What follows belongs to an exercise in optimizing a design on an open flow for small area and a short achievable clock period; a production flow would make more cautious choices.
Function was checked by simulation only, so behaviour that the tests miss may differ from the original.
Some runs may be left out. An edit can pass the tests and still lose a function that they never use.

==> flow/design.v, too long to show whole: its modules and the start of the top module <==
// module ntt_butterfly: 2003 lines
module ntt_butterfly
#(
    parameter REG_SIZE = 23
)
(
    input  wire                 clk,
    input  wire                 reset_n,
    input  wire                 zeroize,
    input  wire [2:0]           mode,
    input  wire                 accumulate,
    input  wire                 mlkem,
    input  wire  [REG_SIZE-1:0] opu_i,
    input  wire  [REG_SIZE-1:0] opv_i,
    input  wire  [REG_SIZE-1:0] opw_i,
    output logic [REG_SIZE-1:0] u_o,
    output logic [REG_SIZE-1:0] v_o,
    output logic [REG_SIZE-1:0] pwm_res_o,
    output logic [REG_SIZE-1:0] pairwm_mul_red_o
);
  // ...
==> flow/run.sh <==
#!/bin/bash
# synth_recipe.tcl (not shown) runs the flow's synth.tcl, then flattens the netlist and writes it again
# the make line also repeats each setting of config.mk as NAME=value (left out here)
make -C /OpenROAD-flow-scripts/flow DESIGN_CONFIG=/design/flow/config.mk WORK_HOME=/design/flow/orfs CLKGATE_MAP_FILE= SYNTH_SCRIPT=/design/flow/synth_recipe.tcl finish
==> flow/config.mk <==
export PLATFORM = sky130hd
export DESIGN_NAME = ntt_butterfly
export DESIGN_NICKNAME = ntt_butterfly
export VERILOG_FILES = /design/flow/design.v
export SDC_FILE = /design/flow/constraint.sdc
export NUM_CORES = 4
export LEC_CHECK = 0
export ABC_AREA = 1
export CAP_MARGIN = 25
export CORE_MARGIN = 2
export CORE_UTILIZATION = 40
export SETUP_SLACK_MARGIN = 5
export SLEW_MARGIN = 30
==> flow/constraint.sdc <==
create_clock -name core_clock -period 13.0 [get_ports {clk}]
set_input_delay 2.6000 -clock core_clock [delete_from_list [all_inputs] [get_ports {clk}]]
set_output_delay 2.6000 -clock core_clock [all_outputs]
set_load 0.01 [all_outputs]
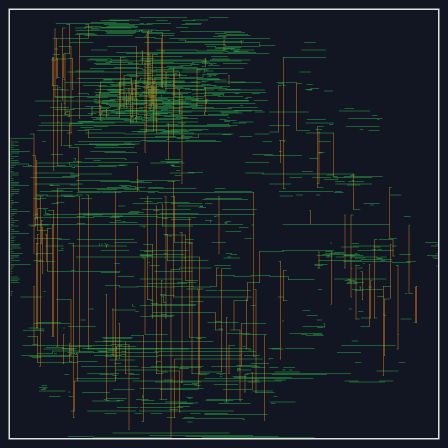
**Above:** run 1 (signal wires by layer).
Only two layers are drawn.
- met4: orange (wire length 6,710 um)
- met3: green (wire length 16,200 um)

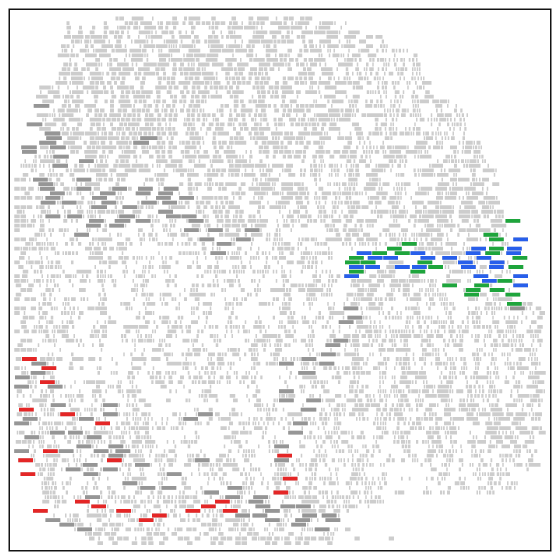
**Above:** run 1 (register map, names as in the netlist).
- `t_s`: green (flops 26; where right middle)
- `t_c`: blue (flops 25; where right middle)
- `c_d`: red (flops 23; where bottom left)
final core occ: 0.461

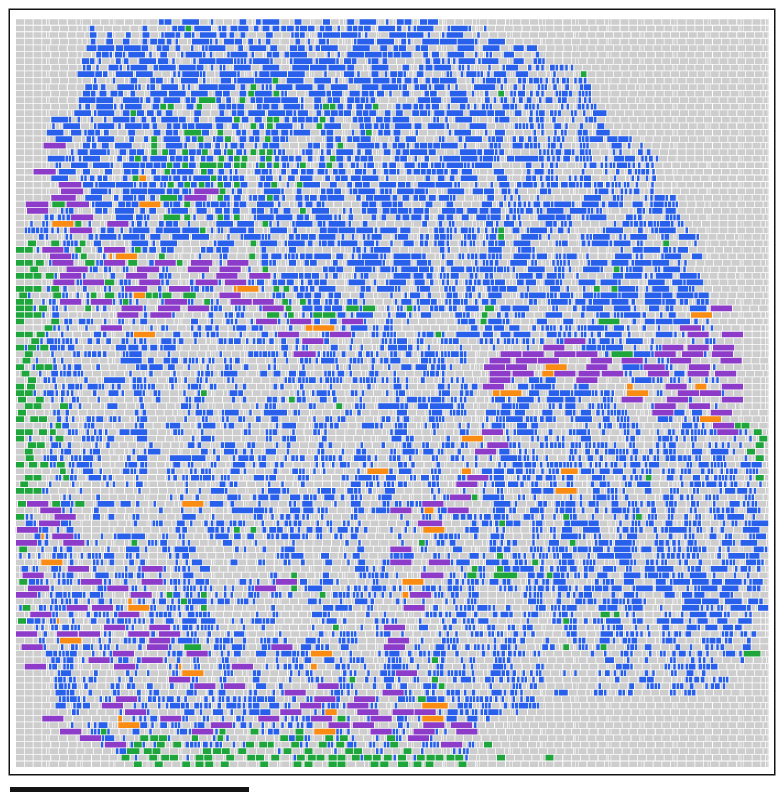
**Above:** run 1 (placed cells, one color a class).
Bar = 100 um. Fill, decap, tap and diode cells in gray.
- flip-flops: purple (cells 205; share of their area 12%)
- clock drivers and dummy loads: orange (cells 46; share of their area 1.9%)
- all other logic: blue (cells 5,314; share of their area 79%)
- other buffers and delay cells: green (cells 343; share of their area 7.4%)
fin area: 0.0454 mm^2
Seq area share: 0.114
Core Region: 0.0984 mm^2

==> results.txt, run 1 <==
detailed placer's ending HPWL 137,000 um; FF-to-FF setup slack 5270 ps; cell count after synthesis 5,735; DRT iter0 DRCs 4,580; Residual DRC 0; kind of critical path reg2out; fin nets 6,620; clk slew on worst S/H paths approximately 60 ps; Main synth FF type dfrtp_1; row cnt about 120; dpl ws 3570 ps; PnR worst setup slack ~5200 ps; Post-DRT Antenna Nets 0; Chip Width 319 um; CP top delay family simple AND/OR/NAND/NOR gates; wire per inst 24.1 um; Hold Buf Count CTS 0; dpl cells 7,020; Final Critical Period 7830 ps; final cell count without fillers 7,198; fmax 128 MHz; Buf/Inv on CP 4; number of flip-flops under the largest register name 26; Most Used Layer, Global Route met2; layout cells sized above 1 0.0948; Mean Syn Cell Area ~6.9 um^2; Global Route met1 Usage 0.463; hold path cells 2; global-route wire length before repair roughly 250,000 um; Critical-path top delay cell clkdlybuf4s50_1; synth-to-layout area growth 14.3%; leading post-synthesis cells by cell area fa_1 (16%), dfrtp_1 (13%), ha_1 (11%); RSZ-0062 raised after global routing yes; crit path max fanout 17; Synth Register Bits 205; vias in the first global route slightly below 40,000; Synth async-reset ratio 1.00; Netlist cell types ~70; CTS Buffer Depth 3; Worst Tran Pin Value 1040 ps; hold crit path type reg2reg; largest net degree at the start of global routing 80; CP arrival 5230 ps; root buf cell clkbuf_16; most numerous cell in the Yosys netlist inv_1; Required @ worst endpoint 10,400 ps; vias per inst 5.65; fin crit share 0.602; cell count along the critical path 18; YS warnings 2; run status no timing/DRC/antenna violations; reg2reg path depth 30; slew margin rel. 0.301; H-tree Lvls 1; Post-synth EDFFs 0; M2 GR Usage 0.508; clock sinks slightly above 200; worst skew pair latency 610 ps; Yosys top cell area share 0.159; Vias 40,677; Final setup viols 0; GR Util met3 0.0636; die height 319 um; number of CTS-inserted buffers 25; die area a little over 0.1 mm^2; CTS tree done; crit-path cells clkinv_8, buf_16, fa_1, inv_1, ha_1, nand2_1, nor2_1, nand3_1, nand3_1, nand3_1, nand2_1, a21oi_1, or2_2, and3_1, o221ai_1, nand2_1, o21bai_1, clkdlybuf4s50_1; Setup crit end kind primary output; total congestion overflow 0; Max stage delay on crit path 630 ps; syn nets 6,466; total wire length 173,000 um; Final GP Congestion 0.989; post-synthesis cell area 0.0397 mm^2; Worst Skew 45.0 ps; Synth top cells by count inv_1 (1,102), nand2_1 (1,018), nor2_1 (474); startpoint types flop; max-slew violations 0; cell taking the most area after synthesis fa_1; Starting Density 0.404; post-synthesis sequential area ratio 0.129
run 1: worst reg2reg max path, delay by kind of cell, from the launching register on:
family | cells | cell delay (ps)
and+or+nand+nor | 9 | 1660
AOI/OAI and AO/OA | 9 | 2270
buffers and inverters | 6 | 920
xor gates and xnor gates | 2 | 940
DFF | 1 | 370
adders and majority gates | 4 | 1440
run 1: repair_timing:
item / in CTS / in global routing
endpoints found under the setup margin: 177 / 133
gates resized for setup: 73 / 174
setup buffers: 46 / 63
cloned: 14 / 6
pin swaps: 7 / 17
run 1: through the flow:
stage           util  hold WS (ps)  instance area [um^2]
3_3_place_gp   0.432           463                 42600
2_1_floorplan      -           445                 39700
5_1_grt        0.461           513                 45400
6_report       0.461           481                 45400
3_5_place_dp   0.433           469                 42600
4_1_cts        0.448           484                 44100
run 1: cell families (layout without fill, tap and decap cells):
| kind of cell | count (synthesis) | in the layout | share of synthesized area |
|---|---|---|---|
| buffers and inverters | 1367 | 1535 | 0.132 |
| flip-flops | 205 | 205 | 0.129 |
| other | 0 | 3 | 0 |
| AND/OR/NAND/NOR | 1975 | 1980 | 0.211 |
| AO/OA/AOI/OAI | 1089 | 1089 | 0.162 |
| adder cells (fa/ha/maj) | 657 | 657 | 0.266 |
| multiplexers | 2 | 2 | 0.000535 |
| XOR/XNOR | 440 | 440 | 0.0998 |
run 1: cell type report:
cell class | instances | area, um^2 | area share
well taps | 1287 | 1610 | 0.0355
clock buffers | 34 | 699 | 0.0154
repair buffers | 343 | 3230 | 0.0710
inverters | 1133 | 4370 | 0.0963
flip-flops and latches | 205 | 5160 | 0.114
clock inverters | 12 | 131 | 0.00289
multi-input cells | 4168 | 30100 | 0.663
diodes | 3 | 7.51 | 0.000165
repair inverters | 13 | 77.6 | 0.00171
run 1: layer usage:
layer  wire [um]  part of all wire  vias up
met4        6710             0.039        4
met5          32           0.00018        -
met1       75500              0.44    19616
li1            -                 -    18615
met3       16200             0.094      362
met2       74700              0.43     2080
run 1: placed cells by master (no fill, tap or decap), types with 14 or more instances in the layout:
master / netlist / routed
a21o_1: 20 / 20
a21oi_1: 329 / 316
a21oi_2: 10 / 22
a31oi_1: 23 / 20
buf_4: 9 / 150
clkbuf_16: 0 / 27
clkdlybuf4s50_1: 0 / 165
clkinvlp_4: 0 / 31
dfrtp_1: 205 / 186
dfrtp_2: 0 / 16
fa_1: 315 / 312
ha_1: 339 / 312
ha_2: 0 / 21
inv_1: 1102 / 1075
inv_2: 27 / 27
nand2_1: 1018 / 1005
nand2_2: 27 / 35
nand3_1: 253 / 249
nand3_2: 9 / 14
nand4_1: 46 / 46
nor2_1: 474 / 465
nor2_2: 10 / 17
nor3_1: 50 / 46
o211ai_1: 18 / 18
o21a_1: 18 / 18
o21ai_0: 227 / 208
o21ai_1: 48 / 58
o21bai_1: 17 / 15
o221ai_1: 45 / 43
o22ai_1: 283 / 282
or2_2: 27 / 27
xnor2_1: 51 / 47
xor2_1: 377 / 364
xor2_2: 10 / 22
**Run 1: placement density heat map**

Bar = 100 um. 32 x 32 tiles, from dark blue (low) to red (high), 0 to 100% covered.
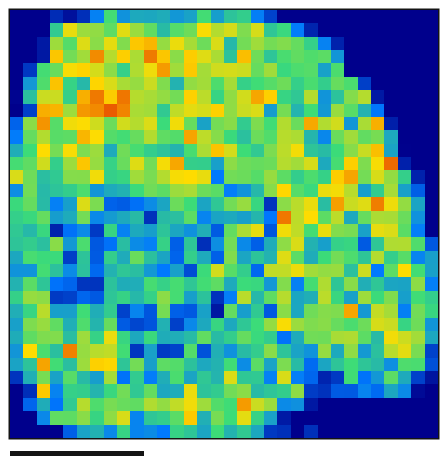

==> inputs of run 2 (changes only) <==
--- a/flow/design.v
+++ b/flow/design.v
@@ -36,5 +36,4 @@
     wire m_pws = (mode_r == PWS);
     wire [24:0] q1  = mlkem_r ? 25'd3329 : 25'd8380417;
-    wire [22:0] hq  = mlkem_r ? 23'd1665 : 23'd4190209;        
     wire [24:0] qn  = mlkem_r ? (25'h1000000 - 25'd3329 + 25'h1000000) : (25'h1000000 - 25'd8380417 + 25'h1000000);
     logic [22:0] c_d, red;
@@ -42,10 +41,14 @@
     wire [22:0]  ax = share ? c_d : opu_i;
     wire [22:0]  ay = share ? red : opv_i;
-    wire [24:0] s_a = {2'b0, ax} + {2'b0, ay};                  
-    wire [24:0] s_m = {2'b0, ax} + {2'b0, ay} + qn;             
-    wire [24:0] d_a = {2'b0, ax} + {2'b11, ~ay} + 25'd1;        
-    wire [24:0] d_p = {2'b0, ax} + {2'b11, ~ay} + 25'd1 + q1;   
-    wire [22:0] addm = s_m[24] ? s_a[22:0] : s_m[22:0];        
-    wire [22:0] subm = d_a[24] ? d_p[22:0] : d_a[22:0];        
+    wire        p_odd = m_gs & (ax[0] ^ ay[0]);
+    wire [24:0] kq    = p_odd ? q1 : 25'd0;
+    wire [24:0] s_a   = {2'b0, ax} + {2'b0, ay} + kq;               
+    wire [24:0] s_x   = m_gs ? {1'b0, s_a[24:1]} : s_a;             
+    wire [24:0] s_m   = s_x + qn;                                   
+    wire [24:0] d_a   = {2'b0, ax} + {2'b11, ~ay} + 25'd1 + kq;     
+    wire [24:0] d_x   = m_gs ? {d_a[24], d_a[24:1]} : d_a;          
+    wire [22:0] d_p   = d_x[22:0] + q1[22:0];                       
+    wire [22:0] addm = s_m[24] ? s_x[22:0] : s_m[22:0];             
+    wire [22:0] subm = d_x[24] ? d_p : d_x[22:0];                   
     wire [22:0] a_n = m_ct ? opv_i : m_gs ? subm : opu_i;
     wire [22:0] b_n = (m_ct | m_gs) ? opw_i : opv_i;
@@ -1648,337 +1651,11 @@
         end
     end
-    wire cp1_0;
-    wire cp1_1;
-    wire cp1_2;
-    wire cp1_3;
-    wire cp1_4;
-    wire cp1_5;
-    wire cp1_6;
-    wire cp1_7;
-    wire cp1_8;
-    wire cp1_9;
-    wire cp1_10;
-    wire cp1_11;
-    wire cp1_12;
-    wire cp1_13;
-    wire cp1_14;
-    wire cp1_15;
-    wire cp1_16;
-    wire cp1_17;
-    wire cp1_18;
-    wire cp1_19;
-    wire cp1_20;
-    wire cp1_21;
-    wire cp1_22;
-    wire cp1_23;
-    wire cp1_24;
-    wire cp1_25;
-    wire cp1_26;
-    wire cp1_27;
-    wire cp1_28;
-    wire cp1_29;
-    wire cp1_30;
-    wire cp1_31;
-    wire cp1_32;
-    wire cp1_33;
-    wire cp1_34;
-    wire cp1_35;
-    wire cp1_36;
-    wire cp1_37;
-    wire cp1_38;
-    wire cp1_39;
-    wire cp1_40;
-    wire cp1_41;
-    wire cp1_42;
-    wire cp1_43;
-    wire cp1_44;
-    wire cp1_45;
-    wire cp1_46;
-    wire cp1_47;
-    wire cp1_48;
-    wire cp1_49;
-    wire cp1_50;
-    wire cp1_51;
-    wire cp1_52;
-    wire cp1_53;
-    assign cp1_0 = t_s[0] ^ t_c[0] ^ 1'b1;
-    assign cp1_1 = (t_s[0] & t_c[0]) | (t_s[0] & 1'b1) | (t_c[0] & 1'b1);
-    assign cp1_2 = t_s[1] ^ t_c[1] ^ 1'b0;
-    assign cp1_3 = (t_s[1] & t_c[1]) | (t_s[1] & 1'b0) | (t_c[1] & 1'b0);
-    assign cp1_4 = t_s[2] ^ t_c[2] ^ 1'b0;
-    assign cp1_5 = (t_s[2] & t_c[2]) | (t_s[2] & 1'b0) | (t_c[2] & 1'b0);
-    assign cp1_6 = t_s[3] ^ t_c[3] ^ 1'b0;
-    assign cp1_7 = (t_s[3] & t_c[3]) | (t_s[3] & 1'b0) | (t_c[3] & 1'b0);
-    assign cp1_8 = t_s[4] ^ t_c[4] ^ 1'b0;
-    assign cp1_9 = (t_s[4] & t_c[4]) | (t_s[4] & 1'b0) | (t_c[4] & 1'b0);
-    assign cp1_10 = t_s[5] ^ t_c[5] ^ 1'b0;
-    assign cp1_11 = (t_s[5] & t_c[5]) | (t_s[5] & 1'b0) | (t_c[5] & 1'b0);
-    assign cp1_12 = t_s[6] ^ t_c[6] ^ 1'b0;
-    assign cp1_13 = (t_s[6] & t_c[6]) | (t_s[6] & 1'b0) | (t_c[6] & 1'b0);
-    assign cp1_14 = t_s[7] ^ t_c[7] ^ 1'b0;
-    assign cp1_15 = (t_s[7] & t_c[7]) | (t_s[7] & 1'b0) | (t_c[7] & 1'b0);
-    assign cp1_16 = t_s[8] ^ t_c[8] ^ mlkem_r;
-    assign cp1_17 = (t_s[8] & t_c[8]) | (t_s[8] & mlkem_r) | (t_c[8] & mlkem_r);
-    assign cp1_18 = t_s[9] ^ t_c[9] ^ 1'b0;
-    assign cp1_19 = (t_s[9] & t_c[9]) | (t_s[9] & 1'b0) | (t_c[9] & 1'b0);
-    assign cp1_20 = t_s[10] ^ t_c[10] ^ mlkem_r;
-    assign cp1_21 = (t_s[10] & t_c[10]) | (t_s[10] & mlkem_r) | (t_c[10] & mlkem_r);
-    assign cp1_22 = t_s[11] ^ t_c[11] ^ mlkem_r;
-    assign cp1_23 = (t_s[11] & t_c[11]) | (t_s[11] & mlkem_r) | (t_c[11] & mlkem_r);
-    assign cp1_24 = t_s[12] ^ t_c[12] ^ 1'b0;
-    assign cp1_25 = (t_s[12] & t_c[12]) | (t_s[12] & 1'b0) | (t_c[12] & 1'b0);
-    assign cp1_26 = t_s[13] ^ t_c[13] ^ ~mlkem_r;
-    assign cp1_27 = (t_s[13] & t_c[13]) | (t_s[13] & ~mlkem_r) | (t_c[13] & ~mlkem_r);
-    assign cp1_28 = t_s[14] ^ t_c[14] ^ ~mlkem_r;
-    assign cp1_29 = (t_s[14] & t_c[14]) | (t_s[14] & ~mlkem_r) | (t_c[14] & ~mlkem_r);
-    assign cp1_30 = t_s[15] ^ t_c[15] ^ ~mlkem_r;
-    assign cp1_31 = (t_s[15] & t_c[15]) | (t_s[15] & ~mlkem_r) | (t_c[15] & ~mlkem_r);
-    assign cp1_32 = t_s[16] ^ t_c[16] ^ ~mlkem_r;
-    assign cp1_33 = (t_s[16] & t_c[16]) | (t_s[16] & ~mlkem_r) | (t_c[16] & ~mlkem_r);
-    assign cp1_34 = t_s[17] ^ t_c[17] ^ ~mlkem_r;
-    assign cp1_35 = (t_s[17] & t_c[17]) | (t_s[17] & ~mlkem_r) | (t_c[17] & ~mlkem_r);
-    assign cp1_36 = t_s[18] ^ t_c[18] ^ ~mlkem_r;
-    assign cp1_37 = (t_s[18] & t_c[18]) | (t_s[18] & ~mlkem_r) | (t_c[18] & ~mlkem_r);
-    assign cp1_38 = t_s[19] ^ t_c[19] ^ ~mlkem_r;
-    assign cp1_39 = (t_s[19] & t_c[19]) | (t_s[19] & ~mlkem_r) | (t_c[19] & ~mlkem_r);
-    assign cp1_40 = t_s[20] ^ t_c[20] ^ ~mlkem_r;
-    assign cp1_41 = (t_s[20] & t_c[20]) | (t_s[20] & ~mlkem_r) | (t_c[20] & ~mlkem_r);
-    assign cp1_42 = t_s[21] ^ t_c[21] ^ ~mlkem_r;
-    assign cp1_43 = (t_s[21] & t_c[21]) | (t_s[21] & ~mlkem_r) | (t_c[21] & ~mlkem_r);
-    assign cp1_44 = t_s[22] ^ t_c[22] ^ ~mlkem_r;
-    assign cp1_45 = (t_s[22] & t_c[22]) | (t_s[22] & ~mlkem_r) | (t_c[22] & ~mlkem_r);
-    assign cp1_46 = t_s[23] ^ t_c[23] ^ 1'b0;
-    assign cp1_47 = (t_s[23] & t_c[23]) | (t_s[23] & 1'b0) | (t_c[23] & 1'b0);
-    assign cp1_48 = t_s[24] ^ t_c[24] ^ 1'b0;
-    assign cp1_49 = (t_s[24] & t_c[24]) | (t_s[24] & 1'b0) | (t_c[24] & 1'b0);
-    assign cp1_50 = t_s[25] ^ t_c[25] ^ 1'b0;
-    assign cp1_51 = (t_s[25] & t_c[25]) | (t_s[25] & 1'b0) | (t_c[25] & 1'b0);
-    assign cp1_52 = t_s[26] ^ t_c[26] ^ 1'b0;
-    assign cp1_53 = (t_s[26] & t_c[26]) | (t_s[26] & 1'b0) | (t_c[26] & 1'b0);
-    wire [26:0] cp1 = {cp1_52, cp1_50, cp1_48, cp1_46, cp1_44, cp1_42, cp1_40, cp1_38, cp1_36, cp1_34, cp1_32, cp1_30, cp1_28, cp1_26, cp1_24, cp1_22, cp1_20, cp1_18, cp1_16, cp1_14, cp1_12, cp1_10, cp1_8, cp1_6, cp1_4, cp1_2, cp1_0} + {cp1_51, cp1_49, cp1_47, cp1_45, cp1_43, cp1_41, cp1_39, cp1_37, cp1_35, cp1_33, cp1_31, cp1_29, cp1_27, cp1_25, cp1_23, cp1_21, cp1_19, cp1_17, cp1_15, cp1_13, cp1_11, cp1_9, cp1_7, cp1_5, cp1_3, cp1_1, 1'b0};
-    wire cm1_0;
-    wire cm1_1;
-    wire cm1_2;
-    wire cm1_3;
-    wire cm1_4;
-    wire cm1_5;
-    wire cm1_6;
-    wire cm1_7;
-    wire cm1_8;
-    wire cm1_9;
-    wire cm1_10;
-    wire cm1_11;
-    wire cm1_12;
-    wire cm1_13;
-    wire cm1_14;
-    wire cm1_15;
-    wire cm1_16;
-    wire cm1_17;
-    wire cm1_18;
-    wire cm1_19;
-    wire cm1_20;
-    wire cm1_21;
-    wire cm1_22;
-    wire cm1_23;
-    wire cm1_24;
-    wire cm1_25;
-    wire cm1_26;
-    wire cm1_27;
-    wire cm1_28;
-    wire cm1_29;
-    wire cm1_30;
-    wire cm1_31;
-    wire cm1_32;
-    wire cm1_33;
-    wire cm1_34;
-    wire cm1_35;
-    wire cm1_36;
-    wire cm1_37;
-    wire cm1_38;
-    wire cm1_39;
-    wire cm1_40;
-    wire cm1_41;
-    wire cm1_42;
-    wire cm1_43;
-    wire cm1_44;
-    wire cm1_45;
-    wire cm1_46;
-    wire cm1_47;
-    wire cm1_48;
-    wire cm1_49;
-    wire cm1_50;
-    wire cm1_51;
-    wire cm1_52;
-    wire cm1_53;
-    assign cm1_0 = t_s[0] ^ t_c[0] ^ 1'b1;
-    assign cm1_1 = (t_s[0] & t_c[0]) | (t_s[0] & 1'b1) | (t_c[0] & 1'b1);
-    assign cm1_2 = t_s[1] ^ t_c[1] ^ 1'b1;
-    assign cm1_3 = (t_s[1] & t_c[1]) | (t_s[1] & 1'b1) | (t_c[1] & 1'b1);
-    assign cm1_4 = t_s[2] ^ t_c[2] ^ 1'b1;
-    assign cm1_5 = (t_s[2] & t_c[2]) | (t_s[2] & 1'b1) | (t_c[2] & 1'b1);
-    assign cm1_6 = t_s[3] ^ t_c[3] ^ 1'b1;
-    assign cm1_7 = (t_s[3] & t_c[3]) | (t_s[3] & 1'b1) | (t_c[3] & 1'b1);
-    assign cm1_8 = t_s[4] ^ t_c[4] ^ 1'b1;
-    assign cm1_9 = (t_s[4] & t_c[4]) | (t_s[4] & 1'b1) | (t_c[4] & 1'b1);
-    assign cm1_10 = t_s[5] ^ t_c[5] ^ 1'b1;
-    assign cm1_11 = (t_s[5] & t_c[5]) | (t_s[5] & 1'b1) | (t_c[5] & 1'b1);
-    assign cm1_12 = t_s[6] ^ t_c[6] ^ 1'b1;
-    assign cm1_13 = (t_s[6] & t_c[6]) | (t_s[6] & 1'b1) | (t_c[6] & 1'b1);
-    assign cm1_14 = t_s[7] ^ t_c[7] ^ 1'b1;
-    assign cm1_15 = (t_s[7] & t_c[7]) | (t_s[7] & 1'b1) | (t_c[7] & 1'b1);
-    assign cm1_16 = t_s[8] ^ t_c[8] ^ ~mlkem_r;
-    assign cm1_17 = (t_s[8] & t_c[8]) | (t_s[8] & ~mlkem_r) | (t_c[8] & ~mlkem_r);
-    assign cm1_18 = t_s[9] ^ t_c[9] ^ 1'b1;
-    assign cm1_19 = (t_s[9] & t_c[9]) | (t_s[9] & 1'b1) | (t_c[9] & 1'b1);
-    assign cm1_20 = t_s[10] ^ t_c[10] ^ ~mlkem_r;
-    assign cm1_21 = (t_s[10] & t_c[10]) | (t_s[10] & ~mlkem_r) | (t_c[10] & ~mlkem_r);
-    assign cm1_22 = t_s[11] ^ t_c[11] ^ ~mlkem_r;
-    assign cm1_23 = (t_s[11] & t_c[11]) | (t_s[11] & ~mlkem_r) | (t_c[11] & ~mlkem_r);
-    assign cm1_24 = t_s[12] ^ t_c[12] ^ 1'b1;
-    assign cm1_25 = (t_s[12] & t_c[12]) | (t_s[12] & 1'b1) | (t_c[12] & 1'b1);
-    assign cm1_26 = t_s[13] ^ t_c[13] ^ mlkem_r;
-    assign cm1_27 = (t_s[13] & t_c[13]) | (t_s[13] & mlkem_r) | (t_c[13] & mlkem_r);
-    assign cm1_28 = t_s[14] ^ t_c[14] ^ mlkem_r;
-    assign cm1_29 = (t_s[14] & t_c[14]) | (t_s[14] & mlkem_r) | (t_c[14] & mlkem_r);
-    assign cm1_30 = t_s[15] ^ t_c[15] ^ mlkem_r;
-    assign cm1_31 = (t_s[15] & t_c[15]) | (t_s[15] & mlkem_r) | (t_c[15] & mlkem_r);
-    assign cm1_32 = t_s[16] ^ t_c[16] ^ mlkem_r;
-    assign cm1_33 = (t_s[16] & t_c[16]) | (t_s[16] & mlkem_r) | (t_c[16] & mlkem_r);
-    assign cm1_34 = t_s[17] ^ t_c[17] ^ mlkem_r;
-    assign cm1_35 = (t_s[17] & t_c[17]) | (t_s[17] & mlkem_r) | (t_c[17] & mlkem_r);
-    assign cm1_36 = t_s[18] ^ t_c[18] ^ mlkem_r;
-    assign cm1_37 = (t_s[18] & t_c[18]) | (t_s[18] & mlkem_r) | (t_c[18] & mlkem_r);
-    assign cm1_38 = t_s[19] ^ t_c[19] ^ mlkem_r;
-    assign cm1_39 = (t_s[19] & t_c[19]) | (t_s[19] & mlkem_r) | (t_c[19] & mlkem_r);
-    assign cm1_40 = t_s[20] ^ t_c[20] ^ mlkem_r;
-    assign cm1_41 = (t_s[20] & t_c[20]) | (t_s[20] & mlkem_r) | (t_c[20] & mlkem_r);
-    assign cm1_42 = t_s[21] ^ t_c[21] ^ mlkem_r;
-    assign cm1_43 = (t_s[21] & t_c[21]) | (t_s[21] & mlkem_r) | (t_c[21] & mlkem_r);
-    assign cm1_44 = t_s[22] ^ t_c[22] ^ mlkem_r;
-    assign cm1_45 = (t_s[22] & t_c[22]) | (t_s[22] & mlkem_r) | (t_c[22] & mlkem_r);
-    assign cm1_46 = t_s[23] ^ t_c[23] ^ 1'b1;
-    assign cm1_47 = (t_s[23] & t_c[23]) | (t_s[23] & 1'b1) | (t_c[23] & 1'b1);
-    assign cm1_48 = t_s[24] ^ t_c[24] ^ 1'b1;
-    assign cm1_49 = (t_s[24] & t_c[24]) | (t_s[24] & 1'b1) | (t_c[24] & 1'b1);
-    assign cm1_50 = t_s[25] ^ t_c[25] ^ 1'b1;
-    assign cm1_51 = (t_s[25] & t_c[25]) | (t_s[25] & 1'b1) | (t_c[25] & 1'b1);
-    assign cm1_52 = t_s[26] ^ t_c[26] ^ 1'b1;
-    assign cm1_53 = (t_s[26] & t_c[26]) | (t_s[26] & 1'b1) | (t_c[26] & 1'b1);
-    wire [26:0] cm1 = {cm1_52, cm1_50, cm1_48, cm1_46, cm1_44, cm1_42, cm1_40, cm1_38, cm1_36, cm1_34, cm1_32, cm1_30, cm1_28, cm1_26, cm1_24, cm1_22, cm1_20, cm1_18, cm1_16, cm1_14, cm1_12, cm1_10, cm1_8, cm1_6, cm1_4, cm1_2, cm1_0} + {cm1_51, cm1_49, cm1_47, cm1_45, cm1_43, cm1_41, cm1_39, cm1_37, cm1_35, cm1_33, cm1_31, cm1_29, cm1_27, cm1_25, cm1_23, cm1_21, cm1_19, cm1_17, cm1_15, cm1_13, cm1_11, cm1_9, cm1_7, cm1_5, cm1_3, cm1_1, 1'b0};
-    wire cm2_0;
-    wire cm2_1;
-    wire cm2_2;
-    wire cm2_3;
-    wire cm2_4;
-    wire cm2_5;
-    wire cm2_6;
-    wire cm2_7;
-    wire cm2_8;
-    wire cm2_9;
-    wire cm2_10;
-    wire cm2_11;
-    wire cm2_12;
-    wire cm2_13;
-    wire cm2_14;
-    wire cm2_15;
-    wire cm2_16;
-    wire cm2_17;
-    wire cm2_18;
-    wire cm2_19;
-    wire cm2_20;
-    wire cm2_21;
-    wire cm2_22;
-    wire cm2_23;
-    wire cm2_24;
-    wire cm2_25;
-    wire cm2_26;
-    wire cm2_27;
-    wire cm2_28;
-    wire cm2_29;
-    wire cm2_30;
-    wire cm2_31;
-    wire cm2_32;
-    wire cm2_33;
-    wire cm2_34;
-    wire cm2_35;
-    wire cm2_36;
-    wire cm2_37;
-    wire cm2_38;
-    wire cm2_39;
-    wire cm2_40;
-    wire cm2_41;
-    wire cm2_42;
-    wire cm2_43;
-    wire cm2_44;
-    wire cm2_45;
-    wire cm2_46;
-    wire cm2_47;
-    wire cm2_48;
-    wire cm2_49;
-    wire cm2_50;
-    wire cm2_51;
-    wire cm2_52;
-    wire cm2_53;
-    assign cm2_0 = t_s[0] ^ t_c[0] ^ 1'b0;
-    assign cm2_1 = (t_s[0] & t_c[0]) | (t_s[0] & 1'b0) | (t_c[0] & 1'b0);
-    assign cm2_2 = t_s[1] ^ t_c[1] ^ 1'b1;
-    assign cm2_3 = (t_s[1] & t_c[1]) | (t_s[1] & 1'b1) | (t_c[1] & 1'b1);
-    assign cm2_4 = t_s[2] ^ t_c[2] ^ 1'b1;
-    assign cm2_5 = (t_s[2] & t_c[2]) | (t_s[2] & 1'b1) | (t_c[2] & 1'b1);
-    assign cm2_6 = t_s[3] ^ t_c[3] ^ 1'b1;
-    assign cm2_7 = (t_s[3] & t_c[3]) | (t_s[3] & 1'b1) | (t_c[3] & 1'b1);
-    assign cm2_8 = t_s[4] ^ t_c[4] ^ 1'b1;
-    assign cm2_9 = (t_s[4] & t_c[4]) | (t_s[4] & 1'b1) | (t_c[4] & 1'b1);
-    assign cm2_10 = t_s[5] ^ t_c[5] ^ 1'b1;
-    assign cm2_11 = (t_s[5] & t_c[5]) | (t_s[5] & 1'b1) | (t_c[5] & 1'b1);
-    assign cm2_12 = t_s[6] ^ t_c[6] ^ 1'b1;
-    assign cm2_13 = (t_s[6] & t_c[6]) | (t_s[6] & 1'b1) | (t_c[6] & 1'b1);
-    assign cm2_14 = t_s[7] ^ t_c[7] ^ 1'b1;
-    assign cm2_15 = (t_s[7] & t_c[7]) | (t_s[7] & 1'b1) | (t_c[7] & 1'b1);
-    assign cm2_16 = t_s[8] ^ t_c[8] ^ 1'b1;
-    assign cm2_17 = (t_s[8] & t_c[8]) | (t_s[8] & 1'b1) | (t_c[8] & 1'b1);
-    assign cm2_18 = t_s[9] ^ t_c[9] ^ ~mlkem_r;
-    assign cm2_19 = (t_s[9] & t_c[9]) | (t_s[9] & ~mlkem_r) | (t_c[9] & ~mlkem_r);
-    assign cm2_20 = t_s[10] ^ t_c[10] ^ 1'b1;
-    assign cm2_21 = (t_s[10] & t_c[10]) | (t_s[10] & 1'b1) | (t_c[10] & 1'b1);
-    assign cm2_22 = t_s[11] ^ t_c[11] ^ ~mlkem_r;
-    assign cm2_23 = (t_s[11] & t_c[11]) | (t_s[11] & ~mlkem_r) | (t_c[11] & ~mlkem_r);
-    assign cm2_24 = t_s[12] ^ t_c[12] ^ ~mlkem_r;
-    assign cm2_25 = (t_s[12] & t_c[12]) | (t_s[12] & ~mlkem_r) | (t_c[12] & ~mlkem_r);
-    assign cm2_26 = t_s[13] ^ t_c[13] ^ 1'b1;
-    assign cm2_27 = (t_s[13] & t_c[13]) | (t_s[13] & 1'b1) | (t_c[13] & 1'b1);
-    assign cm2_28 = t_s[14] ^ t_c[14] ^ mlkem_r;
-    assign cm2_29 = (t_s[14] & t_c[14]) | (t_s[14] & mlkem_r) | (t_c[14] & mlkem_r);
-    assign cm2_30 = t_s[15] ^ t_c[15] ^ mlkem_r;
-    assign cm2_31 = (t_s[15] & t_c[15]) | (t_s[15] & mlkem_r) | (t_c[15] & mlkem_r);
-    assign cm2_32 = t_s[16] ^ t_c[16] ^ mlkem_r;
-    assign cm2_33 = (t_s[16] & t_c[16]) | (t_s[16] & mlkem_r) | (t_c[16] & mlkem_r);
-    assign cm2_34 = t_s[17] ^ t_c[17] ^ mlkem_r;
-    assign cm2_35 = (t_s[17] & t_c[17]) | (t_s[17] & mlkem_r) | (t_c[17] & mlkem_r);
-    assign cm2_36 = t_s[18] ^ t_c[18] ^ mlkem_r;
-    assign cm2_37 = (t_s[18] & t_c[18]) | (t_s[18] & mlkem_r) | (t_c[18] & mlkem_r);
-    assign cm2_38 = t_s[19] ^ t_c[19] ^ mlkem_r;
-    assign cm2_39 = (t_s[19] & t_c[19]) | (t_s[19] & mlkem_r) | (t_c[19] & mlkem_r);
-    assign cm2_40 = t_s[20] ^ t_c[20] ^ mlkem_r;
-    assign cm2_41 = (t_s[20] & t_c[20]) | (t_s[20] & mlkem_r) | (t_c[20] & mlkem_r);
-    assign cm2_42 = t_s[21] ^ t_c[21] ^ mlkem_r;
-    assign cm2_43 = (t_s[21] & t_c[21]) | (t_s[21] & mlkem_r) | (t_c[21] & mlkem_r);
-    assign cm2_44 = t_s[22] ^ t_c[22] ^ mlkem_r;
-    assign cm2_45 = (t_s[22] & t_c[22]) | (t_s[22] & mlkem_r) | (t_c[22] & mlkem_r);
-    assign cm2_46 = t_s[23] ^ t_c[23] ^ mlkem_r;
-    assign cm2_47 = (t_s[23] & t_c[23]) | (t_s[23] & mlkem_r) | (t_c[23] & mlkem_r);
-    assign cm2_48 = t_s[24] ^ t_c[24] ^ 1'b1;
-    assign cm2_49 = (t_s[24] & t_c[24]) | (t_s[24] & 1'b1) | (t_c[24] & 1'b1);
-    assign cm2_50 = t_s[25] ^ t_c[25] ^ 1'b1;
-    assign cm2_51 = (t_s[25] & t_c[25]) | (t_s[25] & 1'b1) | (t_c[25] & 1'b1);
-    assign cm2_52 = t_s[26] ^ t_c[26] ^ 1'b1;
-    assign cm2_53 = (t_s[26] & t_c[26]) | (t_s[26] & 1'b1) | (t_c[26] & 1'b1);
-    wire [26:0] cm2 = {cm2_52, cm2_50, cm2_48, cm2_46, cm2_44, cm2_42, cm2_40, cm2_38, cm2_36, cm2_34, cm2_32, cm2_30, cm2_28, cm2_26, cm2_24, cm2_22, cm2_20, cm2_18, cm2_16, cm2_14, cm2_12, cm2_10, cm2_8, cm2_6, cm2_4, cm2_2, cm2_0} + {cm2_51, cm2_49, cm2_47, cm2_45, cm2_43, cm2_41, cm2_39, cm2_37, cm2_35, cm2_33, cm2_31, cm2_29, cm2_27, cm2_25, cm2_23, cm2_21, cm2_19, cm2_17, cm2_15, cm2_13, cm2_11, cm2_9, cm2_7, cm2_5, cm2_3, cm2_1, 1'b0};
     wire [26:0] c00 = t_s + t_c;
+    wire [26:0] cp1 = c00 + {2'b0, q1};
+    wire [26:0] cm1 = c00 + {2'b11, qn};
+    wire [26:0] cm2 = c00 + (mlkem_r ? 27'h7FFE5FE : 27'h7003FFE);
     assign red = !cm2[26] ? cm2[22:0] :
                  !cm1[26] ? cm1[22:0] :
                  !c00[26] ? c00[22:0] : cp1[22:0];
-    wire [22:0] hc = {1'b0, c_d[22:1]} + (c_d[0] ? hq : 23'd0);
-    wire [22:0] hr = {1'b0, red[22:1]} + (red[0] ? hq : 23'd0);
     logic [22:0] uo_r, vo_r;
     always_ff @(posedge clk or negedge reset_n) begin
@@ -1988,6 +1665,6 @@
             uo_r <= '0; vo_r <= '0;
         end else begin
-            uo_r <= m_gs ? hc : addm;
-            vo_r <= m_gs ? hr : subm;
+            uo_r <= m_gs ? c_d : addm;
+            vo_r <= m_gs ? red : subm;
         end
     end
--- a/flow/config.mk
+++ b/flow/config.mk
@@ -6,8 +6,7 @@
 export NUM_CORES = 4
 export LEC_CHECK = 0
-export ABC_AREA = 1
-export CAP_MARGIN = 25
+export CAP_MARGIN = 20
 export CORE_MARGIN = 2
 export CORE_UTILIZATION = 40
-export SETUP_SLACK_MARGIN = 5
-export SLEW_MARGIN = 30
+export SETUP_SLACK_MARGIN = 3.5
+export SLEW_MARGIN = 20
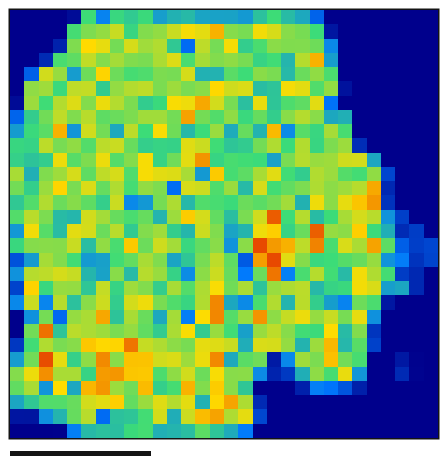
**Above:** run 2 (placement density heat map).
Bar = 100 um. 30 x 30 tiles, from dark blue (low) to red (high), 0 to 100% covered.
- mean over tiles: 44%
- nearly empty tiles: 19%
- emptiest ninth of the die: top right
- tiles over 75% full: 6.9%

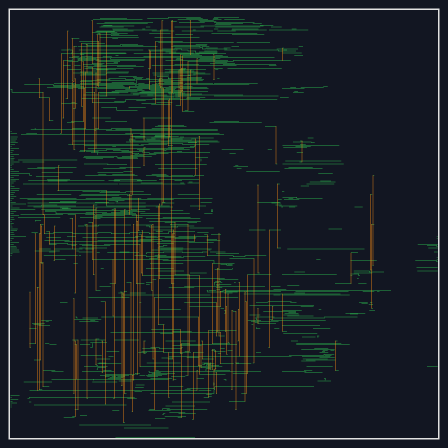
**Above:** run 2 (signal wires by layer).
Only two layers are drawn.
- met4: orange (wire length 6,880 um)
- met3: green (wire length 14,600 um)
Vias: 34,478
total wire length: 143,000 um
gr usage total: 0.300
wire per inst: 25.2 um

==> run 2 against run 1 <==
Effect of this change:
- critical endpoint is now c_r[5]
- via count down 15%
- synthesized cell count is 24% lower
- first-iteration DRC count fell by 20%
- count of clock-buffer cells in the layout is 4 higher
- clock skew rose by 11 ps
- utilization rose by 1.0 points
- non-clock buffer count increased by 24
- die area is 9.2% lower
- wire length fell by 17%
==> results.txt, run 2 <==
run status no timing/DRC/antenna violations; detailed placer's ending HPWL 107,000 um (-22%); cell count along the critical path 50 (+32); final cell count without fillers 5,685 (-21%); Mean Syn Cell Area 8.27 um^2 (+19%); Buf/Inv on CP 5 (+1); Max stage delay on crit path 450 ps (-180 ps); Core Region 0.0896 mm^2 (-9.0%); most common cell after layout, fill and taps aside inv_1; Starting Density 0.402 (-0.00141); startpoint types flop; worst skew pair latency 590 ps (-20 ps); Synth async-reset ratio 1.00 (unchanged); Post-synth EDFFs 0 (unchanged); fin crit share 0.808 (+0.206); total congestion overflow 0 (unchanged); Final GP Congestion 0.945 (-4.5%); kind of critical path reg2reg; fin nets 5,158 (-22%); CP arrival 10,930 ps (+5700 ps); CTS tree done; vias in the first global route 33,365 (-14%); synth-to-layout area growth 17.2%; CP top delay family compound AO/OA/AOI/OAI gates; Yosys top cell area share 0.167 (+0.00846); Main synth FF type dfrtp_1; Residual DRC 0 (unchanged); cell count after synthesis 4,360 (-24%); DRT iter0 DRCs 3,662 (-20%); Critical-path top delay cell or4_4; clock sinks 205 (unchanged); clk slew on worst S/H paths 60 ps (about the same); Final Critical Period 10,510 ps (+2680 ps); fmax 95.2 MHz (-26%); Worst Skew 56.5 ps (+11.4 ps); reg2reg path depth 50 (+67%); number of flip-flops under the largest register name 26 (unchanged); most numerous cell in the Yosys netlist inv_1; crit path max fanout 7 (-10); number of CTS-inserted buffers 26 (+4.0%); Setup crit end kind flop; CTS Buffer Depth 3 (unchanged); Post-DRT Antenna Nets 0 (unchanged); die area 0.0925 mm^2 (-9.2%); leading post-synthesis cells by cell area fa_1 (17%), dfrtp_1 (14%), ha_1 (10%); Netlist cell types 106 (+49%); Hold Buf Count CTS 0 (unchanged); post-synthesis sequential area ratio 0.142 (+0.0132); die height 304 um (-4.7%); YS warnings 2 (unchanged); post-synthesis cell area 0.0360 mm^2 (-9.3%); hold path cells 1 (-1); syn nets 5,029 (-22%)
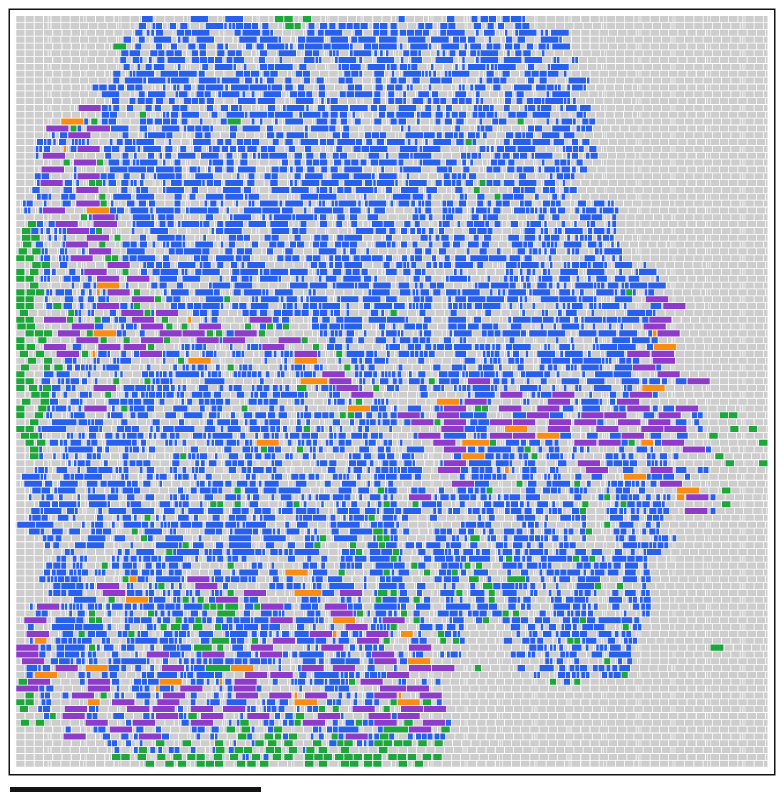
**Above:** run 2 (placed cells, one color a class).
Bar = 100 um. Fill, decap, tap and diode cells in gray.
- other buffers and delay cells: green (cells 367; share of their area 8.1%)
- all other logic: blue (cells 3,889; share of their area 77%)
- clock drivers and dummy loads: orange (cells 46; share of their area 2.1%)
- flip-flops: purple (cells 205; share of their area 13%)

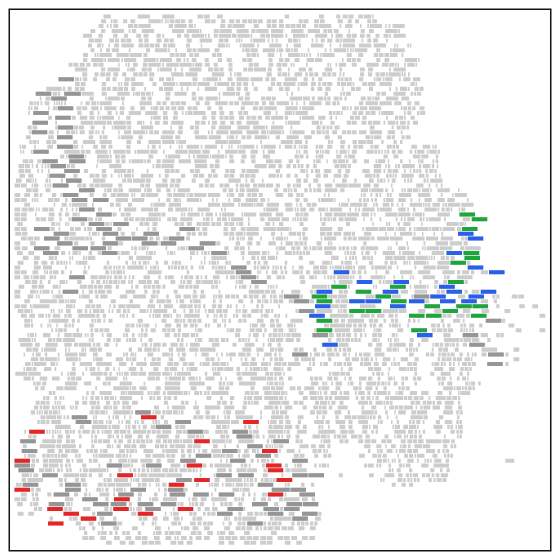
**Above:** run 2 (register map, names as in the netlist).
- `c_d`: red (flops 23)
- `t_c`: blue (flops 25; where right middle)
- `t_s`: green (flops 26; where right middle)
- not colored: 131

-- run 2: cell count changes in the layout (fill, tap and decap cells not counted), moves of 56 or more --
cell and delta:
nand2_1 -745, inv_1 -614, xnor2_1 +310, xor2_1 -283
o22ai_1 -268, a22oi_1 +265, nand3_1 -203, nor2_1 -128
a21oi_1 -101, o21ai_0 -84, and2_1 +69, a21o_1 +68
a211oi_1 +56
-- run 2: layer usage --
layer	GRT usage	vias up	wire (um)
met4	0.124	2	6880
met2	0.451	1815	61900
met3	0.0663	335	14600
met1	0.416	17002	59700
met5	0	-	11
li1	-	15324	-
-- run 2: repair_timing --
item | 4_1_cts | 5_1_grt
setup buffers | 68 | 21
gates cloned | 2 | 0
endpoints found under the setup margin | 129 | 118
pin swaps | 80 | 76
resized for setup | 159 | 111
-- run 2: logic make-up (layout without fill, tap and decap cells) --
| kind of cell | count (synthesis) | count (layout) | synth area share |
|---|---|---|---|
| xor gates and xnor gates | 462 | 462 | 0.113 |
| buffers and inverters | 747 | 893 | 0.0788 |
| AOI/OAI and AO/OA | 1195 | 1195 | 0.231 |
| other | 0 | 2 | 0 |
| muxes | 84 | 84 | 0.0241 |
| adders and majority gates | 594 | 594 | 0.269 |
| DFF | 205 | 205 | 0.142 |
| and+or+nand+nor | 1073 | 1074 | 0.143 |
-- run 2: per-stage QoR --
stage               utilization  area, um^2  setup WS (ps)
floorplan                     -       36300           2620
global placement          0.438       39200            985
detailed placement        0.438       39200            582
CTS                       0.463       41500           2620
global route              0.471       42200           2080
finish                    0.471       42200           2490
-- run 2: worst register-to-register path, delay by kind of cell (launching register included) --
| family | cells | cell delay [ps] |
|---|---|---|
| AOI/OAI and AO/OA | 19 | 3370 |
| and+or+nand+nor | 14 | 2900 |
| adders and majority gates | 6 | 1880 |
| muxes | 3 | 880 |
| buffers and inverters | 5 | 610 |
| xor gates and xnor gates | 3 | 400 |
| DFF | 1 | 360 |
-- run 2: layout make-up --
type | count | area [um^2]
inverter | 480 | 1810
antenna | 2 | 5.00
clock inverter | 8 | 123
sequential | 205 | 5140
timing repair buffer | 367 | 3320
clock buffer | 38 | 736
fill | 8648 | 47400
multi-input combinational | 3409 | 29600
tap | 1176 | 1470
==> inputs of run 3 (changes only) <==
--- a/flow/config.mk
+++ b/flow/config.mk
@@ -9,4 +9,4 @@
 export CORE_MARGIN = 2
 export CORE_UTILIZATION = 40
-export SETUP_SLACK_MARGIN = 3.5
+export SETUP_SLACK_MARGIN = 5
 export SLEW_MARGIN = 20
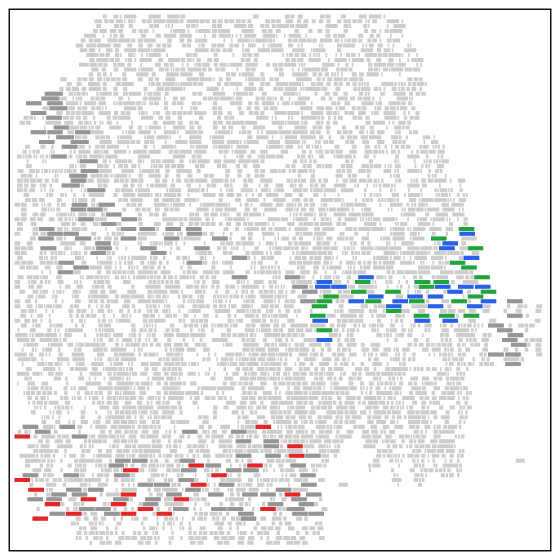
**Above:** run 3 (register map, names as in the netlist).
- `t_s`: green (flops 26; where right middle)
- `t_c`: blue (flops 25; where right middle)
- `c_d`: red (flops 23)

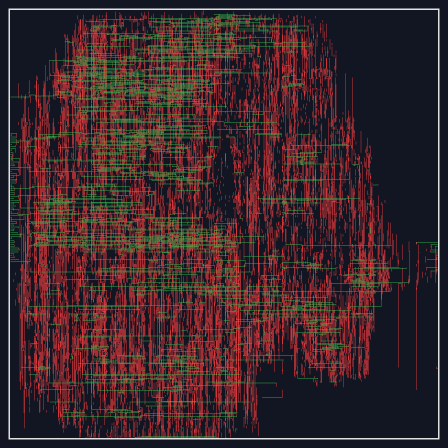
**Above:** run 3 (signal wires by layer).
Only two layers are drawn.
- met2: red (wire length 64.3 mm)
- met3: green (wire length 16,200 um)
wire per inst: 25.7 um
total wire length: 150,000 um

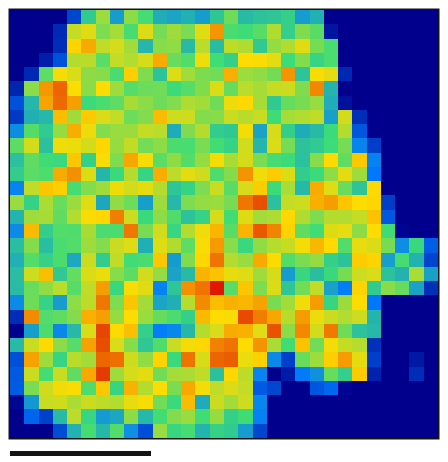
**Above:** run 3 (placement density heat map).
Bar = 100 um. 30 x 30 tiles, from dark blue (low) to red (high), 0 to 100% covered.
- emptiest ninth of the die: top right
- mean over tiles: 47%
- nearly empty tiles: 19%
- fullest tile: 98%

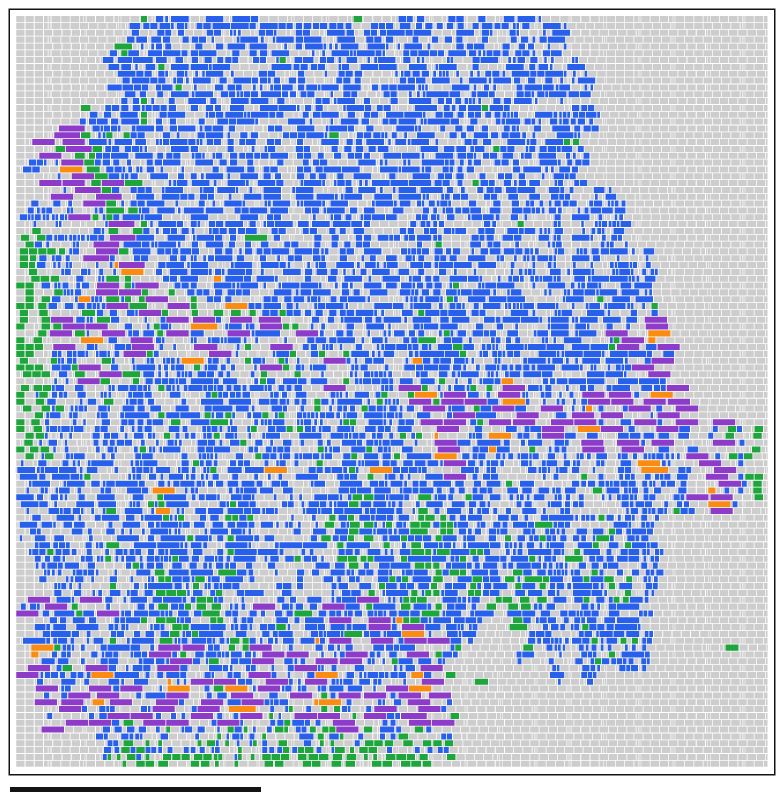
**Above:** run 3 (placed cells, one color a class).
Bar = 100 um. Fill, decap, tap and diode cells in gray.
- clock drivers and dummy loads: orange (cells 46; share of their area 2.0%)
- all other logic: blue (cells 3,890; share of their area 75%)
- other buffers and delay cells: green (cells 509; share of their area 11%)
- flip-flops: purple (cells 205; share of their area 12%)
Seq area share: 0.115
row cnt: 110
final core occ: 0.504

==> run 3 against run 2 <==
Effect of this change:
- cell area increased by 6.9%
- sequential share of layout area is 0.70 points lower
- utilization rose by 3.2 points
- worst hold slack worse by 5.0 ps
- register-to-register slack worse by 170 ps
- critical path depth rose by 1
- via count increased by 3.2%
- clock skew increased by 1.6 ps
- critical endpoint is now c_r[21]
==> results.txt, run 3 <==
Main synth FF type dfrtp_1; Mean Syn Cell Area 8.27 um^2 (unchanged); Required @ worst endpoint 13,510 ps; Vias 35,577 (+3.2%); clock sinks 205 (unchanged); leading post-synthesis cells by cell area fa_1 (17%), dfrtp_1 (14%), ha_1 (10%); total congestion overflow 0 (unchanged); Residual DRC 0 (unchanged); Netlist cell types 106 (unchanged); H-tree Lvls 1; die height 304 um (unchanged); vias per inst 6.10; hold crit path type reg2reg; Post-DRT Antenna Nets 0 (unchanged); initial antenna violation count 8; worst skew pair latency 590 ps (about the same); number of flip-flops under the largest register name 26 (unchanged); die area 0.0925 mm^2 (unchanged); CP arrival 11,190 ps (+260 ps); global-route wire length before repair between 200,000 and 250,000 um; max-slew violations 0; minimum hold slack between 400 and 500 ps; synth-to-layout area growth 25.2%; Post-synth EDFFs 0 (unchanged); vias in the first global route 33,572 (+0.62%); gr usage total 0.306 (+0.00636); post-route setup TNS 0 ps; slew margin rel. 0.149; fmax 93.7 MHz (-1.6%); Max stage delay on crit path 630 ps (+180 ps); DRT iter0 DRCs 3,909 (+6.7%); cell count after synthesis 4,360 (unchanged); syn nets 5,029 (unchanged); Yosys top cell area share 0.167 (unchanged); I/O pin total 169; number of CTS-inserted buffers 25 (-3.8%); most numerous cell in the Yosys netlist inv_1; kind of critical path reg2reg; most common cell after layout, fill and taps aside inv_1; final hold vios 0; Worst Skew 58.0 ps (+1.55 ps); Critical-path top delay cell fa_1; FF-to-FF setup slack 2320 ps; fillers 8,366 (-3.3%); Core Region 0.0896 mm^2 (unchanged); Setup crit end kind flop; cell taking the most area after synthesis fa_1; max cap viols 0; most frequent cells in the layout inv_1 (457), xnor2_1 (343), nor2_1 (321); layout cells sized above 1 0.200; fin nets 5,300 (+2.8%); CTS Buffer Depth 3 (unchanged); fin crit share 0.821 (+0.0129); largest net degree at the start of global routing 82; run status no timing/DRC/antenna violations; YS warnings 2 (unchanged); startpoint types flop; Worst Tran Pin Value 1280 ps; Synth Area in Compound Gates 0.231 (unchanged); post-synthesis sequential area ratio 0.142 (unchanged); simple-gate area share of the yosys netlist 0.143 (unchanged); Starting Density 0.402 (unchanged); detailed placer's ending HPWL 107,000 um (about the same); hold path cells 1 (unchanged); drt first pass iters 8; post-synthesis cell area 0.0360 mm^2 (unchanged); Final GP Congestion 0.953 (+0.88%); root buf cell clkbuf_16; clk slew on worst S/H paths 70 ps (about the same); RSZ-0062 raised after global routing yes; XOR/XNOR Fraction of Synth Area 0.113 (unchanged); Final Critical Period 10,680 ps (+168 ps); Chip Width 304 um; reg2reg path depth 51 (+2.0%); Synth top cells by count inv_1 (467), xnor2_1 (376), nor2_1 (347); Synth async-reset ratio 1.00 (unchanged); port bufs 168; CTS tree done; Synth Register Bits 205; main combinational cell family by area after synthesis adder cells; Final setup viols 0; Synth Area in Adders 0.269 (unchanged); Hold Buf Count CTS 0 (unchanged); post-synthesis mux area share 0.0241 (unchanged); crit path max fanout 6 (-1)
[run 3: cell count changes in the layout (fill, tap and decap cells not counted), sizes merged]
cell           change
clkinv             +5
clkdlybuf4s15      +1
bufinv             +1
buf              +178
nand2              -1
diode              +2
and2               +2
clkdlybuf4s50     -46
inv                +3
[run 3: cell families after synthesis]
family                     count (synthesis)
buffers and inverters                    747
AOI/OAI and AO/OA                       1195
DFF                                      205
xor gates and xnor gates                 462
and+or+nand+nor                         1073
adders and majority gates                594
muxes                                     84
[run 3: through the flow]
step | std cells | utilization | area [um^2] | worst slack (ps)
finish | 5830 | 0.504 | 45100 | 2320
global route | 5828 | 0.504 | 45100 | 1990
CTS | 5728 | 0.478 | 42800 | 2640
detailed placement | 5540 | 0.438 | 39300 | 661
global placement | 5540 | 0.438 | 39300 | 900
floorplan | 4360 | - | 36400 | 2620
[run 3: layout make-up]
| type | instances | area [um^2] | share of cell area |
|---|---|---|---|
| inverters | 480 | 1860 | 0.0412 |
| flip-flops and latches | 205 | 5170 | 0.115 |
| multi-input cells | 3410 | 31000 | 0.687 |
| diodes | 4 | 10.0 | 0.000222 |
| repair buffers | 509 | 4750 | 0.105 |
| well taps | 1176 | 1470 | 0.0326 |
| clock buffers | 29 | 681 | 0.0151 |
| clock inverters | 17 | 201 | 0.00446 |
[run 3: per-layer routing]
layer	global-route usage	part of all wire
met1	0.421	0.41
met2	0.461	0.43
met3	0.0721	0.11
met4	0.128	0.052
met5	0	0
[run 3: what timing repair did]
item / CTS / global route
pin swaps: 117 / 134
gates cloned: 3 / 1
setup buffers: 139 / 97
endpoints found under the setup margin: 186 / 184
resized for setup: 496 / 377
[run 3: critical path: cells and delay by family (launching register included)]
kind	cells	cell delay [ps]
AOI/OAI and AO/OA	21	4090
adders and majority gates	7	2450
DFF	1	360
and+or+nand+nor	11	2180
muxes	2	310
xor gates and xnor gates	3	520
buffers and inverters	7	710
==> inputs of run 4 (changes only) <==
--- a/flow/design.v
+++ b/flow/design.v
@@ -38,13 +38,23 @@
     wire [24:0] qn  = mlkem_r ? (25'h1000000 - 25'd3329 + 25'h1000000) : (25'h1000000 - 25'd8380417 + 25'h1000000);
     logic [22:0] c_d, red;
+    logic [26:0] t_s, t_c;
+    wire  [26:0] c00 = t_s + t_c;           
+    wire        t_neg = c00[26];
+    wire        t_ge1 = !t_neg && (c00[25:0] >= {1'b0, q1});
+    wire        t_ge2 = !t_neg && (c00[25:0] >= (mlkem_r ? 26'd6658 : 26'd16760834));
+    wire [24:0] nkq = t_neg ? q1 : t_ge2 ? (mlkem_r ? 25'h1FFE5FE : 25'h1003FFE) :
+                      t_ge1 ? qn : 25'd0;
+    wire [24:0] pkq = t_neg ? qn : t_ge2 ? (mlkem_r ? 25'd6658 : 25'd16760834) :
+                      t_ge1 ? q1 : 25'd0;
     wire         share = m_ct | m_pwm;
     wire [22:0]  ax = share ? c_d : opu_i;
-    wire [22:0]  ay = share ? red : opv_i;
+    wire [24:0]  ay = share ? c00[24:0] : {2'b0, opv_i};
     wire        p_odd = m_gs & (ax[0] ^ ay[0]);
-    wire [24:0] kq    = p_odd ? q1 : 25'd0;
-    wire [24:0] s_a   = {2'b0, ax} + {2'b0, ay} + kq;               
+    wire [24:0] kqa   = share ? nkq : (p_odd ? q1 : 25'd0);
+    wire [24:0] kqs   = share ? pkq : (p_odd ? q1 : 25'd0);
+    wire [24:0] s_a   = {2'b0, ax} + ay + kqa;                      
     wire [24:0] s_x   = m_gs ? {1'b0, s_a[24:1]} : s_a;             
     wire [24:0] s_m   = s_x + qn;                                   
-    wire [24:0] d_a   = {2'b0, ax} + {2'b11, ~ay} + 25'd1 + kq;     
+    wire [24:0] d_a   = {2'b0, ax} + ~ay + 25'd1 + kqs;             
     wire [24:0] d_x   = m_gs ? {d_a[24], d_a[24:1]} : d_a;          
     wire [22:0] d_p   = d_x[22:0] + q1[22:0];                       
@@ -1639,5 +1649,4 @@
     assign kem_c = {1'b0, 1'b0, 1'b0, 1'b0, 1'b0, 1'b0, 1'b0, 1'b0, 1'b0, 1'b0, 1'b0, 1'b0, 1'b0, kt0[12], fk_48, fk_46, fk_44, fk_42, fk_40, fk_38, fk_36, fk_34, fk_32, fk_30, fk_28, fk_26, kt2[0]};
     wire [45:0] prod = mul_s + mul_c;
-    logic [26:0] t_s, t_c;
     always_ff @(posedge clk or negedge reset_n) begin
         if (!reset_n) begin
@@ -1651,11 +1660,9 @@
         end
     end
-    wire [26:0] c00 = t_s + t_c;
-    wire [26:0] cp1 = c00 + {2'b0, q1};
-    wire [26:0] cm1 = c00 + {2'b11, qn};
-    wire [26:0] cm2 = c00 + (mlkem_r ? 27'h7FFE5FE : 27'h7003FFE);
-    assign red = !cm2[26] ? cm2[22:0] :
-                 !cm1[26] ? cm1[22:0] :
-                 !c00[26] ? c00[22:0] : cp1[22:0];
+    wire [22:0] qa_p1 = mlkem_r ? 23'd3329      : 23'h7FE001;
+    wire [22:0] qa_m1 = mlkem_r ? 23'h7FF2FF    : 23'h001FFF;
+    wire [22:0] qa_m2 = mlkem_r ? 23'h7FE5FE    : 23'h003FFE;
+    wire [22:0] kadd  = t_neg ? qa_p1 : t_ge2 ? qa_m2 : t_ge1 ? qa_m1 : 23'd0;
+    assign red = c00[22:0] + kadd;
     logic [22:0] uo_r, vo_r;
     always_ff @(posedge clk or negedge reset_n) begin
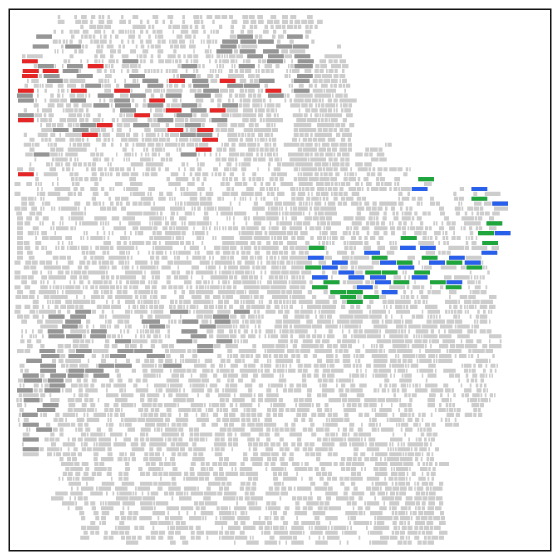
**Above:** run 4 (register map, names as in the netlist).
- `t_s`: green (flops 26)
- `c_d`: red (flops 23; where top left)
- `t_c`: blue (flops 25)
- not colored: 131

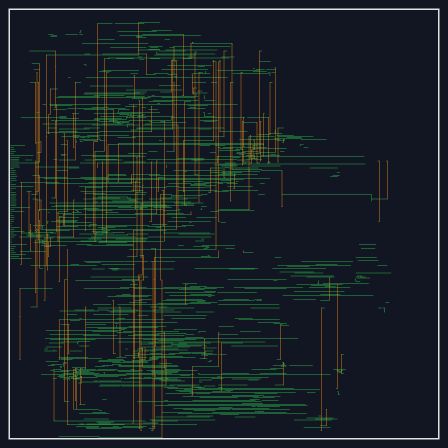
**Above:** run 4 (signal wires by layer).
Only two layers are drawn.
- met4: orange (wire length 6,340 um)
- met3: green (wire length 15,200 um)

==> run 4 against run 3 <==
Effect of this change:
- wire length shrank 6.4%
- count of clock-buffer cells in the layout grew 5
- fmax grew 1.2%
- critical path depth shrank 11
- clock skew shrank 18 ps
- worst setup slack gained 130 ps
- utilization grew 1.4 points
- critical path type is now reg2out
==> results.txt, run 4 <==
reg2reg path depth 53 (+3.9%); clock sinks 205 (unchanged); fin crit share 0.811 (-0.00982); Yosys top cell area share 0.186 (+0.0192); Post-synth EDFFs 0 (unchanged); Worst Skew 40.0 ps (-18.0 ps); fmax 94.8 MHz (+1.2%); CTS Buffer Depth 3 (unchanged); root buf cell clkbuf_16; most frequent cells in the layout inv_1 (451), xnor2_1 (319), nor2_1 (314); Chip Width 299 um (-1.7%); startpoint types flop; largest net degree at the start of global routing 76 (-7.3%); run status no timing/DRC/antenna violations; vias per inst 5.90 (-3.4%); gr usage total 0.298 (-0.00800); post-synthesis cell area 0.0348 mm^2 (-3.4%); clk slew on worst S/H paths 60 ps (about the same); Synth Register Bits 205 (unchanged); hold path cells 1 (unchanged); leading post-synthesis cells by cell area fa_1 (19%), dfrtp_1 (15%), ha_1 (10%); RSZ-0062 raised after global routing yes; storage element area 0.00517 mm^2 (-0.12%); max cap viols 0 (unchanged); CP arrival 7950 ps (-3240 ps); dpl cells 5,342 (-3.6%); drt first pass iters 7 (-1); placed cell area 0.0379 mm^2 (-3.5%); post-synthesis sequential area ratio 0.147 (+0.00505); Residual DRC 0 (unchanged); minimum hold slack 493 ps (-6.35 ps); number of CTS-inserted buffers 25 (unchanged); layout cells sized above 1 0.227 (+0.0264); initial antenna violation count 5 (-3); cell count along the critical path 40 (-22%); most numerous cell in the Yosys netlist inv_1; Synth async-reset ratio 1.00 (unchanged); Worst Tran Pin Value 1240 ps (-33.7 ps); H-tree Lvls 1 (unchanged); wire per inst 24.7 um (-3.7%)
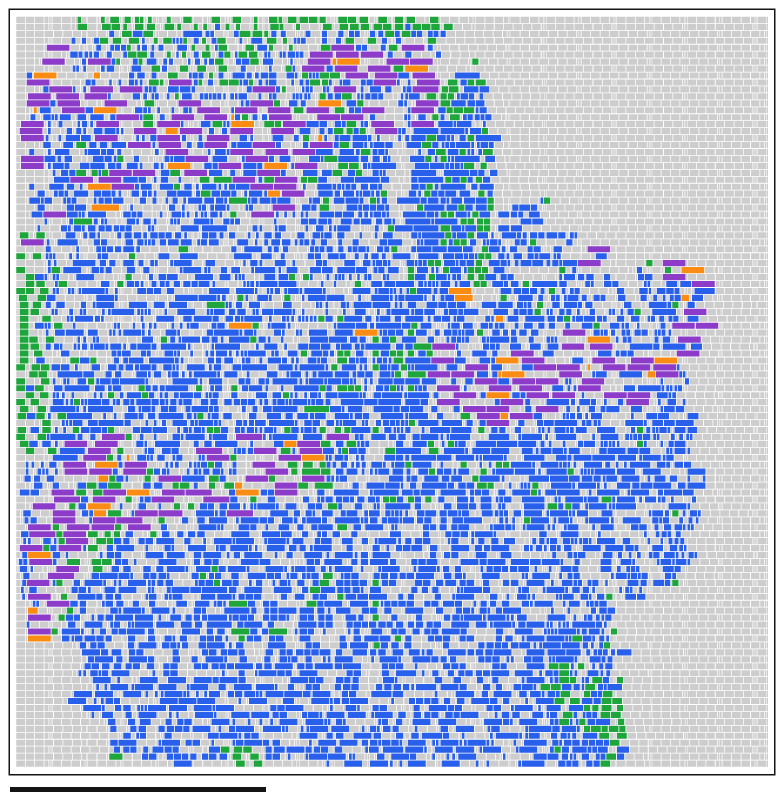
**Above:** run 4 (placed cells, one color a class).
Bar = 100 um. Fill, decap, tap and diode cells in gray.
- flip-flops: purple (cells 205; share of their area 12%)
- other buffers and delay cells: green (cells 524; share of their area 11%)
- all other logic: blue (cells 3,735; share of their area 75%)
- clock drivers and dummy loads: orange (cells 46; share of their area 1.9%)
row cnt: 108
fin area: 0.0448 mm^2
Seq area share: 0.115
Core Region: 0.0865 mm^2
final core occ: 0.517

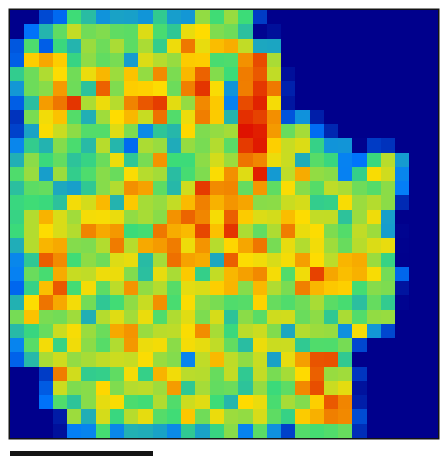
**Above:** run 4 (placement density heat map).
Bar = 100 um. 30 x 30 tiles, from dark blue (low) to red (high), 0 to 100% covered.
- mean over tiles: 48%
- fullest tile: 98%
- tiles over 75% full: 17%
Starting Density: 0.403

==> run 4: changes by cell type after synthesis, sizes merged, moves of 15 or more <==
cell	before	now
nand2	269	318
a21o	89	63
fa	301	324
and3	34	12
nor3	64	42
or3	33	14
o211ai	33	15
a32oi	18	3
nand4	26	11
nor2	349	364
==> run 4: layer usage <==
metal,up-vias,track usage,part of all wire
li1,14794,-,-
met1,16500,0.415,0.41
met2,1797,0.451,0.44
met3,323,0.0678,0.11
met4,6,0.113,0.045
met5,-,0,0.00031
==> run 4: cell type report <==
cell class | instances | share of cell area
Antenna cell | 3 | 0.000168
Clock buffer | 34 | 0.0156
Clock inverter | 12 | 0.00299
Inverter | 485 | 0.0421
Multi-Input combinational cell | 3250 | 0.685
Sequential cell | 205 | 0.115
Tap cell | 1155 | 0.0323
Timing Repair Buffer | 524 | 0.107
==> run 4: cells by family (layout without fill, tap and decap cells) <==
logic type | count (synthesis) | after routing | synth area share
flops | 205 | 205 | 0.147
simple gates | 1033 | 1034 | 0.137
mux | 91 | 94 | 0.0270
compound gates | 1058 | 1058 | 0.207
other cells | 0 | 3 | 0
fa+ha+maj | 605 | 605 | 0.287
xor+xnor | 459 | 459 | 0.116
buf+inv | 728 | 1055 | 0.0791
==> run 4: timing repair <==
action                                  CTS  global route
endpoints found under the hold margin     0             0
buffers inserted                        153           118
gates cloned                              6             0
pin swaps                               103           197
resized for setup                       548           467
endpoints found under the setup margin  186           184
==> run 5: too many edits to list; what changed since run 4 <==
flow/design.v: 1687 -> 1893 lines; modules unchanged: 0
  ntt_butterfly: edited, 1687 -> 1893 lines
--- a/flow/config.mk
+++ b/flow/config.mk
@@ -6,4 +6,5 @@
 export NUM_CORES = 4
 export LEC_CHECK = 0
+export ABC_AREA = 1
 export CAP_MARGIN = 20
 export CORE_MARGIN = 2
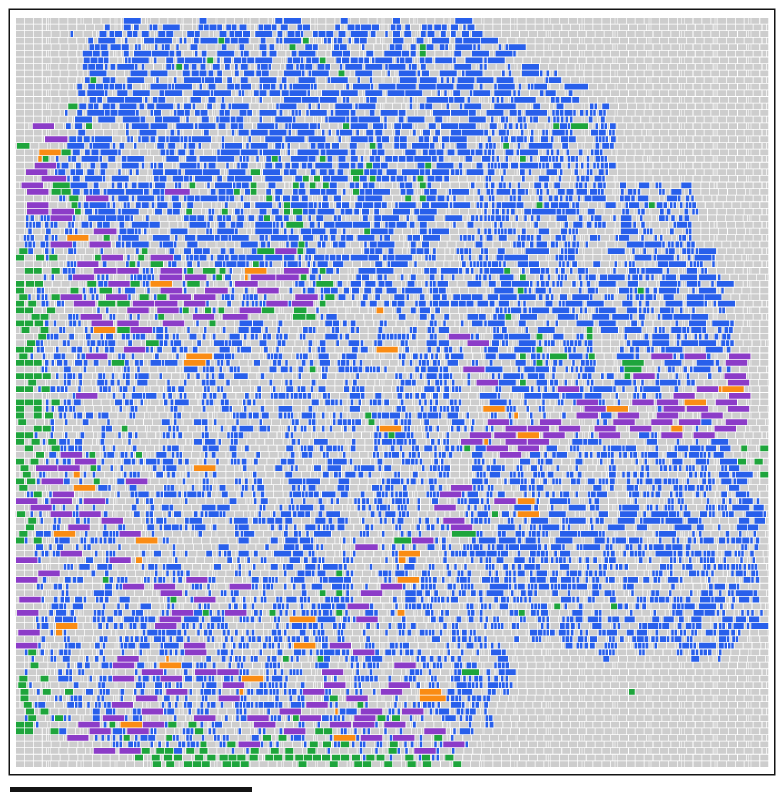
**Above:** run 5 (placed cells, one color a class).
Bar = 100 um. Fill, decap, tap and diode cells in gray.
- clock drivers and dummy loads: orange (cells 46; share of their area 2.1%)
- flip-flops: purple (cells 207; share of their area 12%)
- other buffers and delay cells: green (cells 317; share of their area 7.2%)
- all other logic: blue (cells 5,156; share of their area 79%)
Seq area share: 0.117
Core Region: 0.0966 mm^2
fin area: 0.0444 mm^2

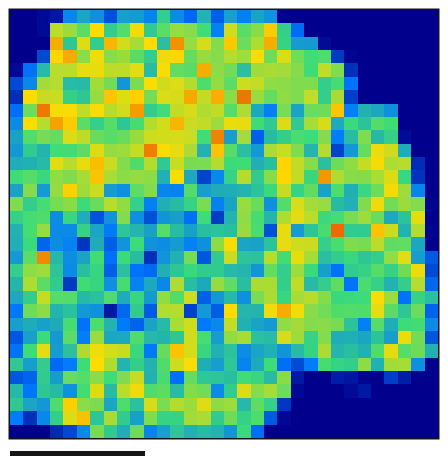
**Above:** run 5 (placement density heat map).
Bar = 100 um. 32 x 32 tiles, from dark blue (low) to red (high), 0 to 100% covered.
- nearly empty tiles: 14%
- densest ninth of the die: top middle
- emptiest ninth of the die: top right
- tiles over 75% full: 4.0%

==> run 5 against run 4 <==
Effect of this change:
- cell area shrank 0.72%
- sequential cell count grew 2
- sequential share of layout area grew 0.19 points
- utilization shrank 5.7 points
- worst hold slack lost 16 ps
- first-iteration DRC count grew 22%
- critical path type is now reg2reg
- critical endpoint is now uo_r[8]
- highest routed layer unchanged
==> results.txt, run 5 <==
clock sinks 207 (+0.98%); Mean Syn Cell Area 6.97 um^2; fmax 127 MHz (+34%); total wire length ~170,000 um; Setup crit end kind flop; Chip Width 316 um (+5.7%); global-route wire length before repair 249,000 um; minimum hold slack 477 ps (-16.2 ps); Synth async-reset ratio 1.00 (unchanged); die height 316 um; syn nets ~6,300; Netlist cell types 69; run status no timing/DRC/antenna violations; CP arrival 8390 ps (+440 ps); hold crit path type reg2reg; cell taking the most area after synthesis fa_1; top sig layer met5; root buf cell clkbuf_16; Synth top cells by count inv_1 (1,082), nand2_1 (996), nor2_1 (455); detailed placer's ending HPWL 135,000 um; synth-to-layout area growth 14.2%; fin nets 6,421; fin crit share 0.606 (-0.205); Required @ worst endpoint 13,510 ps; final cell count without fillers 7,003; most frequent cells in the layout inv_1 (1,065), nand2_1 (985), nor2_1 (451); drt first pass iters 8 (+1); Post-DRT Antenna Nets 0; most numerous cell in the Yosys netlist inv_1; Worst Tran Pin Value 1090 ps (-149 ps); wire per inst 24.6 um (-0.47%); kind of critical path reg2reg; length of routed met3 wiring 19,300 um (+27%); max-slew violations 0; Final GP Congestion 1.01; worst skew pair latency 620 ps; gr usage total 0.335 (+0.0368); number of CTS-inserted buffers 27 (+8.0%); Final Critical Period 7880 ps; Max stage delay on crit path 570 ps; row cnt 114 (+5.6%); post-route setup TNS 0 ps; I/O pin total 169; Worst Skew 49.9 ps (+9.96 ps); Final setup viols 0; die area 0.0998 mm^2; vias in the first global route 38,301; CTS Buffer Depth 3 (unchanged); port bufs roughly 170; Starting Density 0.403 (+0.000526); post-synthesis cell area 0.0389 mm^2 (+12%); clk slew on worst S/H paths 60 ps (about the same); number of flip-flops under the largest register name 27; leading post-synthesis cells by cell area fa_1 (17%), dfrtp_1 (13%), inv_1 (10%); YS warnings 2; WL met1 72,400 um (+27%); Yosys top cell area share 0.166 (-0.0207); max cap viols 0 (unchanged); RSZ-0062 raised after global routing yes; largest net degree at the start of global routing 100 (+32%); Post-synth EDFFs 0 (unchanged); Synth Register Bits 207 (+0.98%); DRT iter0 DRCs 4,260; total congestion overflow 0; Main synth FF type dfrtp_1; Vias between 30,000 and 40,000; Critical-path top delay cell fa_1; H-tree Lvls 1 (unchanged); final hold vios 0; vias per inst 5.71 (-3.2%); Hold Buf Count CTS 0; initial antenna violation count 4 (-1); crit path max fanout 31; startpoint types flop; reg2reg path depth 37 (-30%); layout cells sized above 1 0.0861 (-0.141); post-synthesis sequential area ratio 0.133 (-0.0143); slew margin rel. 0.268; most common cell after layout, fill and taps aside inv_1; CTS tree done; Residual DRC 0 (unchanged); dpl cells 6,861 (+28%); WL met2 73,100 um (+19%); hold path cells 2 (+1); cell count after synthesis 5,584; FF-to-FF setup slack between 5000 and 6000 ps
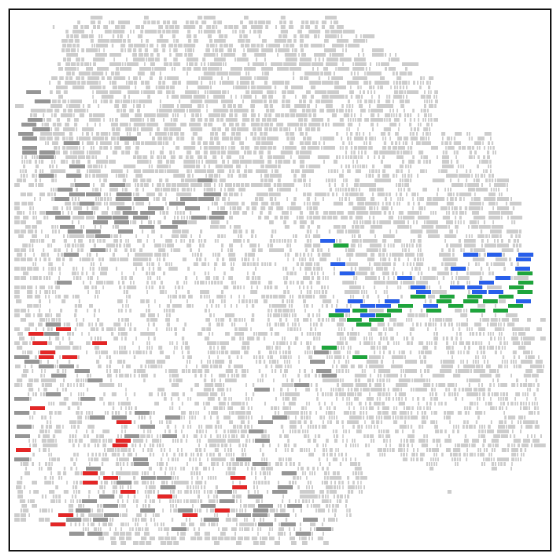
**Above:** run 5 (register map, names as in the netlist).
- `t_c`: blue (flops 26; where right middle)
- `c_d`: red (flops 23; where bottom left)
- `t_s`: green (flops 27; where right middle)
- not colored: 131

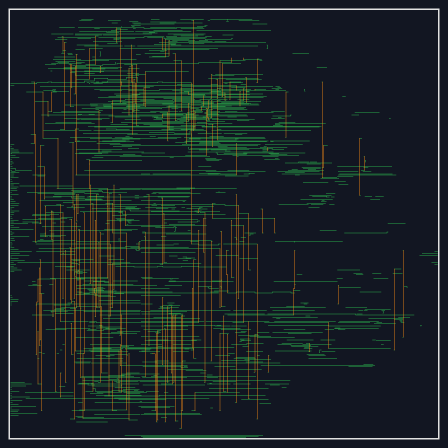
**Above:** run 5 (signal wires by layer).
Only two layers are drawn.
- met4: orange (wire length 7,390 um)
- met3: green (wire length 19,300 um)

## run 5: final cells by class
type / instances / area, um^2
fillers: 9946 / 52100
multi-input cells: 4035 / 29300
flip-flops and latches: 207 / 5220
inverters: 1112 / 4270
repair buffers: 317 / 3100
well taps: 1276 / 1600
clock buffers: 32 / 704
clock inverters: 14 / 179
repair inverters: 9 / 65.1
diodes: 1 / 2.50
## run 5: metal layers
| metal | vias up | track usage |
|---|---|---|
| met4 | 4 | 0.124 |
| met1 | 19358 | 0.464 |
| met2 | 2179 | 0.499 |
| met3 | 376 | 0.0902 |
| met5 | - | 0 |
| li1 | 18038 | - |
## run 5: kinds of logic (layout without fill, tap and decap cells)
family          count (synthesis)  after routing  share of synthesized area
mux                             2              2                   0.000579
simple gates                 1897           1903                      0.205
buf+inv                      1348           1484                      0.133
xor+xnor                      428            428                     0.0989
flops                         207            207                      0.133
fa+ha+maj                     638            638                      0.267
other cells                     0              1                          0
compound gates               1064           1064                      0.162
## run 5: critical path, delay by kind of cell, from the launching register on
family,cells,cell delay (ps)
AO/OA/AOI/OAI,7,1470
XOR/XNOR,1,240
adder cells (fa/ha/maj),4,1680
buffers and inverters,9,970
AND/OR/NAND/NOR,16,2960
flip-flops,1,450
## run 5: per-stage QoR
stage                util  cell area [um^2]  worst slack, ps
global route        0.460             44400             4890
global placement    0.432             41700             3510
detailed placement  0.432             41700             3440
CTS                 0.447             43200             5000
floorplan               -             38900             5060
finish              0.460             44400             5120
## run 5: what timing repair did
action | CTS | global route
resized for setup | 85 | 165
pin swaps | 1 | 22
cloned | 11 | 5
setup buffers | 29 | 50
endpoints found under the setup margin | 130 | 124
==> inputs of run 6 (changes only) <==
--- a/flow/design.v
+++ b/flow/design.v
@@ -93,5 +93,5 @@
     end
     wire [45:0] mul_s, mul_c;
-    wire [26:0] dsa_s, dsa_c, kem_s, kem_c;
+    wire [24:0] dsa_s, dsa_c, kem_s, kem_c;
     wire [3:0] fe = {2'b0, prod[22:21]} + {2'b0, prod[32:31]} + {2'b0, prod[42:41]};
     wire [1:0] e4 = fe[3] ? 2'd2 : fe[2] ? 2'd1 : 2'd0;
@@ -1499,6 +1499,6 @@
     assign fd_116 = fd_67 ^ dtab[24];
     assign fd_117 = fd_67 & dtab[24];
-    assign dsa_s = {1'b1, fd_117, fd_115, fd_113, fd_111, fd_109, fd_107, fd_105, fd_103, fd_101, fd_99, fd_97, fd_95, fd_93, fd_91, fd_89, fd_87, fd_85, fd_83, fd_81, fd_79, fd_77, fd_75, fd_73, fd_71, fd_69, fd_68};
-    assign dsa_c = {1'b0, 1'b1, fd_116, fd_114, fd_112, fd_110, fd_108, fd_106, fd_104, fd_102, fd_100, fd_98, fd_96, fd_94, fd_92, fd_90, fd_88, fd_86, fd_84, fd_82, fd_80, fd_78, fd_76, fd_74, fd_72, fd_70, dtab[0]};
+    assign dsa_s = {fd_115, fd_113, fd_111, fd_109, fd_107, fd_105, fd_103, fd_101, fd_99, fd_97, fd_95, fd_93, fd_91, fd_89, fd_87, fd_85, fd_83, fd_81, fd_79, fd_77, fd_75, fd_73, fd_71, fd_69, fd_68};
+    assign dsa_c = {fd_116, fd_114, fd_112, fd_110, fd_108, fd_106, fd_104, fd_102, fd_100, fd_98, fd_96, fd_94, fd_92, fd_90, fd_88, fd_86, fd_84, fd_82, fd_80, fd_78, fd_76, fd_74, fd_72, fd_70, dtab[0]};
     wire fk_0;
     wire fk_1;
@@ -1633,8 +1633,8 @@
     assign fk_64 = fk_41 ^ kt0[11] ^ kt2[11];
     assign fk_65 = (fk_41 & kt0[11]) | (fk_41 & kt2[11]) | (kt0[11] & kt2[11]);
-    assign kem_s = {kt2[12], kt2[12], kt2[12], kt2[12], kt2[12], kt2[12], kt2[12], kt2[12], kt2[12], kt2[12], kt2[12], kt2[12], kt2[12], kt2[12], fk_65, fk_63, fk_61, fk_59, fk_57, fk_55, fk_53, fk_51, fk_49, fk_47, fk_45, fk_43, fk_42};
-    assign kem_c = {1'b0, 1'b0, 1'b0, 1'b0, 1'b0, 1'b0, 1'b0, 1'b0, 1'b0, 1'b0, 1'b0, 1'b0, 1'b0, 1'b0, kt2[12], fk_64, fk_62, fk_60, fk_58, fk_56, fk_54, fk_52, fk_50, fk_48, fk_46, fk_44, kt3[0]};
+    assign kem_s = {kt2[12], kt2[12], kt2[12], kt2[12], kt2[12], kt2[12], kt2[12], kt2[12], kt2[12], kt2[12], kt2[12], kt2[12], fk_65, fk_63, fk_61, fk_59, fk_57, fk_55, fk_53, fk_51, fk_49, fk_47, fk_45, fk_43, fk_42};
+    assign kem_c = {1'b0, 1'b0, 1'b0, 1'b0, 1'b0, 1'b0, 1'b0, 1'b0, 1'b0, 1'b0, 1'b0, 1'b0, kt2[12], fk_64, fk_62, fk_60, fk_58, fk_56, fk_54, fk_52, fk_50, fk_48, fk_46, fk_44, kt3[0]};
     wire [45:0] prod = mul_s + mul_c;
-    logic [26:0] t_s, t_c;
+    logic [24:0] t_s, t_c;
     always_ff @(posedge clk or negedge reset_n) begin
         if (!reset_n) begin
@@ -1698,8 +1698,4 @@
     wire cp1_48;
     wire cp1_49;
-    wire cp1_50;
-    wire cp1_51;
-    wire cp1_52;
-    wire cp1_53;
     assign cp1_0 = t_s[0] ^ t_c[0] ^ 1'b1;
     assign cp1_1 = (t_s[0] & t_c[0]) | (t_s[0] & 1'b1) | (t_c[0] & 1'b1);
@@ -1752,9 +1748,5 @@
     assign cp1_48 = t_s[24] ^ t_c[24] ^ 1'b0;
     assign cp1_49 = (t_s[24] & t_c[24]) | (t_s[24] & 1'b0) | (t_c[24] & 1'b0);
-    assign cp1_50 = t_s[25] ^ t_c[25] ^ 1'b0;
-    assign cp1_51 = (t_s[25] & t_c[25]) | (t_s[25] & 1'b0) | (t_c[25] & 1'b0);
-    assign cp1_52 = t_s[26] ^ t_c[26] ^ 1'b0;
-    assign cp1_53 = (t_s[26] & t_c[26]) | (t_s[26] & 1'b0) | (t_c[26] & 1'b0);
-    wire [26:0] cp1 = {cp1_52, cp1_50, cp1_48, cp1_46, cp1_44, cp1_42, cp1_40, cp1_38, cp1_36, cp1_34, cp1_32, cp1_30, cp1_28, cp1_26, cp1_24, cp1_22, cp1_20, cp1_18, cp1_16, cp1_14, cp1_12, cp1_10, cp1_8, cp1_6, cp1_4, cp1_2, cp1_0} + {cp1_51, cp1_49, cp1_47, cp1_45, cp1_43, cp1_41, cp1_39, cp1_37, cp1_35, cp1_33, cp1_31, cp1_29, cp1_27, cp1_25, cp1_23, cp1_21, cp1_19, cp1_17, cp1_15, cp1_13, cp1_11, cp1_9, cp1_7, cp1_5, cp1_3, cp1_1, 1'b0};
+    wire [24:0] cp1 = {cp1_48, cp1_46, cp1_44, cp1_42, cp1_40, cp1_38, cp1_36, cp1_34, cp1_32, cp1_30, cp1_28, cp1_26, cp1_24, cp1_22, cp1_20, cp1_18, cp1_16, cp1_14, cp1_12, cp1_10, cp1_8, cp1_6, cp1_4, cp1_2, cp1_0} + {cp1_47, cp1_45, cp1_43, cp1_41, cp1_39, cp1_37, cp1_35, cp1_33, cp1_31, cp1_29, cp1_27, cp1_25, cp1_23, cp1_21, cp1_19, cp1_17, cp1_15, cp1_13, cp1_11, cp1_9, cp1_7, cp1_5, cp1_3, cp1_1, 1'b0};
     wire cm1_0;
     wire cm1_1;
@@ -1807,8 +1799,4 @@
     wire cm1_48;
     wire cm1_49;
-    wire cm1_50;
-    wire cm1_51;
-    wire cm1_52;
-    wire cm1_53;
     assign cm1_0 = t_s[0] ^ t_c[0] ^ 1'b1;
     assign cm1_1 = (t_s[0] & t_c[0]) | (t_s[0] & 1'b1) | (t_c[0] & 1'b1);
@@ -1861,13 +1849,57 @@
     assign cm1_48 = t_s[24] ^ t_c[24] ^ 1'b1;
     assign cm1_49 = (t_s[24] & t_c[24]) | (t_s[24] & 1'b1) | (t_c[24] & 1'b1);
-    assign cm1_50 = t_s[25] ^ t_c[25] ^ 1'b1;
-    assign cm1_51 = (t_s[25] & t_c[25]) | (t_s[25] & 1'b1) | (t_c[25] & 1'b1);
-    assign cm1_52 = t_s[26] ^ t_c[26] ^ 1'b1;
-    assign cm1_53 = (t_s[26] & t_c[26]) | (t_s[26] & 1'b1) | (t_c[26] & 1'b1);
-    wire [26:0] cm1 = {cm1_52, cm1_50, cm1_48, cm1_46, cm1_44, cm1_42, cm1_40, cm1_38, cm1_36, cm1_34, cm1_32, cm1_30, cm1_28, cm1_26, cm1_24, cm1_22, cm1_20, cm1_18, cm1_16, cm1_14, cm1_12, cm1_10, cm1_8, cm1_6, cm1_4, cm1_2, cm1_0} + {cm1_51, cm1_49, cm1_47, cm1_45, cm1_43, cm1_41, cm1_39, cm1_37, cm1_35, cm1_33, cm1_31, cm1_29, cm1_27, cm1_25, cm1_23, cm1_21, cm1_19, cm1_17, cm1_15, cm1_13, cm1_11, cm1_9, cm1_7, cm1_5, cm1_3, cm1_1, 1'b0};
-    wire [26:0] c00 = t_s + t_c;
-    assign red = !cm1[26] ? cm1[22:0] :
-                 !c00[26] ? c00[22:0] : cp1[22:0];
-    wire [22:0] hc = {1'b0, c_d[22:1]} + (c_d[0] ? hq : 23'd0);
+    wire [24:0] cm1 = {cm1_48, cm1_46, cm1_44, cm1_42, cm1_40, cm1_38, cm1_36, cm1_34, cm1_32, cm1_30, cm1_28, cm1_26, cm1_24, cm1_22, cm1_20, cm1_18, cm1_16, cm1_14, cm1_12, cm1_10, cm1_8, cm1_6, cm1_4, cm1_2, cm1_0} + {cm1_47, cm1_45, cm1_43, cm1_41, cm1_39, cm1_37, cm1_35, cm1_33, cm1_31, cm1_29, cm1_27, cm1_25, cm1_23, cm1_21, cm1_19, cm1_17, cm1_15, cm1_13, cm1_11, cm1_9, cm1_7, cm1_5, cm1_3, cm1_1, 1'b0};
+    wire [24:0] c00 = t_s + t_c;
+    assign red = !cm1[24] ? cm1[22:0] :
+                 !c00[24] ? c00[22:0] : cp1[22:0];
+    wire [22:0] hc;
+    wire [22:0] hck = c_d[0] ? hq : 23'd0;
+    wire [22:0] hcc;
+    assign hc[0] = c_d[1] ^ hck[0];
+    assign hcc[0] = c_d[1] & hck[0];
+    assign hc[1] = c_d[2] ^ hck[1] ^ hcc[0];
+    assign hcc[1] = (c_d[2] & hck[1]) | (c_d[2] & hcc[0]) | (hck[1] & hcc[0]);
+    assign hc[2] = c_d[3] ^ hck[2] ^ hcc[1];
+    assign hcc[2] = (c_d[3] & hck[2]) | (c_d[3] & hcc[1]) | (hck[2] & hcc[1]);
+    assign hc[3] = c_d[4] ^ hck[3] ^ hcc[2];
+    assign hcc[3] = (c_d[4] & hck[3]) | (c_d[4] & hcc[2]) | (hck[3] & hcc[2]);
+    assign hc[4] = c_d[5] ^ hck[4] ^ hcc[3];
+    assign hcc[4] = (c_d[5] & hck[4]) | (c_d[5] & hcc[3]) | (hck[4] & hcc[3]);
+    assign hc[5] = c_d[6] ^ hck[5] ^ hcc[4];
+    assign hcc[5] = (c_d[6] & hck[5]) | (c_d[6] & hcc[4]) | (hck[5] & hcc[4]);
+    assign hc[6] = c_d[7] ^ hck[6] ^ hcc[5];
+    assign hcc[6] = (c_d[7] & hck[6]) | (c_d[7] & hcc[5]) | (hck[6] & hcc[5]);
+    assign hc[7] = c_d[8] ^ hck[7] ^ hcc[6];
+    assign hcc[7] = (c_d[8] & hck[7]) | (c_d[8] & hcc[6]) | (hck[7] & hcc[6]);
+    assign hc[8] = c_d[9] ^ hck[8] ^ hcc[7];
+    assign hcc[8] = (c_d[9] & hck[8]) | (c_d[9] & hcc[7]) | (hck[8] & hcc[7]);
+    assign hc[9] = c_d[10] ^ hck[9] ^ hcc[8];
+    assign hcc[9] = (c_d[10] & hck[9]) | (c_d[10] & hcc[8]) | (hck[9] & hcc[8]);
+    assign hc[10] = c_d[11] ^ hck[10] ^ hcc[9];
+    assign hcc[10] = (c_d[11] & hck[10]) | (c_d[11] & hcc[9]) | (hck[10] & hcc[9]);
+    assign hc[11] = c_d[12] ^ hck[11] ^ hcc[10];
+    assign hcc[11] = (c_d[12] & hck[11]) | (c_d[12] & hcc[10]) | (hck[11] & hcc[10]);
+    assign hc[12] = c_d[13] ^ hck[12] ^ hcc[11];
+    assign hcc[12] = (c_d[13] & hck[12]) | (c_d[13] & hcc[11]) | (hck[12] & hcc[11]);
+    assign hc[13] = c_d[14] ^ hck[13] ^ hcc[12];
+    assign hcc[13] = (c_d[14] & hck[13]) | (c_d[14] & hcc[12]) | (hck[13] & hcc[12]);
+    assign hc[14] = c_d[15] ^ hck[14] ^ hcc[13];
+    assign hcc[14] = (c_d[15] & hck[14]) | (c_d[15] & hcc[13]) | (hck[14] & hcc[13]);
+    assign hc[15] = c_d[16] ^ hck[15] ^ hcc[14];
+    assign hcc[15] = (c_d[16] & hck[15]) | (c_d[16] & hcc[14]) | (hck[15] & hcc[14]);
+    assign hc[16] = c_d[17] ^ hck[16] ^ hcc[15];
+    assign hcc[16] = (c_d[17] & hck[16]) | (c_d[17] & hcc[15]) | (hck[16] & hcc[15]);
+    assign hc[17] = c_d[18] ^ hck[17] ^ hcc[16];
+    assign hcc[17] = (c_d[18] & hck[17]) | (c_d[18] & hcc[16]) | (hck[17] & hcc[16]);
+    assign hc[18] = c_d[19] ^ hck[18] ^ hcc[17];
+    assign hcc[18] = (c_d[19] & hck[18]) | (c_d[19] & hcc[17]) | (hck[18] & hcc[17]);
+    assign hc[19] = c_d[20] ^ hck[19] ^ hcc[18];
+    assign hcc[19] = (c_d[20] & hck[19]) | (c_d[20] & hcc[18]) | (hck[19] & hcc[18]);
+    assign hc[20] = c_d[21] ^ hck[20] ^ hcc[19];
+    assign hcc[20] = (c_d[21] & hck[20]) | (c_d[21] & hcc[19]) | (hck[20] & hcc[19]);
+    assign hc[21] = c_d[22] ^ hck[21] ^ hcc[20];
+    assign hcc[21] = (c_d[22] & hck[21]) | (c_d[22] & hcc[20]) | (hck[21] & hcc[20]);
+    assign hc[22] = hck[22] ^ hcc[21];
+    assign hcc[22] = 1'b0;
     wire [22:0] hr = {1'b0, red[22:1]} + (red[0] ? hq : 23'd0);
     logic [22:0] uo_r, vo_r;
==> flow/flow/run.sh (new file) <==
#!/bin/bash
# Standard layout, with repair_timing aiming for a larger setup slack margin.
set -euo pipefail
bash standard.sh SETUP_SLACK_MARGIN=6.5 finish > standard.log 2>&1
==> flow/standard.sh (new file) <==
#!/bin/bash
# synth_recipe.tcl (not shown) runs the flow's synth.tcl, then flattens the netlist and writes it again
# the make line also repeats each setting of config.mk as NAME=value (left out here)
make -C /OpenROAD-flow-scripts/flow DESIGN_CONFIG=/design/flow/config.mk WORK_HOME=/design/flow/orfs CLKGATE_MAP_FILE= SYNTH_SCRIPT=/design/flow/synth_recipe.tcl "${@:-finish}"
--- a/flow/config.mk
+++ b/flow/config.mk
@@ -10,4 +10,3 @@
 export CORE_MARGIN = 2
 export CORE_UTILIZATION = 40
-export SETUP_SLACK_MARGIN = 5
 export SLEW_MARGIN = 20
removed: flow/run.sh
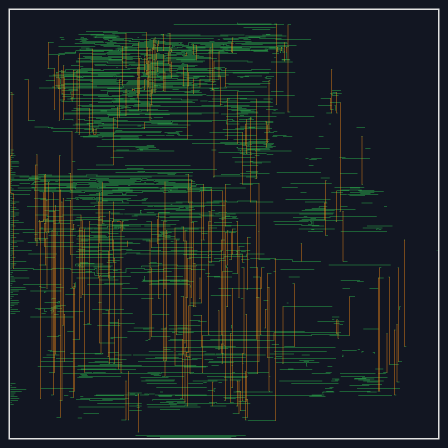
**Above:** run 6 (signal wires by layer).
Only two layers are drawn.
- met4: orange (wire length 9,430 um)
- met3: green (wire length 19,900 um)
wire per inst: 24.0 um
gr usage total: 0.339
Vias: 41,566
total wire length: 175,000 um

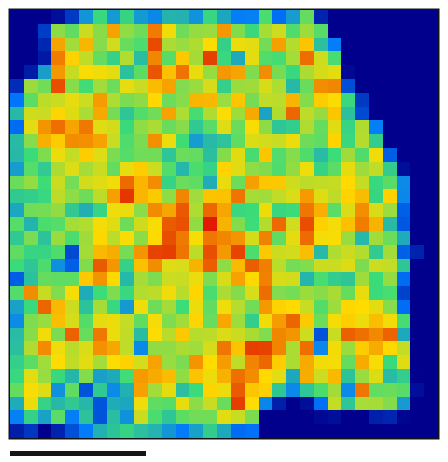
**Above:** run 6 (placement density heat map).
Bar = 100 um. 31 x 31 tiles, from dark blue (low) to red (high), 0 to 100% covered.
- emptiest ninth of the die: top right
- fullest tile: 97%
- nearly empty tiles: 14%
- tiles over 75% full: 20%
- densest ninth of the die: middle
final core occ: 0.560
Core Region: 0.0950 mm^2
Starting Density: 0.404

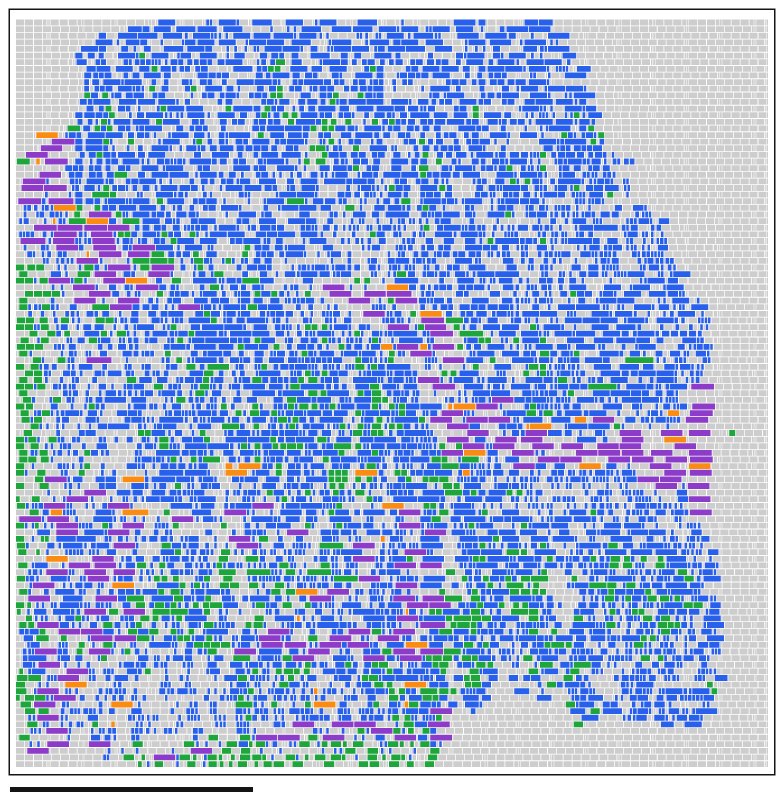
**Above:** run 6 (placed cells, one color a class).
Bar = 100 um. Fill, decap, tap and diode cells in gray.
- other buffers and delay cells: green (cells 728; share of their area 14%)
- clock drivers and dummy loads: orange (cells 44; share of their area 1.5%)
- all other logic: blue (cells 5,075; share of their area 75%)
- flip-flops: purple (cells 204; share of their area 10%)
Seq area share: 0.0969
row cnt: 113
fin area: 0.0532 mm^2

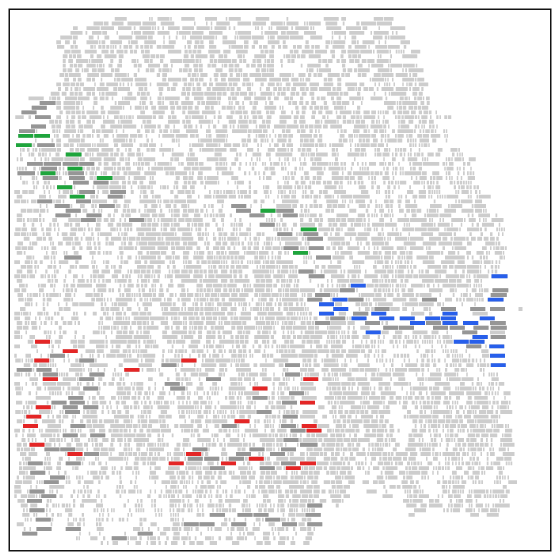
**Above:** run 6 (register map, names as in the netlist).
- `c_d`: red (flops 23)
- `t_c`: blue (flops 25; where right middle)
- `btwo_r`: green (flops 12)

==> run 6 against run 5 <==
Effect of this change:
- die area shrank 1.3%
- highest routed layer unchanged
- still clean
- synthesized area shrank 1.3%
- wire length grew 1.8%
==> results.txt, run 6 <==
Post-synth EDFFs 0 (unchanged); Setup crit end kind flop; hold crit path type reg2reg; Mean Syn Cell Area 7.00 um^2 (+0.42%); post-synthesis sequential area ratio 0.133 (-0.000164); run status no timing/DRC/antenna violations; startpoint types flop; FF-to-FF setup slack 5300 ps (+190 ps); Residual DRC 0 (unchanged); dpl cells 6,741 (-1.7%); layout cells sized above 1 0.300 (+0.214); final cell count without fillers 7,316 (+4.5%); vias in the first global route 39,711 (+3.7%); Post-DRT Antenna Nets 0 (unchanged); max cap viols 0 (unchanged); die height 314 um (-0.66%); Max stage delay on crit path 670 ps (+100 ps); YS warnings 2 (unchanged); post-synthesis cell area 0.0384 mm^2 (-1.3%); Critical-path top delay cell fa_2; minimum hold slack 506 ps (+29.2 ps); detailed placer's ending HPWL 127,000 um (-5.5%); Final GP Congestion 1.03 (+2.3%); Hold Buf Count CTS 0 (unchanged); worst skew pair latency 590 ps (-30 ps); fmax 130 MHz (+2.4%); Synth async-reset ratio 1.00 (unchanged); kind of critical path reg2reg; Final Critical Period 7700 ps (-185 ps); CTS tree done; slew margin rel. 0.311 (+0.0428); Synth top cells by count inv_1 (1,112), nand2_1 (947), nor2_1 (428); drt first pass iters 6 (-2); die area 0.0985 mm^2 (-1.3%); number of CTS-inserted buffers 25 (-7.4%); root buf cell clkbuf_16; Main synth FF type dfrtp_1; synth-to-layout area growth 38.7%; fin nets 6,745 (+5.0%); most numerous cell in the Yosys netlist inv_1
## run 6: changes by cell type in the layout (fill, tap and decap cells not counted), moves of 104 or more
cell,before,now
nand2_1,985,750
buf_4,113,359
a21oi_1,283,176
buf_6,13,174
nor2_1,451,346
nand2_2,42,146
## run 6: stage by stage
| step | cell area, um^2 | util | worst slack, ps |
|---|---|---|---|
| final | 53200 | 0.560 | 5300 |
| after global routing | 53200 | 0.560 | 5110 |
| after CTS | 49300 | 0.518 | 5320 |
| after detailed placement | 41800 | 0.440 | 3480 |
| after global placement | 41800 | 0.440 | 3520 |
| after floorplan | 39500 | - | 6010 |
## run 6: cells by family (layout without fill, tap and decap cells)
family / Yosys count / after routing / share of synthesized area
mux: 2 / 2 / 0.000586
fa+ha+maj: 637 / 637 / 0.273
buf+inv: 1368 / 1928 / 0.136
flops: 204 / 204 / 0.133
simple gates: 1835 / 1839 / 0.203
compound gates: 1033 / 1033 / 0.159
xor+xnor: 408 / 408 / 0.0952
## run 6: timing repair
item / CTS / global route
pin swaps: 290 / 293
cloned: 28 / 1
gates resized for setup: 1197 / 659
endpoints found under the setup margin: 234 / 216
setup buffers: 343 / 159
## run 6: cell type report
| class | instances | area, um^2 |
|---|---|---|
| clock buffer | 34 | 699 |
| inverter | 1139 | 4560 |
| tap | 1265 | 1580 |
| fill | 8792 | 41800 |
| multi-input combinational | 3919 | 34000 |
| timing repair buffer | 728 | 7060 |
| clock inverter | 10 | 86.3 |
| sequential | 204 | 5160 |
| timing repair inverter | 17 | 139 |
## run 6: routing by layer
metal / wire length [um] / global-route usage / vias to the layer above
li1: - / - / 18495
met2: 74900 / 0.509 / 2427
met4: 9430 / 0.142 / 2
met3: 19900 / 0.0806 / 489
met1: 71100 / 0.465 / 20153
met5: 13 / 0 / -
## run 6: worst max-delay path: cells and delay by family (launching register included)
family                     cells  cell delay, ps
adders and majority gates      9            4170
DFF                            1             570
buffers and inverters          5             790
and+or+nand+nor                5             370
AOI/OAI and AO/OA              9            1190
xor gates and xnor gates       2             420
==> inputs of run 7 (changes only) <==
==> flow/run.sh (new file) <==
#!/bin/bash
# synth_recipe.tcl (not shown) runs the flow's synth.tcl, then flattens the netlist and writes it again
# the make line also repeats each setting of config.mk as NAME=value (left out here)
make -C /OpenROAD-flow-scripts/flow DESIGN_CONFIG=/design/flow/config.mk WORK_HOME=/design/flow/orfs CLKGATE_MAP_FILE= SYNTH_SCRIPT=/design/flow/synth_recipe.tcl finish
--- a/flow/config.mk
+++ b/flow/config.mk
@@ -10,3 +10,4 @@
 export CORE_MARGIN = 2
 export CORE_UTILIZATION = 40
+export SETUP_SLACK_MARGIN = 4.5
 export SLEW_MARGIN = 20
removed: flow/flow/run.sh
removed: flow/standard.sh
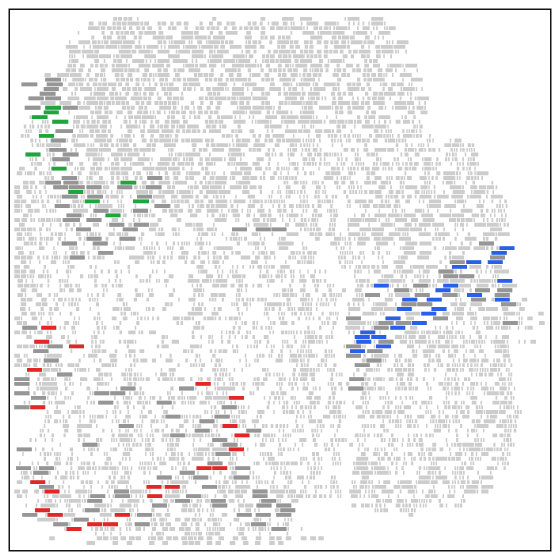
**Above:** run 7 (register map, names as in the netlist).
- `c_d`: red (flops 23; where bottom left)
- `btwo_r`: green (flops 12; where top left)
- `t_c`: blue (flops 25; where right middle)
- not colored: 144
Seq area share: 0.118
storage element area: 0.00514 mm^2
final core occ: 0.458

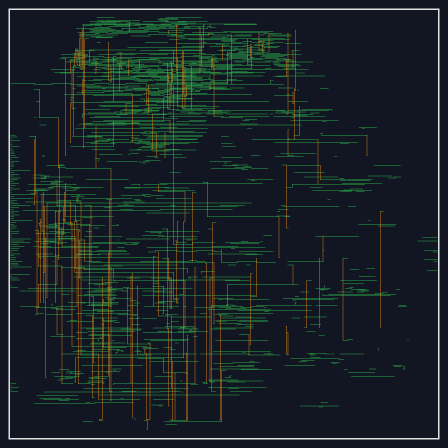
**Above:** run 7 (signal wires by layer).
Only two layers are drawn.
- met4: orange (wire length 6,400 um)
- met3: green (wire length 18,000 um)

==> run 7 against run 6 <==
Effect of this change:
- still clean on timing, DRC and antenna
- first-iteration DRC count rose by 0.13%
- worst hold slack got worse by 34 ps
- cell area decreased by 18%
- cell count decreased by 5.7%
- worst setup slack worse by 480 ps
- synthesized area did not move
- via count shrank 5.8%
- non-clock buffer count down 417
- sequential cell count unchanged
- highest routed layer unchanged
==> results.txt, run 7 <==
run status no timing/DRC/antenna violations; layout cells sized above 1 0.0808 (-0.220); post-synthesis cell area 0.0384 mm^2 (unchanged); Post-synth EDFFs 0 (unchanged); hold crit path type reg2reg; number of CTS-inserted buffers 26 (+4.0%); Final Critical Period 8180 ps (+482 ps); Setup crit end kind flop; clk slew on worst S/H paths 70 ps; post-synthesis sequential area ratio 0.133 (unchanged); wire per inst 24.0 um (+0.25%); Vias 39,160 (-5.8%); Max stage delay on crit path 560 ps (-110 ps); startpoint types flop; Core Region 0.0950 mm^2 (unchanged); total congestion overflow 0; CP most frequent cell fa_1; DRT iter0 DRCs 4,472; gr usage total 0.327 (-0.0118); Mean Syn Cell Area 7.00 um^2 (unchanged); fin nets 6,324 (-6.2%); max-slew violations 0; clock sinks approximately 200; worst skew pair latency 610 ps (+20 ps); cell taking the most area after synthesis fa_1; vias in the first global route 37,260 (-6.2%); Synth top cells by count inv_1 (1,112), nand2_1 (947), nor2_1 (428); H-tree Lvls 1; most common cell after layout, fill and taps aside inv_1; detailed placer's ending HPWL 129,000 um (+1.5%); die height 314 um (unchanged); syn nets 6,198; root buf cell clkbuf_16; Main synth FF type dfrtp_1; slew margin rel. 0.264 (-0.0466); Residual DRC 0 (unchanged); drt first pass iters 6 (unchanged); fmax 122 MHz (-5.9%); Worst Tran Pin Value 1100 ps; synth-to-layout area growth 13.4%; kind of critical path reg2reg; Synth async-reset ratio 1.00 (unchanged); most frequent cells in the layout inv_1 (1,089), nand2_1 (942), nor2_1 (423); die area 0.0985 mm^2 (unchanged); max cap viols 0 (unchanged); row cnt 113 (unchanged); Final GP Congestion 1.07 (+3.5%); largest net degree at the start of global routing 77; hold path cells 2; Post-DRT Antenna Nets 0 (unchanged); RSZ-0062 raised after global routing yes; Worst Skew ~55 ps; Required @ worst endpoint 13,440 ps; most numerous cell in the Yosys netlist inv_1; I/O pin total 169; FF-to-FF setup slack 4820 ps (-480 ps); Critical-path top delay cell fa_1; YS warnings 2 (unchanged); total wire length 166,000 um (-5.5%); CTS tree done; Starting Density 0.404 (unchanged)
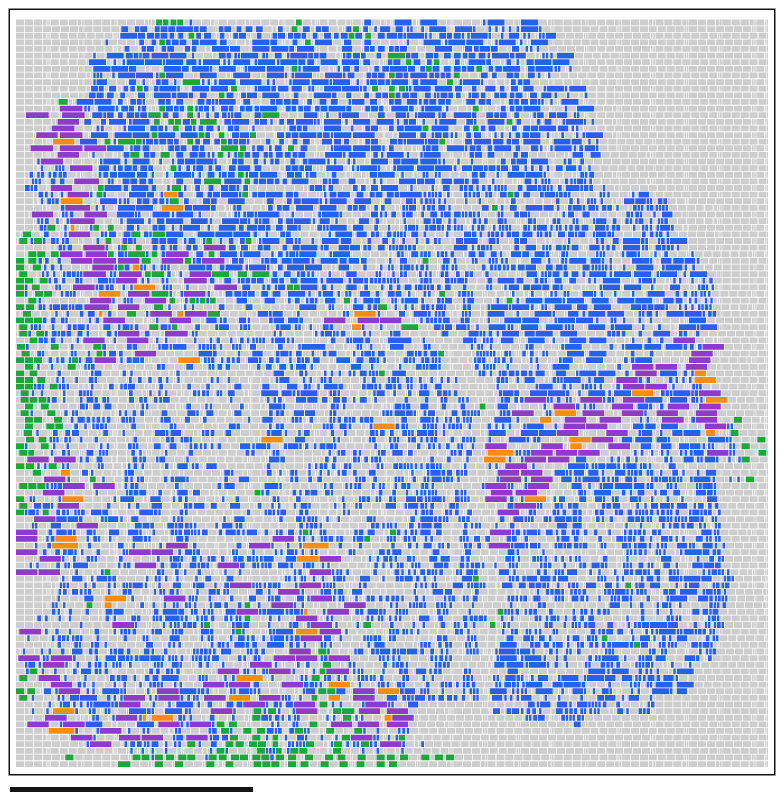
**Above:** run 7 (placed cells, one color a class).
Bar = 100 um. Fill, decap, tap and diode cells in gray.
- all other logic: blue (cells 5,070; share of their area 78%)
- clock drivers and dummy loads: orange (cells 47; share of their area 2.3%)
- other buffers and delay cells: green (cells 311; share of their area 7.1%)
- flip-flops: purple (cells 204; share of their area 12%)
fin area: 0.0436 mm^2

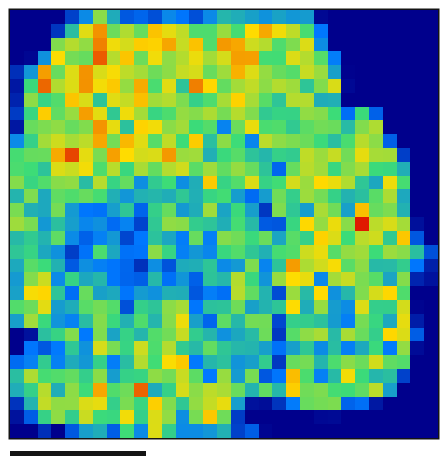
**Above:** run 7 (placement density heat map).
Bar = 100 um. 31 x 31 tiles, from dark blue (low) to red (high), 0 to 100% covered.
- densest ninth of the die: top middle
- mean over tiles: 43%
- emptiest ninth of the die: top right
- fullest tile: 97%
- nearly empty tiles: 14%

-- run 7: cells by family (layout without fill, tap and decap cells) --
logic type	count (synthesis)	in the layout	synth area share
compound gates	1033	1033	0.159
xor+xnor	408	408	0.0952
fa+ha+maj	637	637	0.273
buf+inv	1368	1510	0.136
flops	204	204	0.133
mux	2	2	0.000586
other cells	0	2	0
simple gates	1835	1838	0.203
-- run 7: per-layer routing --
layer	GRT usage	up-vias	routed length, um
li1	-	17649	-
met3	0.0793	403	18000
met5	0.00193	-	162
met2	0.499	2204	71600
met4	0.102	14	6400
met1	0.454	18890	69600
-- run 7: critical path, delay by kind of cell, from the launching register on --
family | cells | cell delay, ps
compound gates | 8 | 1220
flops | 1 | 390
xor+xnor | 2 | 370
fa+ha+maj | 10 | 4700
simple gates | 9 | 660
buf+inv | 7 | 660
-- run 7: cell type report --
cell class | count | area, um^2
Clock inverter | 17 | 254
Sequential cell | 204 | 5140
Fill cell | 9888 | 51500
Inverter | 1139 | 4390
Antenna cell | 2 | 5.00
Clock buffer | 30 | 706
Timing Repair inverter | 13 | 95.1
Multi-Input combinational cell | 3918 | 28400
Tap cell | 1265 | 1580
Timing Repair Buffer | 311 | 2990
-- run 7: stage by stage --
stage                     std cells  utilization  setup slack [ps]  instance area [um^2]  hold slack, ps
final                          6899        0.458              4820                 43600             472
after global routing           6897        0.458              4390                 43500             485
after CTS                      6856        0.451              4480                 42800             472
after detailed placement       6756        0.434              3450                 41200             463
after global placement         6756        0.434              3450                 41200             454
after floorplan                5487            -              4570                 38400             445
-- run 7: timing repair --
| action | in CTS | in global routing |
|---|---|---|
| hold buffers | 0 | 0 |
| pin swaps | 1 | 5 |
| cloned | 13 | 3 |
| setup buffers | 40 | 38 |
| hold endpoints to repair | 0 | 0 |
| endpoints found under the setup margin | 104 | 104 |
| gates resized for setup | 69 | 98 |
==> inputs of run 8 (changes only) <==
--- a/flow/config.mk
+++ b/flow/config.mk
@@ -10,4 +10,4 @@
 export CORE_MARGIN = 2
 export CORE_UTILIZATION = 40
-export SETUP_SLACK_MARGIN = 4.5
+export SETUP_SLACK_MARGIN = 4
 export SLEW_MARGIN = 20
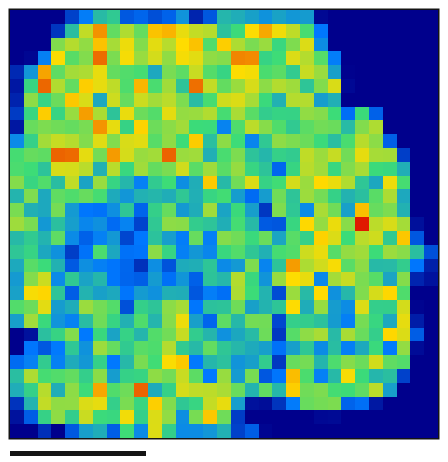
**Above:** run 8 (placement density heat map).
Bar = 100 um. 31 x 31 tiles, from dark blue (low) to red (high), 0 to 100% covered.
- densest ninth of the die: top middle
- tiles over 75% full: 4.7%
- nearly empty tiles: 14%
final core occ: 0.451

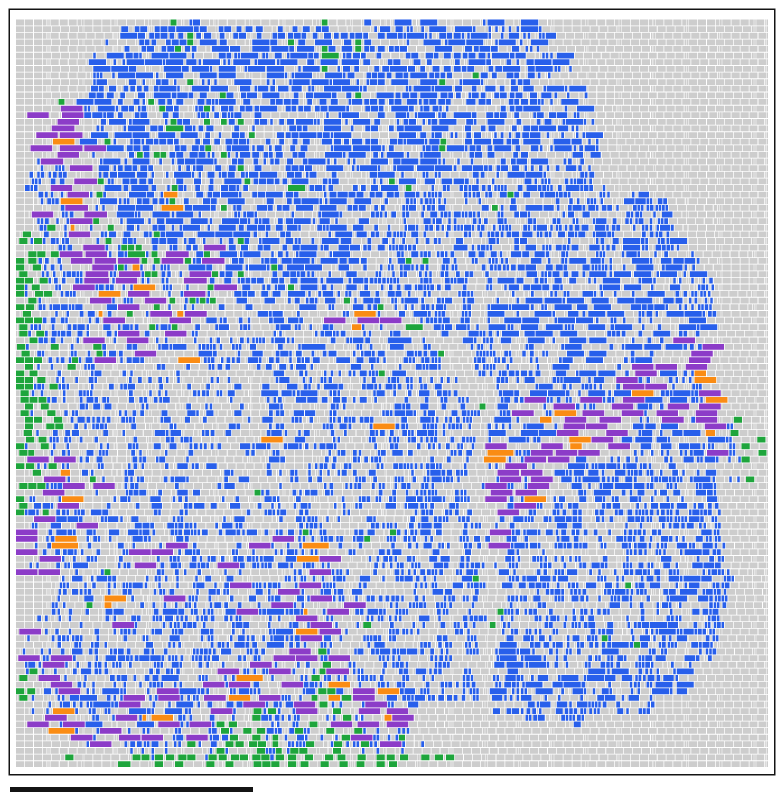
**Above:** run 8 (placed cells, one color a class).
Bar = 100 um. Fill, decap, tap and diode cells in gray.
- flip-flops: purple (cells 204; share of their area 12%)
- clock drivers and dummy loads: orange (cells 47; share of their area 2.3%)
- other buffers and delay cells: green (cells 275; share of their area 6.2%)
- all other logic: blue (cells 5,069; share of their area 79%)

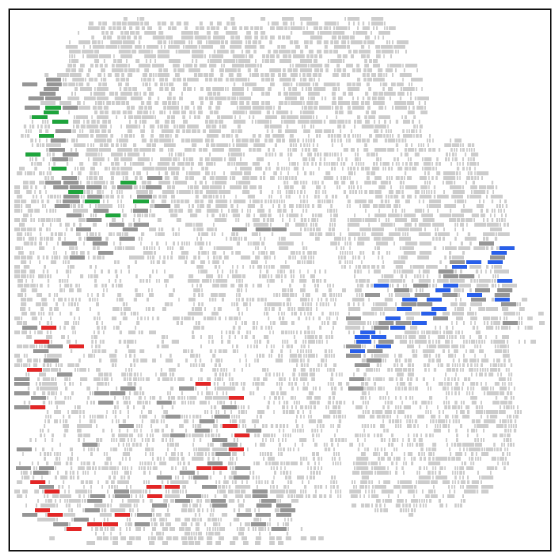
**Above:** run 8 (register map, names as in the netlist).
- `c_d`: red (flops 23; where bottom left)
- `btwo_r`: green (flops 12; where top left)
- `t_c`: blue (flops 25; where right middle)

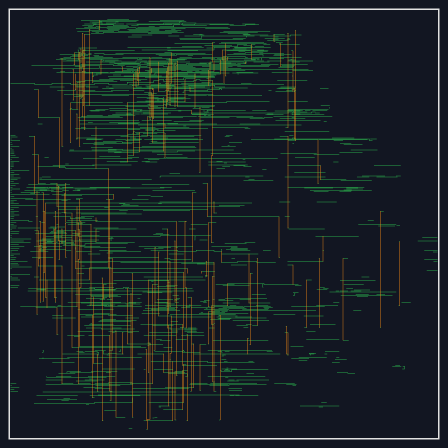
**Above:** run 8 (signal wires by layer).
Only two layers are drawn.
- met4: orange (wire length 6,390 um)
- met3: green (wire length 18,000 um)
gr usage total: 0.321
total wire length: 165,000 um
wire per inst: 24.0 um

==> run 8 against run 7 <==
Effect of this change:
- sequential share of layout area grew 0.15 points
- largest cell class unchanged
- utilization shrank 0.70 points
- non-clock buffer count shrank 36
- worst setup slack lost 460 ps
- still clean on timing, DRC and antenna
==> results.txt, run 8 <==
H-tree Lvls 1 (unchanged); post-synthesis sequential area ratio 0.133 (unchanged); vias in the first global route 36,824 (-1.2%); fillers 9,929 (+0.41%); clock sinks 204 (unchanged); most frequent cells in the layout inv_1 (1,090), nand2_1 (943), nor2_1 (425); Max stage delay on crit path 580 ps (+20 ps); Worst Skew 53.5 ps (-1.03 ps); Post-DRT Antenna Nets 0 (unchanged); die height 314 um (unchanged); Starting Density 0.404 (unchanged); Required @ worst endpoint 13,440 ps (about the same); cell taking the most area after synthesis fa_1; Mean Syn Cell Area 7.00 um^2 (unchanged); kind of critical path reg2reg; Worst Tran Pin Value 1060 ps (-35.2 ps); Core Region 0.0950 mm^2 (unchanged); FF-to-FF setup slack 4360 ps (-460 ps); DRT iter0 DRCs 4,269 (-4.5%); slew margin rel. 0.289 (+0.0252); most numerous cell in the Yosys netlist inv_1; Critical-path top delay cell dfrtp_1; Main synth FF type dfrtp_1; hold path cells 2 (unchanged); total congestion overflow 0 (unchanged); Final GP Congestion 1.07 (unchanged); Setup crit end kind flop; I/O pin total 169 (unchanged); RSZ-0062 raised after global routing no; synth-to-layout area growth 11.7%; Final Critical Period 8640 ps (+457 ps); max cap viols 0 (unchanged); fin nets 6,287 (-0.59%); minimum hold slack 472 ps (-0.634 ps); YS warnings 2 (unchanged); run status no timing/DRC/antenna violations; Synth async-reset ratio 1.00 (unchanged); Synth top cells by count inv_1 (1,112), nand2_1 (947), nor2_1 (428); drt first pass iters 14 (+8); syn nets 6,198 (unchanged); CTS tree done; detailed placer's ending HPWL 129,000 um (unchanged); Vias 38,975 (-0.47%); number of CTS-inserted buffers 26 (unchanged); hold crit path type reg2reg; Post-synth EDFFs 0 (unchanged)
-- run 8: cell counts after synthesis --
No cell type changed its count.
-- run 8: cells by family after synthesis --
group | synth area share
fa+ha+maj | 0.273
xor+xnor | 0.0952
compound gates | 0.159
mux | 0.000586
simple gates | 0.203
flops | 0.133
buf+inv | 0.136
-- run 8: final cells by class --
cell class	count	area (um^2)	area share
flip-flops and latches	204	5130	0.120
clock buffers	30	706	0.0165
diodes	2	5.00	0.000117
repair buffers	275	2550	0.0595
inverters	1139	4370	0.102
clock inverters	17	254	0.00592
repair inverters	13	90.1	0.00210
well taps	1265	1580	0.0369
multi-input cells	3917	28200	0.657
-- run 8: worst max-delay path: cells and delay by family (launching register included) --
kind / cells / cell delay (ps)
AOI/OAI and AO/OA: 5 / 1090
xor gates and xnor gates: 2 / 340
adders and majority gates: 10 / 4360
buffers and inverters: 6 / 930
DFF: 1 / 580
and+or+nand+nor: 10 / 1170
-- run 8: through the flow --
stage	cell area (um^2)	cells	setup WS, ps
after floorplan	38400	5487	4570
after global placement	41200	6756	3450
after detailed placement	41200	6756	3450
after CTS	42300	6803	4000
after global routing	42900	6860	4000
final	42900	6862	4360
-- run 8: timing repair --
item / in CTS / in global routing
pin swaps: 0 / 3
gates cloned: 0 / 15
setup endpoints to repair: 80 / 99
hold buffers: 0 / 0
gates resized for setup: 16 / 62
buffers inserted: 0 / 42
-- run 8: routing by layer --
layer / global-route usage / share of wire
met3: 0.0721 / 0.11
met1: 0.447 / 0.42
met5: 0 / 0.00099
met4: 0.0983 / 0.039
met2: 0.494 / 0.43

==> what the ideal ports hide <==
How much do the figures lean on ideal ports? The routed layouts below were timed once more, with nothing changed but the port constraints.
Step 1 (the two cells are an assumption about what drives the block):
set clk [get_ports {clk}]
set_driving_cell -lib_cell sky130_fd_sc_hd__clkbuf_16 $clk
set_driving_cell -lib_cell sky130_fd_sc_hd__buf_2 [delete_from_list [all_inputs] $clk]
Step 2 also shifts input and output timing later by t, the mid clock arrival at the registers, as if the neighbouring blocks saw the same clock.
Slacks: ideal ports / drivers / drivers and shift; pairs: ideal ports / drivers.
run	t (ns)	slack for setup (ns)	worst data-port slew with drivers (ns)
run 1	0.648	5.175 / 5.112 / 5.272	0.05
run 2	0.633	2.492 / 2.492 / 2.492	0.06
run 3	0.639	2.324 / 2.324 / 2.324	0.06
run 4	0.631	2.452 / 2.384 / 2.500	0.07
run 5	0.674	5.117 / 5.117 / 4.991	0.05
run 6	0.629	5.302 / 5.302 / 5.302	0.06
run 7	0.660	4.820 / 4.820 / 4.704	0.05
run 8	0.660	4.363 / 4.363 / 4.363	0.05
After both steps every run listed still meets setup and hold. For run 5, which loses most, drivers alone change the setup slack by 0.000 ns; drivers and shift together by -0.126 ns.
